Background: an optimization exercise with open tools, aiming at small area and a short achievable clock period. Do not read the settings as production practice. Only simulation tests tie the RTL to the original design; equivalence was not proved. The series may have gaps, and a smaller design here may also do less where the tests do not look.

==> design/flow/design.v <==
module weighted_mean #(
         parameter  N_INPUT =4,
         parameter SIZE =32  
			)  
		  (
		input  clk, reset,enable,reset_s,
		input  [N_INPUT*SIZE-1 :0] in,
		input  [N_INPUT*SIZE-1 :0] weight,
		output  reg [31:0]  mean
			);
integer i;			
reg [31:0]sum[0:3];
reg [31:0]weighted_sum[0:3]; 
reg [31:0] sum_all;
reg [31:0] weighted_sum_all;
reg [31:0]weight_in_prod[0:3];
reg [31:0] weight_sum;
reg [31:0] sum_weight_in_prod;
 always @(posedge clk)  begin
 if(reset)
 begin 
  sum_weight_in_prod <=0;
  weighted_sum_all <= 0;
 end else begin
 sum_weight_in_prod <= weight_in_prod[0]+weight_in_prod[1]+weight_in_prod[2]+weight_in_prod[3];
 weighted_sum_all<=weighted_sum[0]+weighted_sum[1]+weighted_sum[2]+weighted_sum[3];
 end 
 end
 always @(*)
 begin
 			if(reset) begin
	   weight_in_prod[0]=0;
		weight_in_prod[1]=0;
	   weight_in_prod[2]=0;
		weight_in_prod[3]=0;
		weighted_sum[0]=0;
		weighted_sum[1]=0;
		weighted_sum[2]=0;
		weighted_sum[3]=0;
		sum[0]=0;
		sum[1]=0;
		sum[2]=0;
		sum[3]=0;
		     sum_all = 0;
			  mean    = 0;
			  weight_sum = 0;
		 			end
         else 
			begin  
			 for( i=0; i < N_INPUT; i=i+1) 
				begin
				weight_in_prod[i] = (in[i*SIZE +: SIZE]*weight[i*SIZE +: SIZE]);
				sum_all = sum_weight_in_prod; 
				weighted_sum[i] =	weight[i*SIZE +: SIZE];
				end
				mean = (weighted_sum_all == 32'd0) ? 32'hFFFFFFFF : sum_all/weighted_sum_all;
			end
	end
endmodule 
==> design/flow/run.sh <==
#!/bin/bash
# synth_recipe.tcl (not shown) runs the flow's synth.tcl, then flattens the netlist and writes it again
# the make line also repeats each setting of config.mk as NAME=value (left out here)
make -C /OpenROAD-flow-scripts/flow DESIGN_CONFIG=/design/flow/config.mk WORK_HOME=/design/flow/orfs CLKGATE_MAP_FILE= SYNTH_SCRIPT=/design/flow/synth_recipe.tcl finish
==> design/flow/config.mk <==
export PLATFORM = sky130hd
export DESIGN_NAME = weighted_mean
export DESIGN_NICKNAME = weighted_mean
export VERILOG_FILES = /design/flow/design.v
export SDC_FILE = /design/flow/constraint.sdc
export NUM_CORES = 4
export LEC_CHECK = 0
export CAP_MARGIN = 20
export CORE_MARGIN = 2
export CORE_UTILIZATION = 40
export SLEW_MARGIN = 20
==> design/flow/constraint.sdc <==
create_clock -name core_clock -period 92.0 [get_ports {clk}]
set_input_delay 18.4000 -clock core_clock [delete_from_list [all_inputs] [get_ports {clk}]]
set_output_delay 18.4000 -clock core_clock [all_outputs]
set_load 0.01 [all_outputs]
Run 1, the metal 1 layer:
Drawn at 1.5 px/um. Supply wires on this layer in gray.
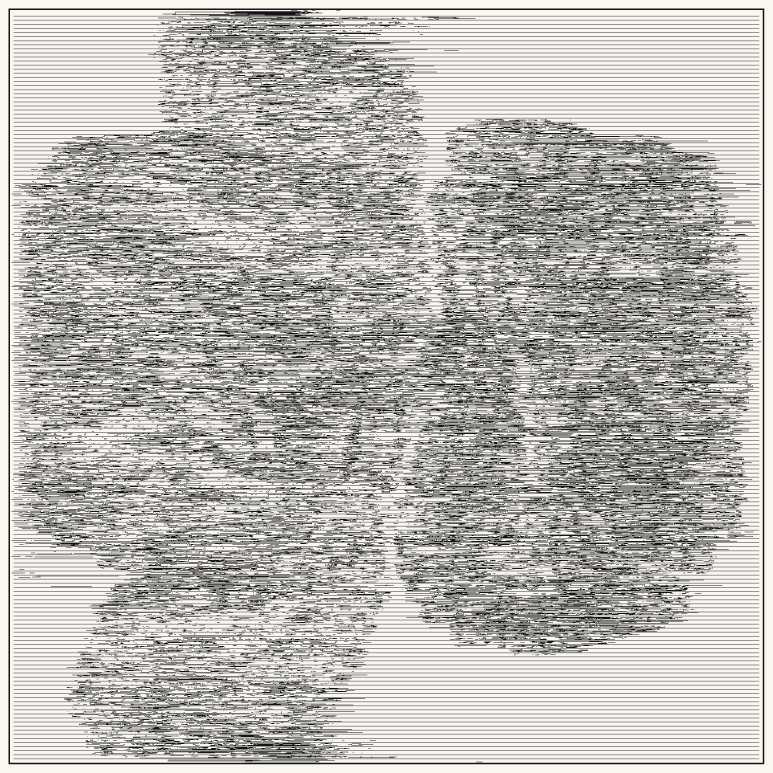
The wires run mostly horizontal. The layer carries 147 mm of wire.
overall routed net length: 346 mm
GR Util met1: 36.7%
DR vias: 91400

Run 1, placed cells, one color a class:
Drawn at 1 px/um. Fill, decap, tap and diode cells in gray.
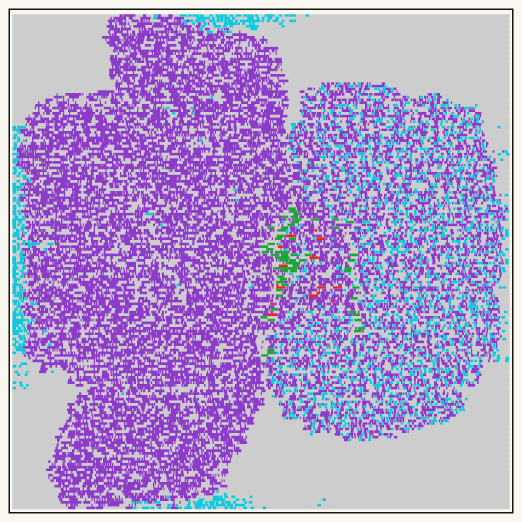
Key: remaining buffers and delay cells = cyan [cells 2004, share of their area 14%]; remaining logic cells = purple [cells 11923, share of their area 85%]; registers = green [cells 64, share of their area 1.1%]; clock drivers and dummy loads = red [cells 16, share of their area 0.25%]
fraction of the core area covered by cells at the end of the flow: 47.9%
final non-filler cell area: 118000 um2

==> impl_results.md, run 1 <==
* Result of the run: timing/DRC/antenna clean
* I/O pin count at 292
* Layout clock buffers at 10
* Post-DRT Antenna Nets at 0
* Detailed-routed wire length on met3 at 24.6 mm
* Effective utilization at floorplan at 40.3%
* Biggest cell category by area in the final layout: multi-input gates
* Estimated wirelength of the detail-placed design at 276 mm
* Combinational family with the most area after synthesis: adder cells
* Smallest setup slack after layout at 3.51 ns
* Fraction of synthesis flops using an asynchronous set or reset pin at 0%
* Slowest cell on the critical path: sky130_fd_sc_hd__or4_4
* Met2 layer usage reported by global route at 45.2%
* Post-synthesis share of cell area spent on and, or, nand and nor gates at 20.1%
* Inverter count at 2224
* Synth Cell Area at 99200 um2
* First drt pass iteration count at 6
* Worst Path Buf+Inv at 50
* Area used by sequential logic in the layout at 1280 um2
* CTS tree: done
* Headroom to the max-slew limit at 19.8%
* Cell count after synthesis at 12600
* Min Hold Slack at 18.61 ns
* First-pass GRT wire length at 538 mm
* Critical Path Max Stage Delay at 0.58 ns
* Final hold violation count at 0
* Non-clock buffer total of the final layout at 2004
* Vias in the first global route at 93100
* Adder-cell share of the synthesized area at 49.1%
* Most instantiated cells after synthesis: sky130_fd_sc_hd__inv_1, sky130_fd_sc_hd__nand2_1, sky130_fd_sc_hd__fa_1
* Total core area at 246000 um2
* Required arrival time at the worst endpoint at 73.60 ns
* Proportion of layout cells with a drive suffix above 1 at 14.8%
* Net count, final at 17100
* Post CTS Setup Buffer Count at 4
* Share of synthesized area spent on multiplexers at 1.06%
* Kind of cell with the highest combined delay on the critical path: compound AO/OA/AOI/OAI gates
* Worst Path Max Fanout at 16
* Clock network area share at 0.239%
* Warning count from the yosys run at 4
* Met3 track utilization from global routing at 3.59%
* FILL cells at 24400
* Area growth from synthesis to layout at 19.0%
* Die Span Y at 502 um
* Clock-pin slew of the registers on the worst-case setup and hold paths at 0.06 ns
* Share of the clock period used by the worst path at 96.2%
* Die ar. at 252000 um2
* Clock tree sinks at 64
* Top sig layer: met5
* Post-cts resize count at 3
* Largest net degree at the start of global routing at 121
* Area share of the largest cell type after synthesis at 35.4%
* Buffers on Ports at 289
* Initial antenna violation count at 19
* Hold Buf Count CTS at 0
* Slew at the pin closest to its max-slew limit at 1.20 ns
* Non-filler cells, final at 17300
* Area of combinational cells with multiple inputs at 88000 um2
* Chip width at 502 um
* Summed negative setup slack over all endpoints at 0 ns
* Vias/cell at 5.28
* Worst Hold Path EP: weighted_sum_all[1]$_SDFF_PP0_
* Max Clock Freq at 11.3 MHz
* Share of synthesized area occupied by flip-flops and latches at 1.29%
* Overall fraction of global-route tracks in use at 27.6%
* Number of max-capacitance violations reported at 0
* Number of multi-input combinational cells in the layout at 9699
* Total grt overflow at 0
* Instance area at placement at 117000 um2
* Startpoint of the lowest-slack hold path: reset
* Sequential share of cell area at 1.09%
* Complex-gate fraction of the synthesized area at 11.8%
* Termination of the worst setup path: mean[0]
* Most instantiated flip-flop cell in the synthesis netlist: sky130_fd_sc_hd__dfxtp_1
* Synthesized area per cell at 7.90 um2
* Ranking of synthesized cells by area: sky130_fd_sc_hd__fa_1, sky130_fd_sc_hd__ha_1, sky130_fd_sc_hd__inv_1
* Count of flip-flops with a built-in enable after synthesis at 0
* Synthesized Nets at 15700
* Worst Path Class, Setup: flip-flop to output pin
* Dominant cell by count in the synthesized netlist: sky130_fd_sc_hd__inv_1
* Most frequent cell on the critical path: sky130_fd_sc_hd__buf_4
Run 1, the clock tree on the layout:
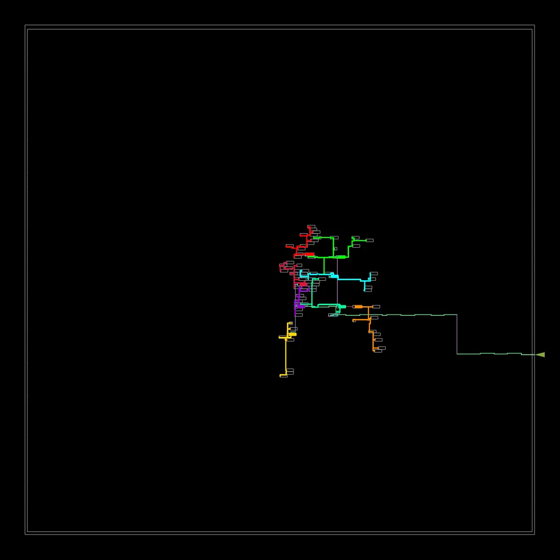
CTS Root Cell: sky130_fd_sc_hd__clkbuf_16
H-tree levels: 3
total clock buffers created by CTS: 9

Run 1, routing view:
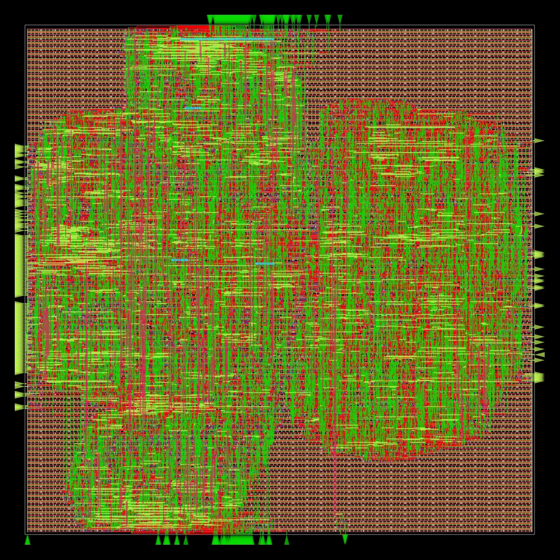

--- run 2: outline of the changes from run 1 ---
design/flow/design.v: 59 -> 9421 lines; modules unchanged: 0
  weighted_mean: edited, 59 -> 9421 lines
Run 2, routing view:
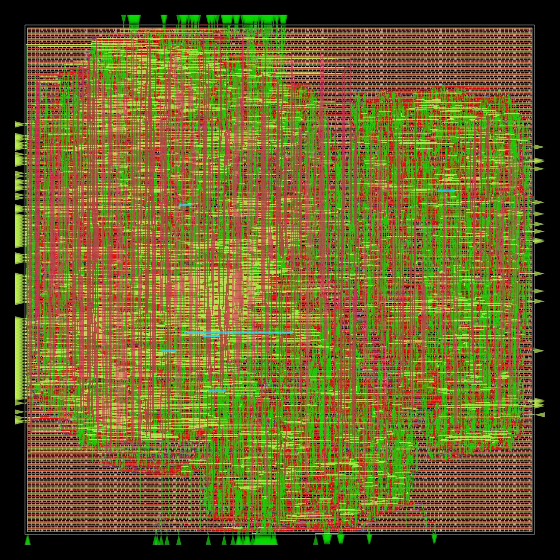
Met2 Routed Length: 187 mm
WL met1: 149 mm
detailed-routed wire length on met3: 43.6 mm

==> run 2 against run 1 <==
Critical path depth is 196 lower. Via count fell by 7.4%. Area after synthesis decreased by 10%. Setup slack improved by 33 ns. Die area down 10%. Clock-buffer cell count increased by 7. Cell area is 18% lower. Core utilization down 4.4 points. Critical endpoint unchanged. Largest cell class unchanged.
==> impl_results.md, run 2 <==
* Warning count from the yosys run at 1
* Ranking of synthesized cells by area: sky130_fd_sc_hd__fa_1, sky130_fd_sc_hd__ha_1, sky130_fd_sc_hd__xor2_1
* Post CTS Setup Buffer Count at 0
* Die Span Y at 476 um
* Synthesized area per cell at 8.43 um2
* Worst Path Max Fanout at 24
* Startpoint of the lowest-slack hold path: reset
* Worst Path Buf+Inv at 10
* First-pass GRT wire length at 616 mm
* Share of synthesized area occupied by flip-flops and latches at 2.54%
* Area used by sequential logic in the layout at 2260 um2
* Area growth from synthesis to layout at 8.41%
* Buffers on Ports at 289
* Slowest cell on the critical path: sky130_fd_sc_hd__nor4b_2
* Min Hold Slack at 18.47 ns
* Cell count after synthesis at 10600
* Vias in the first global route at 85300
* Met3 track utilization from global routing at 9.84%
* Area of combinational cells with multiple inputs at 79900 um2
* Share of synthesized area spent on multiplexers at 0.591%
* Complex-gate fraction of the synthesized area at 21.8%
* Termination of the worst setup path: mean[0]
* Worst Path Class, Setup: flip-flop to output pin
* Smallest setup slack after layout at 36.62 ns
* Die ar. at 227000 um2
* Result of the run: timing/DRC/antenna clean
* Post-cts resize count at 0
* Kind of cell with the highest combined delay on the critical path: compound AO/OA/AOI/OAI gates
* CTS Root Cell: sky130_fd_sc_hd__clkbuf_16
* Number of max-capacitance violations reported at 0
* Most instantiated flip-flop cell in the synthesis netlist: sky130_fd_sc_hd__dfxtp_1
* Overall fraction of global-route tracks in use at 37.4%
* Fraction of the core area covered by cells at the end of the flow at 43.6%
* Synthesized Nets at 13000
* Clock-pin slew of the registers on the worst-case setup and hold paths at 0.06 ns
* Chip width at 476 um
* Non-filler cells, final at 13600
* Slew at the pin closest to its max-slew limit at 1.32 ns
* Share of the clock period used by the worst path at 60.2%
* Vias/cell at 6.24
* Most frequent cell on the critical path: sky130_fd_sc_hd__a21o_1
* Worst Hold Path EP: r_q[6]$_SDFF_PP0_
* Area share of the largest cell type after synthesis at 26.7%
* FILL cells at 22100
* Met2 layer usage reported by global route at 56.7%
* Adder-cell share of the synthesized area at 40.0%
* Total core area at 222000 um2
* Overall routed net length at 436 mm
* Fraction of synthesis flops using an asynchronous set or reset pin at 0%
* Top sig layer: met5
* Sequential share of cell area at 2.34%
* Most instantiated cells after synthesis: sky130_fd_sc_hd__inv_1, sky130_fd_sc_hd__fa_1, sky130_fd_sc_hd__xor2_1
Run 2, the clock tree on the layout:
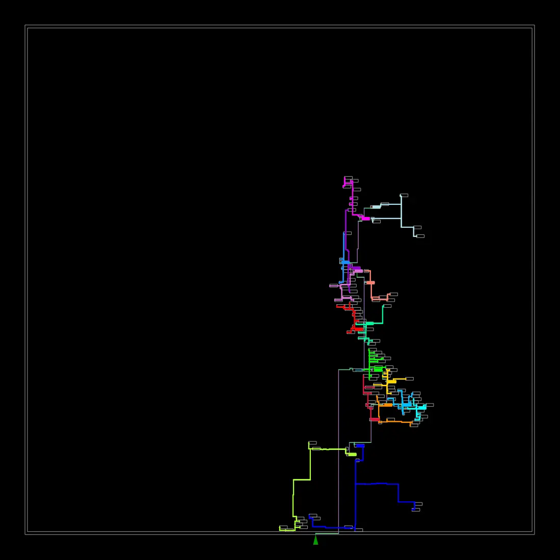
layout sequential cell count: 113
clock tree sinks: 113
H-tree levels: 4
total clock buffers created by CTS: 17

--- run 3 (diff from run 2) ---
==> design/flow/flow/run.sh (new file) <==
#!/bin/bash
# Standard ORFS layout with two changes:
#  1. after the standard synthesis, inverters between full-adder cells are pushed
#     through the (self-dual) adders and mostly removed (flow/fapol.py);
#  2. repair_timing is asked to leave extra setup slack (SETUP_SLACK_MARGIN), so the
#     resizer keeps working on the paths that set the achieved period.
set -euo pipefail
R=orfs/results/sky130hd/weighted_mean/base
bash standard.sh synth > make_synth.log 2>&1
cp $R/1_2_yosys.v $R/1_2_yosys_std.v
python3 flow/fapol.py $R/1_2_yosys_std.v $R/1_2_yosys.v > fapol.log 2>&1 || cp $R/1_2_yosys_std.v $R/1_2_yosys.v
touch $R/1_2_yosys.v
bash standard.sh finish SETUP_SLACK_MARGIN=50 > make.log 2>&1
==> design/flow/flow/fapol.py (new file) <==
#!/usr/bin/env python3
"""Push inverters through full-adder cells in a Yosys gate netlist.

A full adder is self-dual: FA(~a,~b,~c) = (~sum, ~cout). Each fa cell may be
'flipped' (fed with inverted inputs, producing inverted outputs). This picks
flips that reduce the number of inverters, removes the inverters and inserts one
inverter per signal that some pin still needs inverted.
usage: fapol.py in.v out.v
"""
import re, sys, collections

src = open(sys.argv[1]).read()
m = re.search(r'\bmodule\b.*?\bendmodule\b', src, re.S)
body = m.group(0)
inst_re = re.compile(r'^(\s*)(sky130_fd_sc_hd__\w+)\s+(\S+)\s*\((.*?)\);\s*$', re.S | re.M)
pin_re = re.compile(r'\.(\w+)\(\s*([^()]*?)\s*\)')
OUTP = {'X', 'Y', 'Q', 'Q_N', 'SUM', 'COUT', 'HI', 'LO'}

cells = []
for mm in inst_re.finditer(body):
    typ, name, pins = mm.group(2), mm.group(3), mm.group(4)
    cells.append({'type': typ, 'name': name, 'pins': dict(pin_re.findall(pins)), 'span': mm.span()})

def is_inv(c):
    return re.match(r'sky130_fd_sc_hd__(inv|clkinv)_\d+$', c['type']) is not None
def is_fa(c):
    return re.match(r'sky130_fd_sc_hd__fa_\d+$', c['type']) is not None

inv_of = {}        # inverter output net -> input net
for c in cells:
    if is_inv(c):
        inv_of[c['pins']['Y']] = c['pins']['A']

def root(n):
    """strip inverter chain: returns (root net, parity)"""
    par = 0
    seen = 0
    while n in inv_of and seen < 100:
        n = inv_of[n]; par ^= 1; seen += 1
    return n, par

# consumers: every input pin of a non-inverter cell, plus output ports
ports_out = set()
for mm in re.finditer(r'^\s*output\s+(\[[^\]]*\]\s*)?([^;]+);', body, re.M):
    rng, names = mm.group(1), mm.group(2)
    for nm in names.split(','):
        nm = nm.strip()
        if rng:
            hi, lo = [int(x) for x in rng.strip()[1:-1].split(':')]
            for i in range(min(hi, lo), max(hi, lo) + 1):
                ports_out.add(f'{nm}[{i}]')
        else:
            ports_out.add(nm)
# assigns that read nets (e.g. assign out = net;)
assign_reads = []
for mm in re.finditer(r'^\s*assign\s+(.+?)\s*=\s*(.+?)\s*;', body, re.M):
    assign_reads.append((mm.group(1), mm.group(2)))

fas = [c for c in cells if is_fa(c)]
fa_idx = {c['name']: i for i, c in enumerate(fas)}
drv_fa = {}
for i, c in enumerate(fas):
    drv_fa[c['pins']['SUM']] = i
    drv_fa[c['pins']['COUT']] = i

# consumers per root: list of (cell name or None, parity needed)
uses = collections.defaultdict(list)   # root -> list of (fa index or -1, parity)
for c in cells:
    if is_inv(c):
        continue
    for p, n in c['pins'].items():
        if p in OUTP or n == '':
            continue
        r, par = root(n)
        uses[r].append((fa_idx.get(c['name'], -1) if is_fa(c) else -1, par))
# nets read by assigns or output ports keep their polarity; inverter outputs feeding
# ports/assigns: treat as consumers
for lhs, rhs in assign_reads:
    for tok in re.findall(r'[\\\w$\.\[\]]+', rhs):
        if tok in inv_of or tok in drv_fa:
            r, par = root(tok)
            uses[r].append((-1, par))
for n in ports_out:
    if n in inv_of or n in drv_fa:
        r, par = root(n)
        uses[r].append((-1, par))

flip = [0] * len(fas)
def src_flip(r):
    i = drv_fa.get(r)
    return flip[i] if i is not None else 0
def needs_inv(r):
    sf = src_flip(r)
    return any((par ^ (flip[ci] if ci >= 0 else 0) ^ sf) for ci, par in uses[r])
# roots touched by fa i
touch = collections.defaultdict(set)
for r, lst in uses.items():
    for ci, _ in lst:
        if ci >= 0:
            touch[ci].add(r)
for i, c in enumerate(fas):
    touch[i].add(c['pins']['SUM']); touch[i].add(c['pins']['COUT'])
def count(rs):
    return sum(1 for r in rs if needs_inv(r))
before = sum(1 for r in list(uses) if needs_inv(r))
for it in range(6):
    changed = 0
    for i in range(len(fas)):
        rs = touch[i]
        a = count(rs)
        flip[i] ^= 1
        b = count(rs)
        if b < a:
            changed += 1
        else:
            flip[i] ^= 1
    if not changed:
        break
after = sum(1 for r in list(uses) if needs_inv(r))
ninv = sum(1 for c in cells if is_inv(c))
print(f'inverters {ninv}; needed before {before}, after {after}; flipped {sum(flip)} of {len(fas)} fa', file=sys.stderr)

# rebuild: physical net for (root, parity): parity 0 -> root if source not flipped
# For a flipped fa, its outputs drive new nets root+'_n' (=~root). Signals:
#   phys(root, want) : net carrying root ^ want
newinv = []
cnt = [0]
phys_cache = {}
def fresh(base):
    cnt[0] += 1
    return f'_fapol{cnt[0]}_'
flip_out = {}
for i, c in enumerate(fas):
    if flip[i]:
        for p in ('SUM', 'COUT'):
            flip_out[c['pins'][p]] = fresh('o')
def phys(r, want):
    key = (r, want)
    if key in phys_cache:
        return phys_cache[key]
    sf = src_flip(r)
    if want == sf:
        net = flip_out[r] if sf else r
    else:
        # need an inverter from the available polarity
        srcn = flip_out[r] if sf else r
        if not sf:
            # root net carries the true value; produce its complement
            net = fresh('i')
        else:
            # flipped source carries ~r on flip_out; the true value goes on r itself
            net = r
        newinv.append((srcn, net))
    phys_cache[key] = net
    return net

out_cells = []
for c in cells:
    if is_inv(c):
        continue
    pins = dict(c['pins'])
    ci = fa_idx.get(c['name']) if is_fa(c) else None
    cf = flip[ci] if ci is not None else 0
    for p, n in list(pins.items()):
        if p in OUTP:
            if ci is not None and cf:
                pins[p] = flip_out[n]
            continue
        if n == '':
            continue
        r, par = root(n)
        pins[p] = phys(r, par ^ cf)
    out_cells.append((c['type'], c['name'], pins))
# ports / assigns: the original net name must carry its original value
fix = []
def keep_name(n):
    r, par = root(n)
    p = phys(r, par)
    if p != n:
        fix.append((n, p))
for n in ports_out:
    if n in inv_of or n in drv_fa:
        keep_name(n)
for lhs, rhs in assign_reads:
    for tok in re.findall(r'[\\\w$\.\[\]]+', rhs):
        if tok in inv_of or tok in drv_fa:
            keep_name(tok)
print(f'new inverters {len(newinv)}', file=sys.stderr)

# emit
def esc(n):
    return n + ' ' if n.startswith('\\') else n
lines = []
decl_new = set()
for a, b in newinv:
    for n in (a, b):
        if n.startswith('_fapol'):
            decl_new.add(n)
for n in flip_out.values():
    decl_new.add(n)
head_end = body.index(';') + 1   # end of module header
# keep all non-instance text (declarations, assigns) except instances
text = []
pos = 0
for mm in inst_re.finditer(body):
    text.append(body[pos:mm.start()])
    pos = mm.end()
text.append(body[pos:])
rest = ''.join(text)
rest = rest.rstrip()
assert rest.endswith('endmodule')
rest = rest[:-len('endmodule')]
o = [rest]
for n in sorted(decl_new):
    o.append(f'  wire {n};\n')
k = 0
for typ, name, pins in out_cells:
    o.append(f'  {typ} {name} (\n' + ',\n'.join(f'    .{p}({esc(n)})' for p, n in pins.items()) + '\n  );\n')
for a, b in newinv:
    k += 1
    o.append(f'  sky130_fd_sc_hd__inv_1 _fapolinv{k}_ (\n    .A({esc(a)}),\n    .Y({esc(b)})\n  );\n')
for n, p in fix:
    o.append(f'  assign {esc(n)} = {esc(p)};\n')
o.append('endmodule\n')
res = src[:m.start()] + ''.join(o) + src[m.end():]
open(sys.argv[2], 'w').write(res)
==> design/flow/standard.sh (new file) <==
#!/bin/bash
# synth_recipe.tcl (not shown) runs the flow's synth.tcl, then flattens the netlist and writes it again
# the make line also repeats each setting of config.mk as NAME=value (left out here)
make -C /OpenROAD-flow-scripts/flow DESIGN_CONFIG=/design/flow/config.mk WORK_HOME=/design/flow/orfs CLKGATE_MAP_FILE= SYNTH_SCRIPT=/design/flow/synth_recipe.tcl "${@:-finish}"
--- a/design/flow/config.mk
+++ b/design/flow/config.mk
@@ -8,4 +8,5 @@
 export CAP_MARGIN = 20
 export CORE_MARGIN = 2
-export CORE_UTILIZATION = 40
+export CORE_UTILIZATION = 70
+export PLACE_DENSITY = 0.8
 export SLEW_MARGIN = 20
removed: design/flow/run.sh
==> run 3 against run 2 <==
Area after synthesis fell by 2.8%. The run now fails in global routing (5_1_grt). Synthesized cell count shrank 6.3%.
==> impl_results.md, run 3 <==
* Hold Buf Count CTS at 0
* CTS Root Cell: sky130_fd_sc_hd__clkbuf_16
* DP Worst Slack at 40.15 ns
* Estimated wirelength of the detail-placed design at 307 mm
* I/O pin count at 292
* Die Span Y at 356 um
* Post CTS Setup Buffer Count at 657
* Post-cts resize count at 1641
* Cell count after synthesis at 9908
* Maximum clock path buffer count at 2
* Gpl congestion at 1.14
* Last stage: global routing (5_1_grt)
* Total clock buffers created by CTS at 17
* Largest net degree at the start of global routing at 92
* Site Rows at 129
* Instance area at placement at 93000 um2
* Effective utilization at floorplan at 70.3%
* Synthesized area per cell at 8.75 um2
* First error: [ERROR GRT-0116] Global routing finished with congestion. Check the congestion regions in the DRC Viewer.
* Buffers on Ports at 289
* Placed insts at 11500
* Synthesized Nets at 12300
* H-tree levels at 4
* Chip width at 356 um
* Synth Cell Area at 86600 um2
* Result of the run: stopped before the end
* Warning count from the yosys run at 1
--- run 4 (diff from run 3) ---
--- a/design/flow/config.mk
+++ b/design/flow/config.mk
@@ -6,4 +6,5 @@
 export NUM_CORES = 4
 export LEC_CHECK = 0
+export ABC_AREA = 1
 export CAP_MARGIN = 20
 export CORE_MARGIN = 2
==> run 4 against run 3 <==
Synthesized cell count up 9.4%. Area after synthesis down 2.8%. The run again fails in global routing (5_1_grt).
==> impl_results.md, run 4 <==
* Effective utilization at floorplan at 70.4%
* I/O pin count at 292
* Post CTS Setup Buffer Count at 1053
* Total clock buffers created by CTS at 17
* Synth Cell Area at 84200 um2
* Estimated wirelength of the detail-placed design at 294 mm
* Site Rows at 127
* Gpl congestion at 1.16
* Largest net degree at the start of global routing at 72
* Hold Buf Count CTS at 0
* Buffers on Ports at 289
* DP Worst Slack at 37.51 ns
* Cell count after synthesis at 10800
* Die Span Y at 351 um
* CTS Root Cell: sky130_fd_sc_hd__clkbuf_16
* H-tree levels at 4
* Chip width at 351 um
* Maximum clock path buffer count at 2
* Last stage: global routing (5_1_grt)
* Instance area at placement at 88600 um2
* Synthesized area per cell at 7.77 um2
* Placed insts at 12400
* Result of the run: stopped before the end
* Warning count from the yosys run at 1
* First error: [ERROR GRT-0116] Global routing finished with congestion. Check the congestion regions in the DRC Viewer.
* Synthesized Nets at 13200
* Post-cts resize count at 1178
--- run 5 (diff from run 4) ---
--- a/design/flow/flow/run.sh
+++ b/design/flow/flow/run.sh
@@ -11,3 +11,3 @@
 python3 flow/fapol.py $R/1_2_yosys_std.v $R/1_2_yosys.v > fapol.log 2>&1 || cp $R/1_2_yosys_std.v $R/1_2_yosys.v
 touch $R/1_2_yosys.v
-bash standard.sh finish SETUP_SLACK_MARGIN=50 > make.log 2>&1
+bash standard.sh finish SETUP_SLACK_MARGIN=46 > make.log 2>&1
--- a/design/flow/config.mk
+++ b/design/flow/config.mk
@@ -9,5 +9,5 @@
 export CAP_MARGIN = 20
 export CORE_MARGIN = 2
-export CORE_UTILIZATION = 70
-export PLACE_DENSITY = 0.8
+export CORE_UTILIZATION = 50
+export PLACE_DENSITY = 0.62
 export SLEW_MARGIN = 20
Run 5, the metal 1 layer:
Drawn at 2 px/um. Supply wires on this layer in gray.
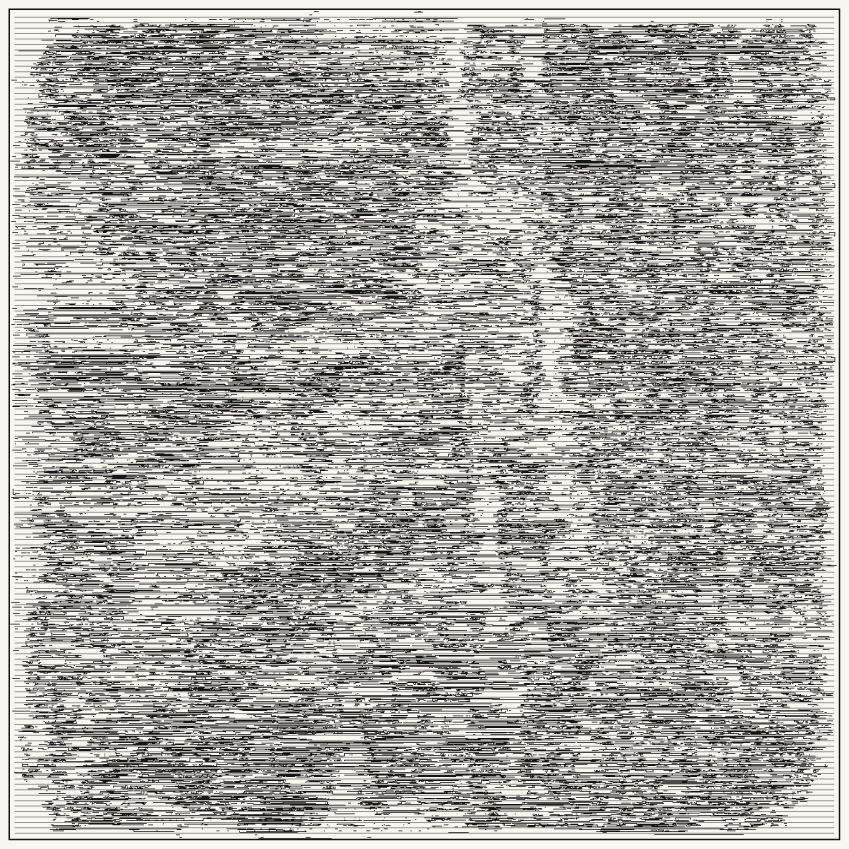
The longest straight run is 123 um. 12708 nets have wire on it. The layer carries 138 mm of wire. The layer holds 33% of the routed length. The wires run mostly horizontal.
GR Util met1: 52.1%
overall routed net length: 418 mm

==> run 5 against run 4 <==
Synthesized cell count unchanged. Area after synthesis stayed put. Now clean on timing, DRC and antenna.
==> impl_results.md, run 5 <==
* Non-filler cells, final at 13500
* Post-DRT Antenna Nets at 0
* Gpl congestion at 1.08
* Termination of the worst setup path: mean[0]
* Die Span Y at 414 um
* Headroom to the max-slew limit at 15.8%
* Placed insts at 13100
* Effective utilization at floorplan at 50.4%
* Worst Hold Path EP: w_q[9]$_SDFF_PP0_
* Area growth from synthesis to layout at 15.8%
* Inverter count at 1543
* Number of multi-input combinational cells in the layout at 8737
* Biggest cell category by area in the final layout: multi-input gates
* Non-clock buffer total of the final layout at 888
* Critical Path Max Stage Delay at 0.41 ns
* Chip width at 414 um
* Clock-pin slew of the registers on the worst-case setup and hold paths at 0.06 ns
* Top sig layer: met5
* Worst Path Class, Setup: flip-flop to output pin
* Number of max-capacitance violations reported at 0
* Buffers on Ports at 289
* H-tree levels at 4
* Met3 track utilization from global routing at 15.2%
* Total number of cells along the worst setup path at 236
* Starting DRC count in detailed routing at 10100
* Post-cts resize count at 407
* Area of combinational cells with multiple inputs at 77800 um2
* Required arrival time at the worst endpoint at 73.60 ns
* Max Clock Freq at 22.1 MHz
* Synth Cell Area at 84200 um2
* Share of the clock period used by the worst path at 49.2%
* Net count, final at 13700
* Total core area at 167000 um2
* Detailed-routed wire length on met3 at 45.9 mm
* First-pass GRT wire length at 592 mm
* Met2 Routed Length at 179 mm
* Clock network area share at 0.635%
* Synthesized Nets at 13200
* Final hold violation count at 0
* Cell count after synthesis at 10800
* Hold/Removal Path Class: input pin to flip-flop
* Site Rows at 150
* Warning count from the yosys run at 1
* WL met1 at 138 mm
* Final non-filler cell area at 97500 um2
* Maximum clock path buffer count at 2
* Overall fraction of global-route tracks in use at 47.5%
* Inserted Diodes at 12
* Largest net degree at the start of global routing at 74
* Area used by sequential logic in the layout at 2280 um2
* Summed negative setup slack over all endpoints at 0 ns
* Slowest cell on the critical path: sky130_fd_sc_hd__fa_2
* Min Hold Slack at 18.57 ns
* Hold Buf Count CTS at 0
* Proportion of layout cells with a drive suffix above 1 at 14.9%
* Die ar. at 172000 um2
* Most frequent cell on the critical path: sky130_fd_sc_hd__nand2_2
* First drt pass iteration count at 7
* Estimated wirelength of the detail-placed design at 320 mm
* Smallest setup slack after layout at 46.73 ns
* CTS tree: done
* Final Max Slew Viols at 0
* Startpoint of the lowest-slack hold path: reset
* Start point of the critical path: r_q[14]$_SDFF_PP0_
* Layout sequential cell count at 113
* Met2 layer usage reported by global route at 71.2%
* Vias in the first global route at 83400
* Initial antenna violation count at 21
* Flip-flop count of the largest register after layout at 34
* Non-clk buf share at 8.12%
* Post CTS Setup Buffer Count at 164
* Layout clock buffers at 18
* DR vias at 86000
* Instance area at placement at 89600 um2
* Vias/cell at 6.35
* FILL cells at 15400
* Clock tree sinks at 113
* Result of the run: timing/DRC/antenna clean
* Total clock buffers created by CTS at 17
* Synthesized area per cell at 7.77 um2
* Hold Crit Depth at 2
* Kind of cell with the highest combined delay on the critical path: simple AND/OR/NAND/NOR gates
* Fraction of the core area covered by cells at the end of the flow at 58.3%
* DP Worst Slack at 36.95 ns
* Total grt overflow at 0
* Worst Path Max Fanout at 9
* Slew at the pin closest to its max-slew limit at 1.25 ns
Run 5, the clock tree on the layout:
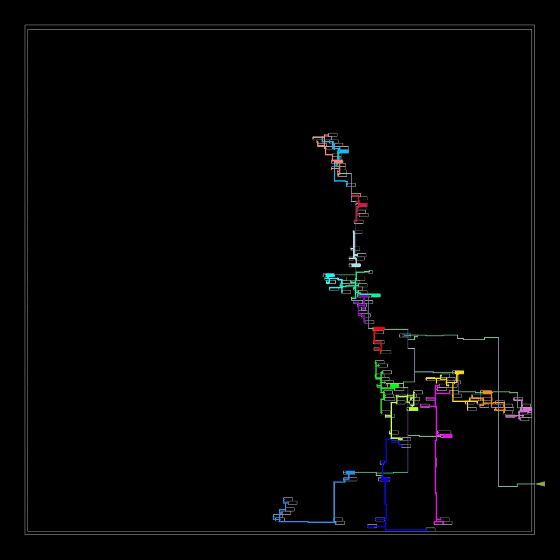

Run 5, placed cells, one color a class:
Drawn at 1.5 px/um. Fill, decap, tap and diode cells in gray.
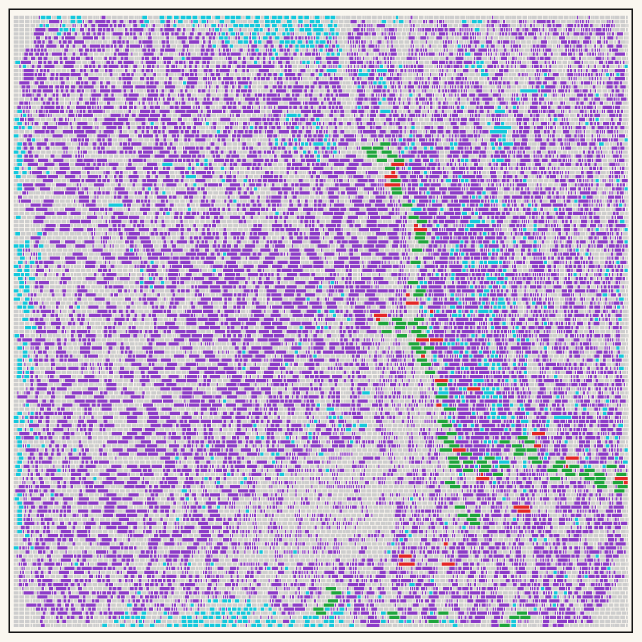

--- run 6 (diff from run 5) ---
--- a/design/flow/flow/run.sh
+++ b/design/flow/flow/run.sh
@@ -1,9 +1,12 @@
 #!/bin/bash
-# Standard ORFS layout with two changes:
+# Standard ORFS layout with three changes:
 #  1. after the standard synthesis, inverters between full-adder cells are pushed
 #     through the (self-dual) adders and mostly removed (flow/fapol.py);
 #  2. repair_timing is asked to leave extra setup slack (SETUP_SLACK_MARGIN), so the
-#     resizer keeps working on the paths that set the achieved period.
+#     resizer keeps working on the paths that set the achieved period;
+#  3. the input and output ports are buffered with buf_2 cells instead of the
+#     default delay buffer.
 set -euo pipefail
+export BUFFER_PORTS_ARGS="-buffer_cell sky130_fd_sc_hd__buf_2"
 R=orfs/results/sky130hd/weighted_mean/base
 bash standard.sh synth > make_synth.log 2>&1
Run 6, placed cells, one color a class:
Drawn at 1.5 px/um. Fill, decap, tap and diode cells in gray.
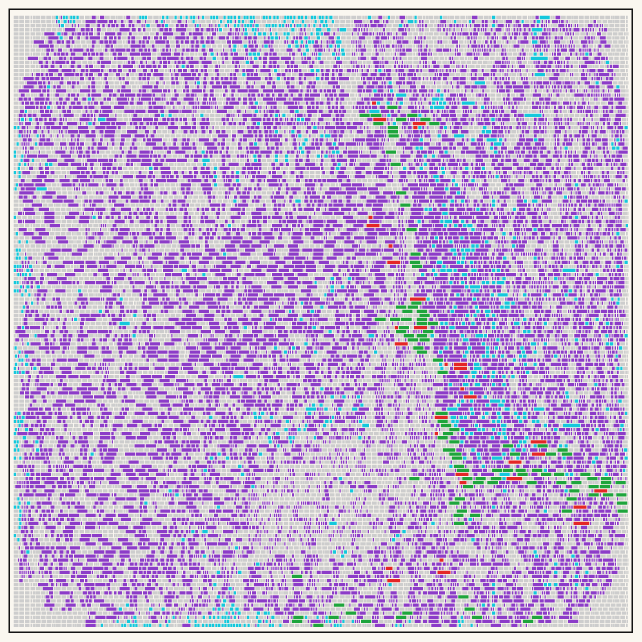
Key: clock drivers and dummy loads = red [cells 32, share of their area 0.69%]; remaining logic cells = purple [cells 10277, share of their area 90%]; remaining buffers and delay cells = cyan [cells 901, share of their area 7.1%]; registers = green [cells 113, share of their area 2.4%]
sequential share of cell area: 2.37%
total core area: 167000 um2
fraction of the core area covered by cells at the end of the flow: 57.7%
final non-filler cell area: 96400 um2

==> run 6 against run 5 <==
Still clean. Critical path type unchanged. Area after synthesis did not move. Die area did not move. Cell area fell by 1.1%. Core utilization fell by 0.65 points.
==> impl_results.md, run 6 <==
* Inserted Diodes at 24
* Clock network area share at 0.672%
* Met2 layer usage reported by global route at 69.8%
* Area used by sequential logic in the layout at 2280 um2
* Termination of the worst setup path: mean[1]
* Die ar. at 172000 um2
* Final hold violation count at 0
* Final Max Slew Viols at 0
* Slowest cell on the critical path: sky130_fd_sc_hd__fa_2
* Layout sequential cell count at 113
* Headroom to the max-slew limit at 20.1%
* Min Hold Slack at 18.60 ns
* Startpoint of the lowest-slack hold path: reset
* Clock-pin slew of the registers on the worst-case setup and hold paths at 0.06 ns
* Hold/Removal Path Class: input pin to flip-flop
* First-pass GRT wire length at 588 mm
* Initial antenna violation count at 30
* Post CTS Setup Buffer Count at 162
* GR Util met1 at 52.2%
* Number of multi-input combinational cells in the layout at 8737
* Worst Path Class, Setup: flip-flop to output pin
* Estimated wirelength of the detail-placed design at 318 mm
* Proportion of layout cells with a drive suffix above 1 at 17.7%
* Required arrival time at the worst endpoint at 73.60 ns
* H-tree levels at 4
* Result of the run: timing/DRC/antenna clean
* Vias in the first global route at 83000
* Overall routed net length at 415 mm
* Worst Path Buf+Inv at 22
* Total number of cells along the worst setup path at 248
* Max Clock Freq at 22.1 MHz
* Instance area at placement at 88200 um2
* Kind of cell with the highest combined delay on the critical path: simple AND/OR/NAND/NOR gates
* Start point of the critical path: r_q[14]$_SDFF_PP0_
* CTS tree: done
* Buffers on Ports at 289
* Flip-flop count of the largest register after layout at 34
* Area growth from synthesis to layout at 14.5%
* WL met1 at 139 mm
* Met2 Routed Length at 177 mm
Run 6, the clock tree on the layout:
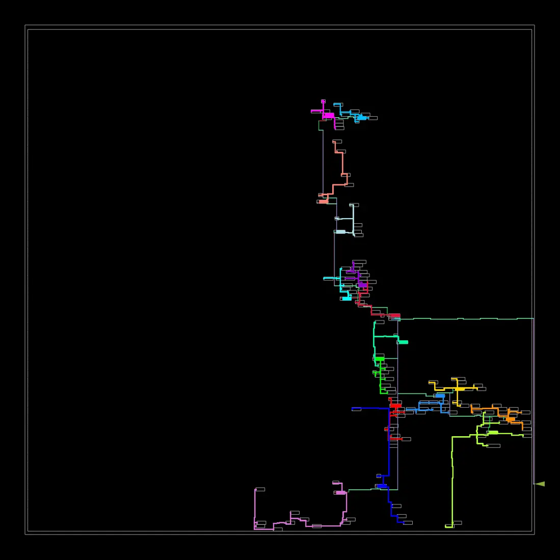

Run 6, routing view:
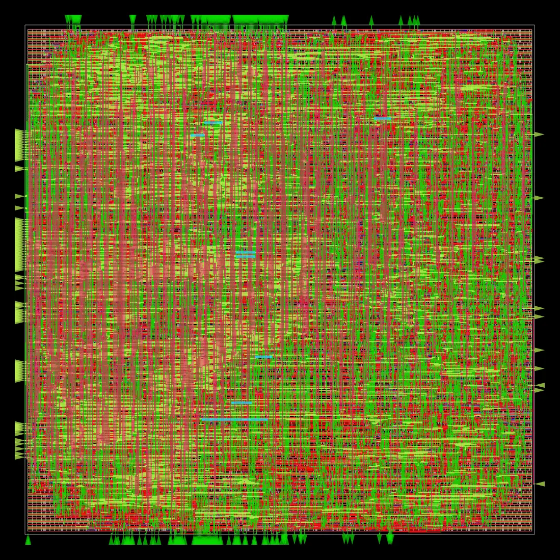

--- run 7 (diff from run 6) ---
--- a/design/flow/flow/run.sh
+++ b/design/flow/flow/run.sh
@@ -14,3 +14,3 @@
 python3 flow/fapol.py $R/1_2_yosys_std.v $R/1_2_yosys.v > fapol.log 2>&1 || cp $R/1_2_yosys_std.v $R/1_2_yosys.v
 touch $R/1_2_yosys.v
-bash standard.sh finish SETUP_SLACK_MARGIN=46 > make.log 2>&1
+bash standard.sh finish SETUP_SLACK_MARGIN=44 > make.log 2>&1
Run 7, routing view:
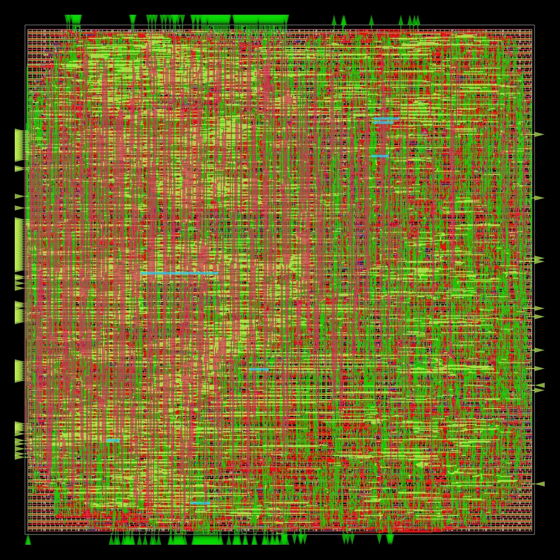
WL met1: 138 mm
overall routed net length: 409 mm
WL per Instance: 30.5 um
Met2 Routed Length: 173 mm

==> run 7 against run 6 <==
Still clean on timing, DRC and antenna. Core utilization fell by 1.9 points. Cell area is 3.3% lower. Global-route usage down 0.54 points. Area after synthesis stayed put. Synthesized cell count unchanged. Via count is 1.7% lower. Wire length is 1.6% lower. Hold slack lost 0.021 ns. Largest cell class unchanged.
==> impl_results.md, run 7 <==
* Result of the run: timing/DRC/antenna clean
* Slew at the pin closest to its max-slew limit at 1.38 ns
* Min Hold Slack at 18.58 ns
* Termination of the worst setup path: mean[0]
* Non-filler cells, final at 13400
* Clock tree sinks at 113
* Placed insts at 13100
* Startpoint of the lowest-slack hold path: reset
* Layout clock buffers at 19
* Vias in the first global route at 81800
* Number of max-capacitance violations reported at 0
* Largest net degree at the start of global routing at 64
* Total core area at 167000 um2
* Max Clock Freq at 21.6 MHz
* Slowest cell on the critical path: sky130_fd_sc_hd__o211ai_1
* Net count, final at 13500
* Estimated wirelength of the detail-placed design at 318 mm
* Non-clock buffer total of the final layout at 743
* Worst Hold Path EP: w_q[10]$_SDFF_PP0_
* Post CTS Setup Buffer Count at 64
* Gpl congestion at 1.10
* Starting DRC count in detailed routing at 9507
* Detailed-routed wire length on met3 at 44.6 mm
* H-tree levels at 4
* Post-DRT Antenna Nets at 0
* Total grt overflow at 0
* Overall fraction of global-route tracks in use at 46.7%
* Smallest setup slack after layout at 45.67 ns
* Kind of cell with the highest combined delay on the critical path: simple AND/OR/NAND/NOR gates
* Summed negative setup slack over all endpoints at 0 ns
* Final Max Slew Viols at 0
* Most frequent cell on the critical path: sky130_fd_sc_hd__nand2_1
* Clock network area share at 0.695%
* Clock-pin slew of the registers on the worst-case setup and hold paths at 0.06 ns
* Total clock buffers created by CTS at 17
* Headroom to the max-slew limit at 7.03%
* FILL cells at 15900
* Worst Path Class, Setup: flip-flop to output pin
* Non-clk buf share at 5.58%
* Worst Path Max Fanout at 21
* Area growth from synthesis to layout at 10.8%
* Effective utilization at floorplan at 50.4%
* Area used by sequential logic in the layout at 2280 um2
* First drt pass iteration count at 9
* DR vias at 84000
* Biggest cell category by area in the final layout: multi-input gates
* DP Worst Slack at 37.36 ns
* GR Util met1 at 51.7%
* Start point of the critical path: w_q[30]$_SDFF_PP0_
* Chip width at 414 um
* Instance area at placement at 88200 um2
* Number of multi-input combinational cells in the layout at 8737
* Proportion of layout cells with a drive suffix above 1 at 13.3%
* Cell count after synthesis at 10800
* Hold Buf Count CTS at 0
* Maximum clock path buffer count at 2
* I/O pin count at 292
* Final hold violation count at 0
* Vias/cell at 6.28
* Layout sequential cell count at 113
* Buffers on Ports at 289
* Post-cts resize count at 143
* Warning count from the yosys run at 1
Run 7, placed cells, one color a class:
Drawn at 1.5 px/um. Fill, decap, tap and diode cells in gray.
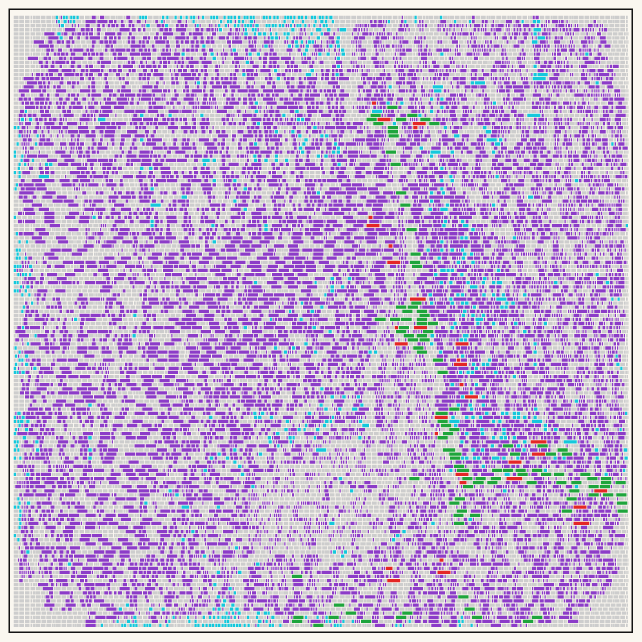
fraction of the core area covered by cells at the end of the flow: 55.8%
sequential share of cell area: 2.45%
Site Rows: 150
final non-filler cell area: 93300 um2

Run 7, the metal 1 layer:
Drawn at 2 px/um. Supply wires on this layer in gray.
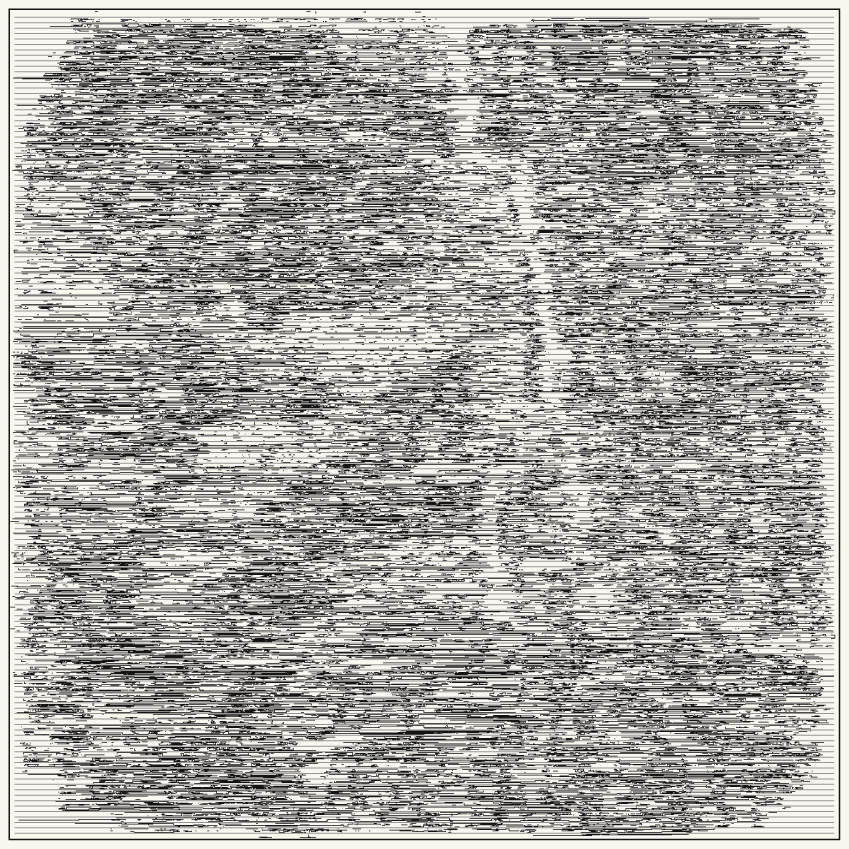

--- run 8 (diff from run 7) ---
--- a/design/flow/flow/run.sh
+++ b/design/flow/flow/run.sh
@@ -14,3 +14,3 @@
 python3 flow/fapol.py $R/1_2_yosys_std.v $R/1_2_yosys.v > fapol.log 2>&1 || cp $R/1_2_yosys_std.v $R/1_2_yosys.v
 touch $R/1_2_yosys.v
-bash standard.sh finish SETUP_SLACK_MARGIN=44 > make.log 2>&1
+bash standard.sh finish SETUP_SLACK_MARGIN=42 > make.log 2>&1
Run 8, the metal 1 layer:
Drawn at 2 px/um. Supply wires on this layer in gray.
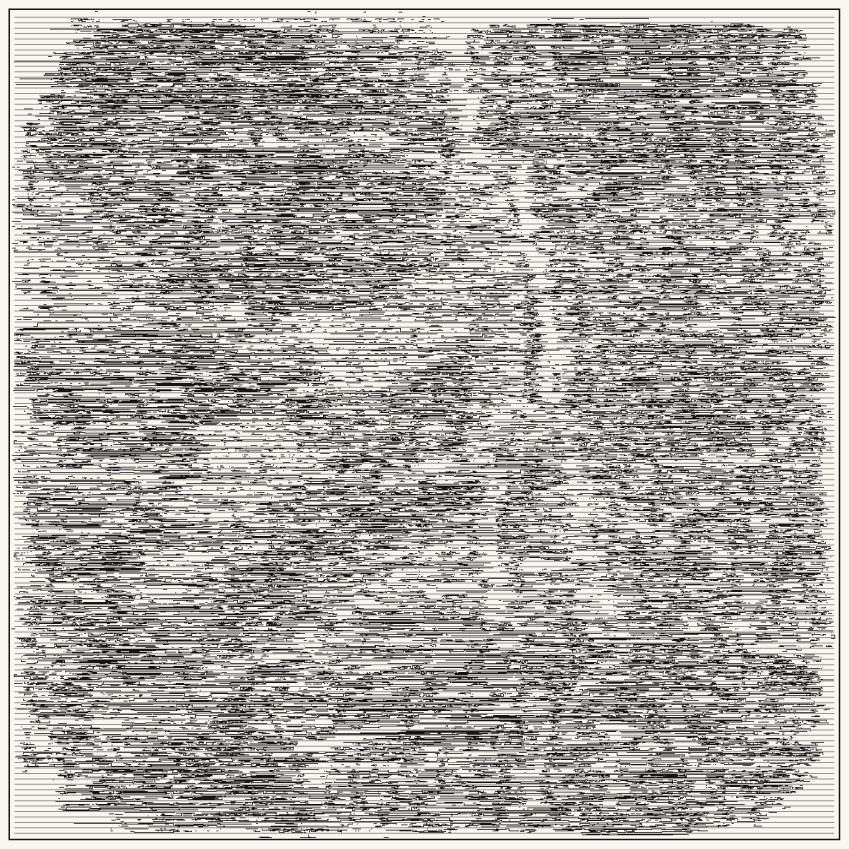
The wires run mostly horizontal. The longest straight run is 102 um. The layer holds 34% of the routed length.
DR vias: 83400
overall routed net length: 407 mm

==> run 8 against run 7 <==
Still clean on timing, DRC and antenna. Via count decreased by 0.75%. Setup slack got worse by 1.4 ns. Flip-flop and latch count unchanged. Global-route usage about the same. Die area unchanged. Maximum frequency decreased by 3.0%. Critical path depth unchanged. Largest cell class unchanged.
==> impl_results.md, run 8 <==
* GR Util met1 at 51.6%
* Max Clock Freq at 20.9 MHz
* Detailed-routed wire length on met3 at 44.7 mm
* Clock tree sinks at 113
* WL per Instance at 30.6 um
* Hold Crit Depth at 2
* Total grt overflow at 0
* Area growth from synthesis to layout at 8.50%
* Post-DRT Antenna Nets at 0
* Termination of the worst setup path: mean[0]
* Post CTS Setup Buffer Count at 31
* Starting DRC count in detailed routing at 8899
* Kind of cell with the highest combined delay on the critical path: simple AND/OR/NAND/NOR gates
* Headroom to the max-slew limit at 19.7%
* Die ar. at 172000 um2
* CTS tree: done
* Final non-filler cell area at 91400 um2
* Required arrival time at the worst endpoint at 73.60 ns
* Clock network area share at 0.709%
* Proportion of layout cells with a drive suffix above 1 at 10.4%
* Largest net degree at the start of global routing at 64
* Synthesized Nets at 13200
* Worst Path Class, Setup: flip-flop to output pin
* Clock-pin slew of the registers on the worst-case setup and hold paths at 0.06 ns
* Inserted Diodes at 25
* Instance area at placement at 88200 um2
* Placed insts at 13100
* Slowest cell on the critical path: sky130_fd_sc_hd__dfxtp_4
* Met3 track utilization from global routing at 15.8%
* Share of the clock period used by the worst path at 51.9%
* Number of multi-input combinational cells in the layout at 8736
* Die Span Y at 414 um
* Effective utilization at floorplan at 50.4%
* Estimated wirelength of the detail-placed design at 318 mm
* Startpoint of the lowest-slack hold path: reset
* Met2 Routed Length at 171 mm
* Start point of the critical path: w_q[29]$_SDFF_PP0_
* Net count, final at 13400
* Warning count from the yosys run at 1
* First-pass GRT wire length at 580 mm
* Smallest setup slack after layout at 44.23 ns
* Non-clock buffer total of the final layout at 635
* Vias/cell at 6.28
* CTS Root Cell: sky130_fd_sc_hd__clkbuf_16
* Final Max Slew Viols at 0
* Result of the run: timing/DRC/antenna clean
* Top sig layer: met5
* Worst Hold Path EP: w_q[10]$_SDFF_PP0_
* FILL cells at 16000
* Inverter count at 1539
* Non-filler cells, final at 13300
* Critical Path Max Stage Delay at 0.40 ns
* Layout clock buffers at 19
* Cell count after synthesis at 10800
* I/O pin count at 292
* Summed negative setup slack over all endpoints at 0 ns
* First drt pass iteration count at 8
* Synthesized area per cell at 7.77 um2
* Flip-flop count of the largest register after layout at 34
* WL met1 at 138 mm
* Chip width at 414 um
Run 8, where the registers sit:
Drawn at 1 px/um.
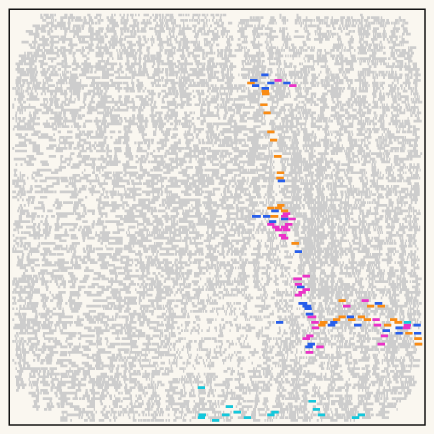
Key: mq3 = magenta [sequential cells 34]; w_q = blue [sequential cells 31]; qh_q = cyan [sequential cells 16]; r_q = orange [sequential cells 32]
sequential share of cell area: 2.50%
fraction of the core area covered by cells at the end of the flow: 54.6%
area used by sequential logic in the layout: 2280 um2

Run 8, routing view:
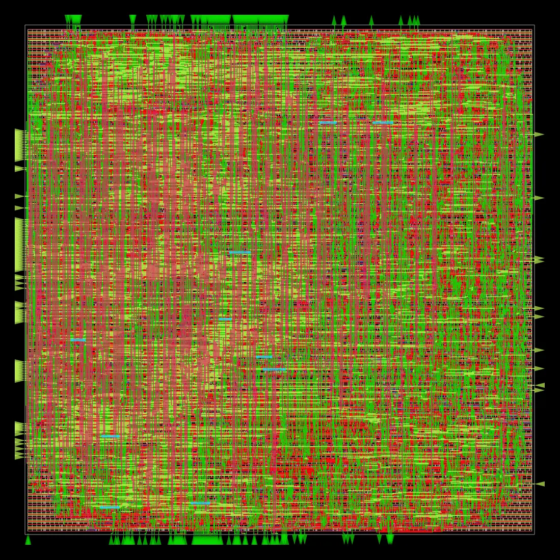

--- run 9 (diff from run 8) ---
--- a/design/flow/flow/run.sh
+++ b/design/flow/flow/run.sh
@@ -14,3 +14,3 @@
 python3 flow/fapol.py $R/1_2_yosys_std.v $R/1_2_yosys.v > fapol.log 2>&1 || cp $R/1_2_yosys_std.v $R/1_2_yosys.v
 touch $R/1_2_yosys.v
-bash standard.sh finish SETUP_SLACK_MARGIN=42 > make.log 2>&1
+bash standard.sh finish SETUP_SLACK_MARGIN=40 > make.log 2>&1
Run 9, routing view:
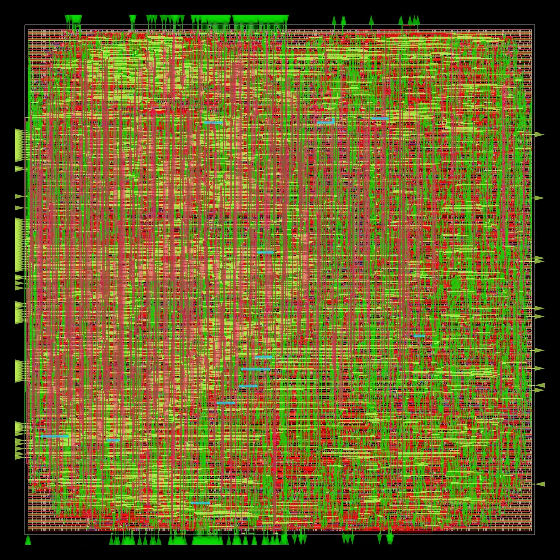
WL met1: 138 mm
WL per Instance: 30.6 um
DR vias: 83000
overall routed net length: 404 mm
detailed-routed wire length on met3: 43.4 mm

Run 9, the clock tree on the layout:
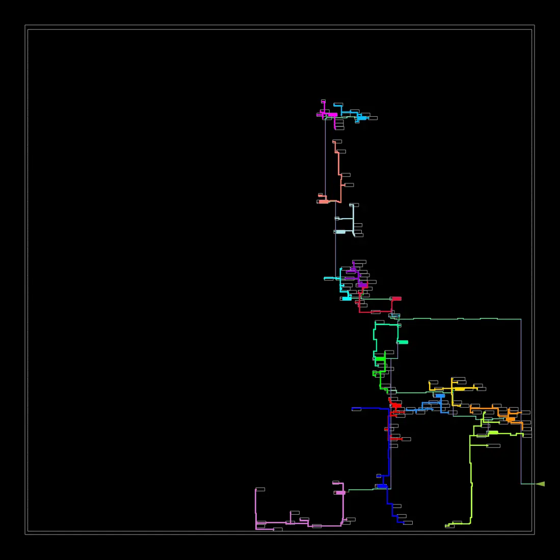

==> run 9 against run 8 <==
Still clean. Wire length fell by 0.61%. Non-clock buffer count shrank 60. Maximum frequency decreased by 4.1%. Die area unchanged. Largest cell class unchanged.
==> impl_results.md, run 9 <==
* Buffers on Ports at 289
* Overall fraction of global-route tracks in use at 46.6%
* Met3 track utilization from global routing at 14.8%
* Non-clock buffer total of the final layout at 575
* Startpoint of the lowest-slack hold path: reset
* FILL cells at 16100
* Post CTS Setup Buffer Count at 18
* Synth Cell Area at 84200 um2
* Most frequent cell on the critical path: sky130_fd_sc_hd__nand2_1
* Warning count from the yosys run at 1
* Critical Path Max Stage Delay at 1.04 ns
* Clock tree sinks at 113
* Hold/Removal Path Class: input pin to flip-flop
* Clock network area share at 0.719%
* Required arrival time at the worst endpoint at 92.37 ns
* Area growth from synthesis to layout at 7.08%
* I/O pin count at 292
* Final hold violation count at 0
* Vias/cell at 6.28
* Top sig layer: met5
* Result of the run: timing/DRC/antenna clean
* Fin crit period at 49.82 ns
* Post-DRT Antenna Nets at 0
* Summed negative setup slack over all endpoints at 0 ns
* Hold Crit Depth at 2
* Smallest setup slack after layout at 42.18 ns
* Share of the clock period used by the worst path at 54.2%
* Estimated wirelength of the detail-placed design at 318 mm
* Total clock buffers created by CTS at 17
* Die ar. at 172000 um2
* Fraction of the core area covered by cells at the end of the flow at 53.9%
* Total number of cells along the worst setup path at 135
* H-tree levels at 4
* Total grt overflow at 0
* Net count, final at 13400
* CTS tree: done
* CTS Root Cell: sky130_fd_sc_hd__clkbuf_16
* Start point of the critical path: weight[13]
* Post-cts resize count at 36
* Total core area at 167000 um2
* Inserted Diodes at 20
* Gpl congestion at 1.10
* Met2 layer usage reported by global route at 68.9%
* Worst Path Buf+Inv at 13
* Final Max Slew Viols at 0
* Effective utilization at floorplan at 50.4%
* Worst Path Max Fanout at 18
* DP Worst Slack at 37.36 ns
* Site Rows at 150
* First drt pass iteration count at 10
* Biggest cell category by area in the final layout: multi-input gates
* Synthesized area per cell at 7.77 um2
* Synthesized Nets at 13200
* Cell count after synthesis at 10800
* Flip-flop count of the largest register after layout at 34
* Max Clock Freq at 20.1 MHz
* Final non-filler cell area at 90200 um2
* Maximum clock path buffer count at 2
* Inverter count at 1540
* Slowest cell on the critical path: sky130_fd_sc_hd__xnor2_1
* Clock-pin slew of the registers on the worst-case setup and hold paths at 0.06 ns
* Non-clk buf share at 4.09%
* Layout clock buffers at 19
* Starting DRC count in detailed routing at 9691
* Chip width at 414 um
* Proportion of layout cells with a drive suffix above 1 at 8.95%
* Area of combinational cells with multiple inputs at 74900 um2
* Worst Path Class, Setup: input pin to flip-flop
* Headroom to the max-slew limit at 11.1%
* Largest net degree at the start of global routing at 64
* Min Hold Slack at 18.57 ns
* Layout sequential cell count at 113
* Slew at the pin closest to its max-slew limit at 1.32 ns
* Die Span Y at 414 um
* Termination of the worst setup path: r_q[21]$_SDFF_PP0_
* Instance area at placement at 88200 um2
Run 9, where the registers sit:
Drawn at 1 px/um.
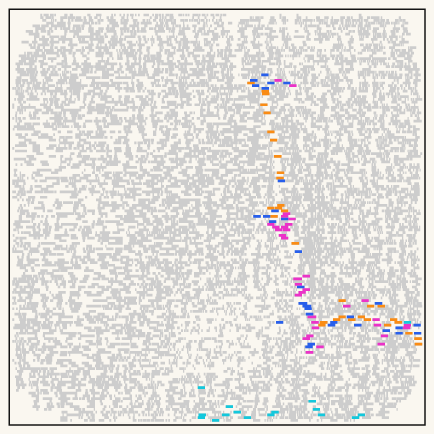

==> run 10: too many edits to list; what changed since run 9 <==
design/flow/design.v: 9421 -> 9421 lines; modules unchanged: 0
  weighted_mean: edited, 9421 -> 9421 lines
==> design/flow/flow/run.sh (replaced) <==
#!/bin/bash
# Standard ORFS layout with two changes:
#  1. after the standard synthesis, inverters between full-adder cells are pushed
#     through the (self-dual) adders and mostly removed (flow/fapol.py);
#  2. repair_timing is asked to leave extra setup slack (SETUP_SLACK_MARGIN), so the
#     resizer keeps working on the paths that set the achieved period.
set -euo pipefail
R=orfs/results/sky130hd/weighted_mean/base
bash standard.sh synth > make_synth.log 2>&1
cp $R/1_2_yosys.v $R/1_2_yosys_std.v
python3 flow/fapol.py $R/1_2_yosys_std.v $R/1_2_yosys.v > fapol.log 2>&1 || cp $R/1_2_yosys_std.v $R/1_2_yosys.v
touch $R/1_2_yosys.v
bash standard.sh finish SETUP_SLACK_MARGIN=46 > make.log 2>&1
Run 10, where the registers sit:
Drawn at 1 px/um.
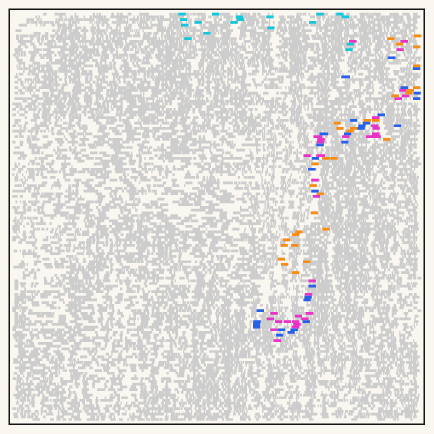
Key: w_q = blue [sequential cells 31]; r_q = orange [sequential cells 32]; qh_q = cyan [sequential cells 18]; mq3 = magenta [sequential cells 34]
area used by sequential logic in the layout: 2320 um2

==> run 10 against run 9 <==
Still clean. Core utilization up 7.3 points. Sequential share of layout area down 0.26 points. Die area down 0.38%. Global-route usage up 1.9 points. Highest routed layer unchanged.
==> impl_results.md, run 10 <==
* Hold Buf Count CTS at 0
* Layout sequential cell count at 115
* Critical Path Max Stage Delay at 0.77 ns
* Sequential share of cell area at 2.27%
* GR Util met1 at 52.4%
* Die ar. at 171000 um2
* Initial antenna violation count at 13
* Synth Cell Area at 83900 um2
* Instance area at placement at 89400 um2
* Result of the run: timing/DRC/antenna clean
* Startpoint of the lowest-slack hold path: reset
* Die Span Y at 414 um
* I/O pin count at 292
* Largest net degree at the start of global routing at 62
* Detailed-routed wire length on met3 at 48.6 mm
* Smallest setup slack after layout at 46.50 ns
* Summed negative setup slack over all endpoints at 0 ns
* Termination of the worst setup path: r_q[30]$_SDFF_PP0_
* Non-clock buffer total of the final layout at 1165
* Clock tree sinks at 115
* CTS tree: done
* First-pass GRT wire length at 591 mm
* Cell count after synthesis at 10700
* Post-cts resize count at 639
* Vias in the first global route at 82500
* Total grt overflow at 0
* Buffers on Ports at 289
* WL met1 at 140 mm
* WL per Instance at 31.6 um
* Placed insts at 13000
* Vias/cell at 6.35
* Inverter count at 1504
* Area growth from synthesis to layout at 21.8%
* Slew at the pin closest to its max-slew limit at 1.25 ns
* Inserted Diodes at 8
* DR vias at 87000
* Overall fraction of global-route tracks in use at 48.5%
* Met2 layer usage reported by global route at 73.9%
* Min Hold Slack at 18.39 ns
* Kind of cell with the highest combined delay on the critical path: compound AO/OA/AOI/OAI gates
* Worst Path Buf+Inv at 22
* Hold/Removal Path Class: input pin to flip-flop
* Worst Hold Path EP: w_q[2]$_SDFF_PP0_
* Synthesized area per cell at 7.82 um2
* Most frequent cell on the critical path: sky130_fd_sc_hd__nand2_1
* Number of max-capacitance violations reported at 0
* Hold Crit Depth at 2
* Layout clock buffers at 17
* Headroom to the max-slew limit at 16.0%
* Final non-filler cell area at 102000 um2
* Met2 Routed Length at 185 mm
* Site Rows at 150
* Top sig layer: met5
* First drt pass iteration count at 7
* Max Clock Freq at 22.0 MHz
* H-tree levels at 4
* Met3 track utilization from global routing at 14.5%
* Number of multi-input combinational cells in the layout at 8673
* CTS Root Cell: sky130_fd_sc_hd__clkbuf_16
* Total clock buffers created by CTS at 17
* Share of the clock period used by the worst path at 49.5%
* Synthesized Nets at 13100
* Clock network area share at 0.628%
* Fin crit period at 45.50 ns
* Clock-pin slew of the registers on the worst-case setup and hold paths at 0.06 ns
* Total number of cells along the worst setup path at 162
* Estimated wirelength of the detail-placed design at 326 mm
* FILL cells at 14900
* DP Worst Slack at 36.88 ns
* Worst Path Max Fanout at 18
* Warning count from the yosys run at 1
Run 10, cell density map:
Drawn at 1 px/um. 21 x 21 tiles, from black (low) to pale yellow (high), 0 to 100% covered.
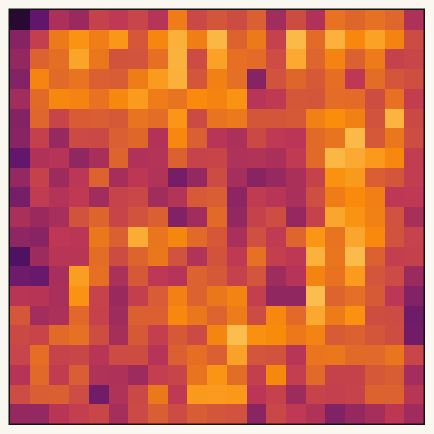
The fullest tile reaches 86%. 10% of the tiles are over 75% full. The mean over all tiles is 58%.
fraction of the core area covered by cells at the end of the flow: 61.2%
total core area: 167000 um2
effective utilization at floorplan: 50.3%

## separate check: timing with driven ports
Ports are ideal in the flow. The routed layouts listed here were re-timed in OpenROAD.
Step 1 (the two cells are an assumption about what drives the block):
set clk [get_ports {clk}]
set_driving_cell -lib_cell sky130_fd_sc_hd__clkbuf_16 $clk
set_driving_cell -lib_cell sky130_fd_sc_hd__buf_2 [delete_from_list [all_inputs] $clk]
Step 2 moves the port delays by t, midway between the first and last clock arrival at a register: inputs arrive t later, outputs are due t later. That takes back most of the time a late clock gives input paths.
Slacks: ideal / step 1 / step 2; pairs: ideal / step 1.
run	t (ns)	setup slack, ns	worst hold slack (ns)	cell pins on the clock port's net
run 1	0.409	3.507 / 3.438 / 3.847	18.607 / 18.586 / 18.995	1
run 2	0.494	36.619 / 36.562 / 37.057	18.474 / 18.449 / 18.944	1
run 5	0.538	46.729 / 46.660 / 46.619	18.571 / 18.522 / 19.061	1
run 6	0.542	46.726 / 46.663 / 47.129	18.599 / 18.558 / 18.889	1
run 7	0.544	45.672 / 45.598 / 45.401	18.578 / 18.526 / 18.889	1
run 8	0.548	44.229 / 44.159 / 43.866	18.571 / 18.521 / 18.888	1
run 9	0.544	42.175 / 42.225 / 41.681	18.574 / 18.524 / 18.888	1
run 10	0.546	46.505 / 46.539 / 45.993	18.390 / 18.345 / 18.892	1
After both steps every run listed still meets setup and hold. For run 10, which loses most, drivers alone change the setup slack by +0.034 ns; drivers and shift together by -0.512 ns.
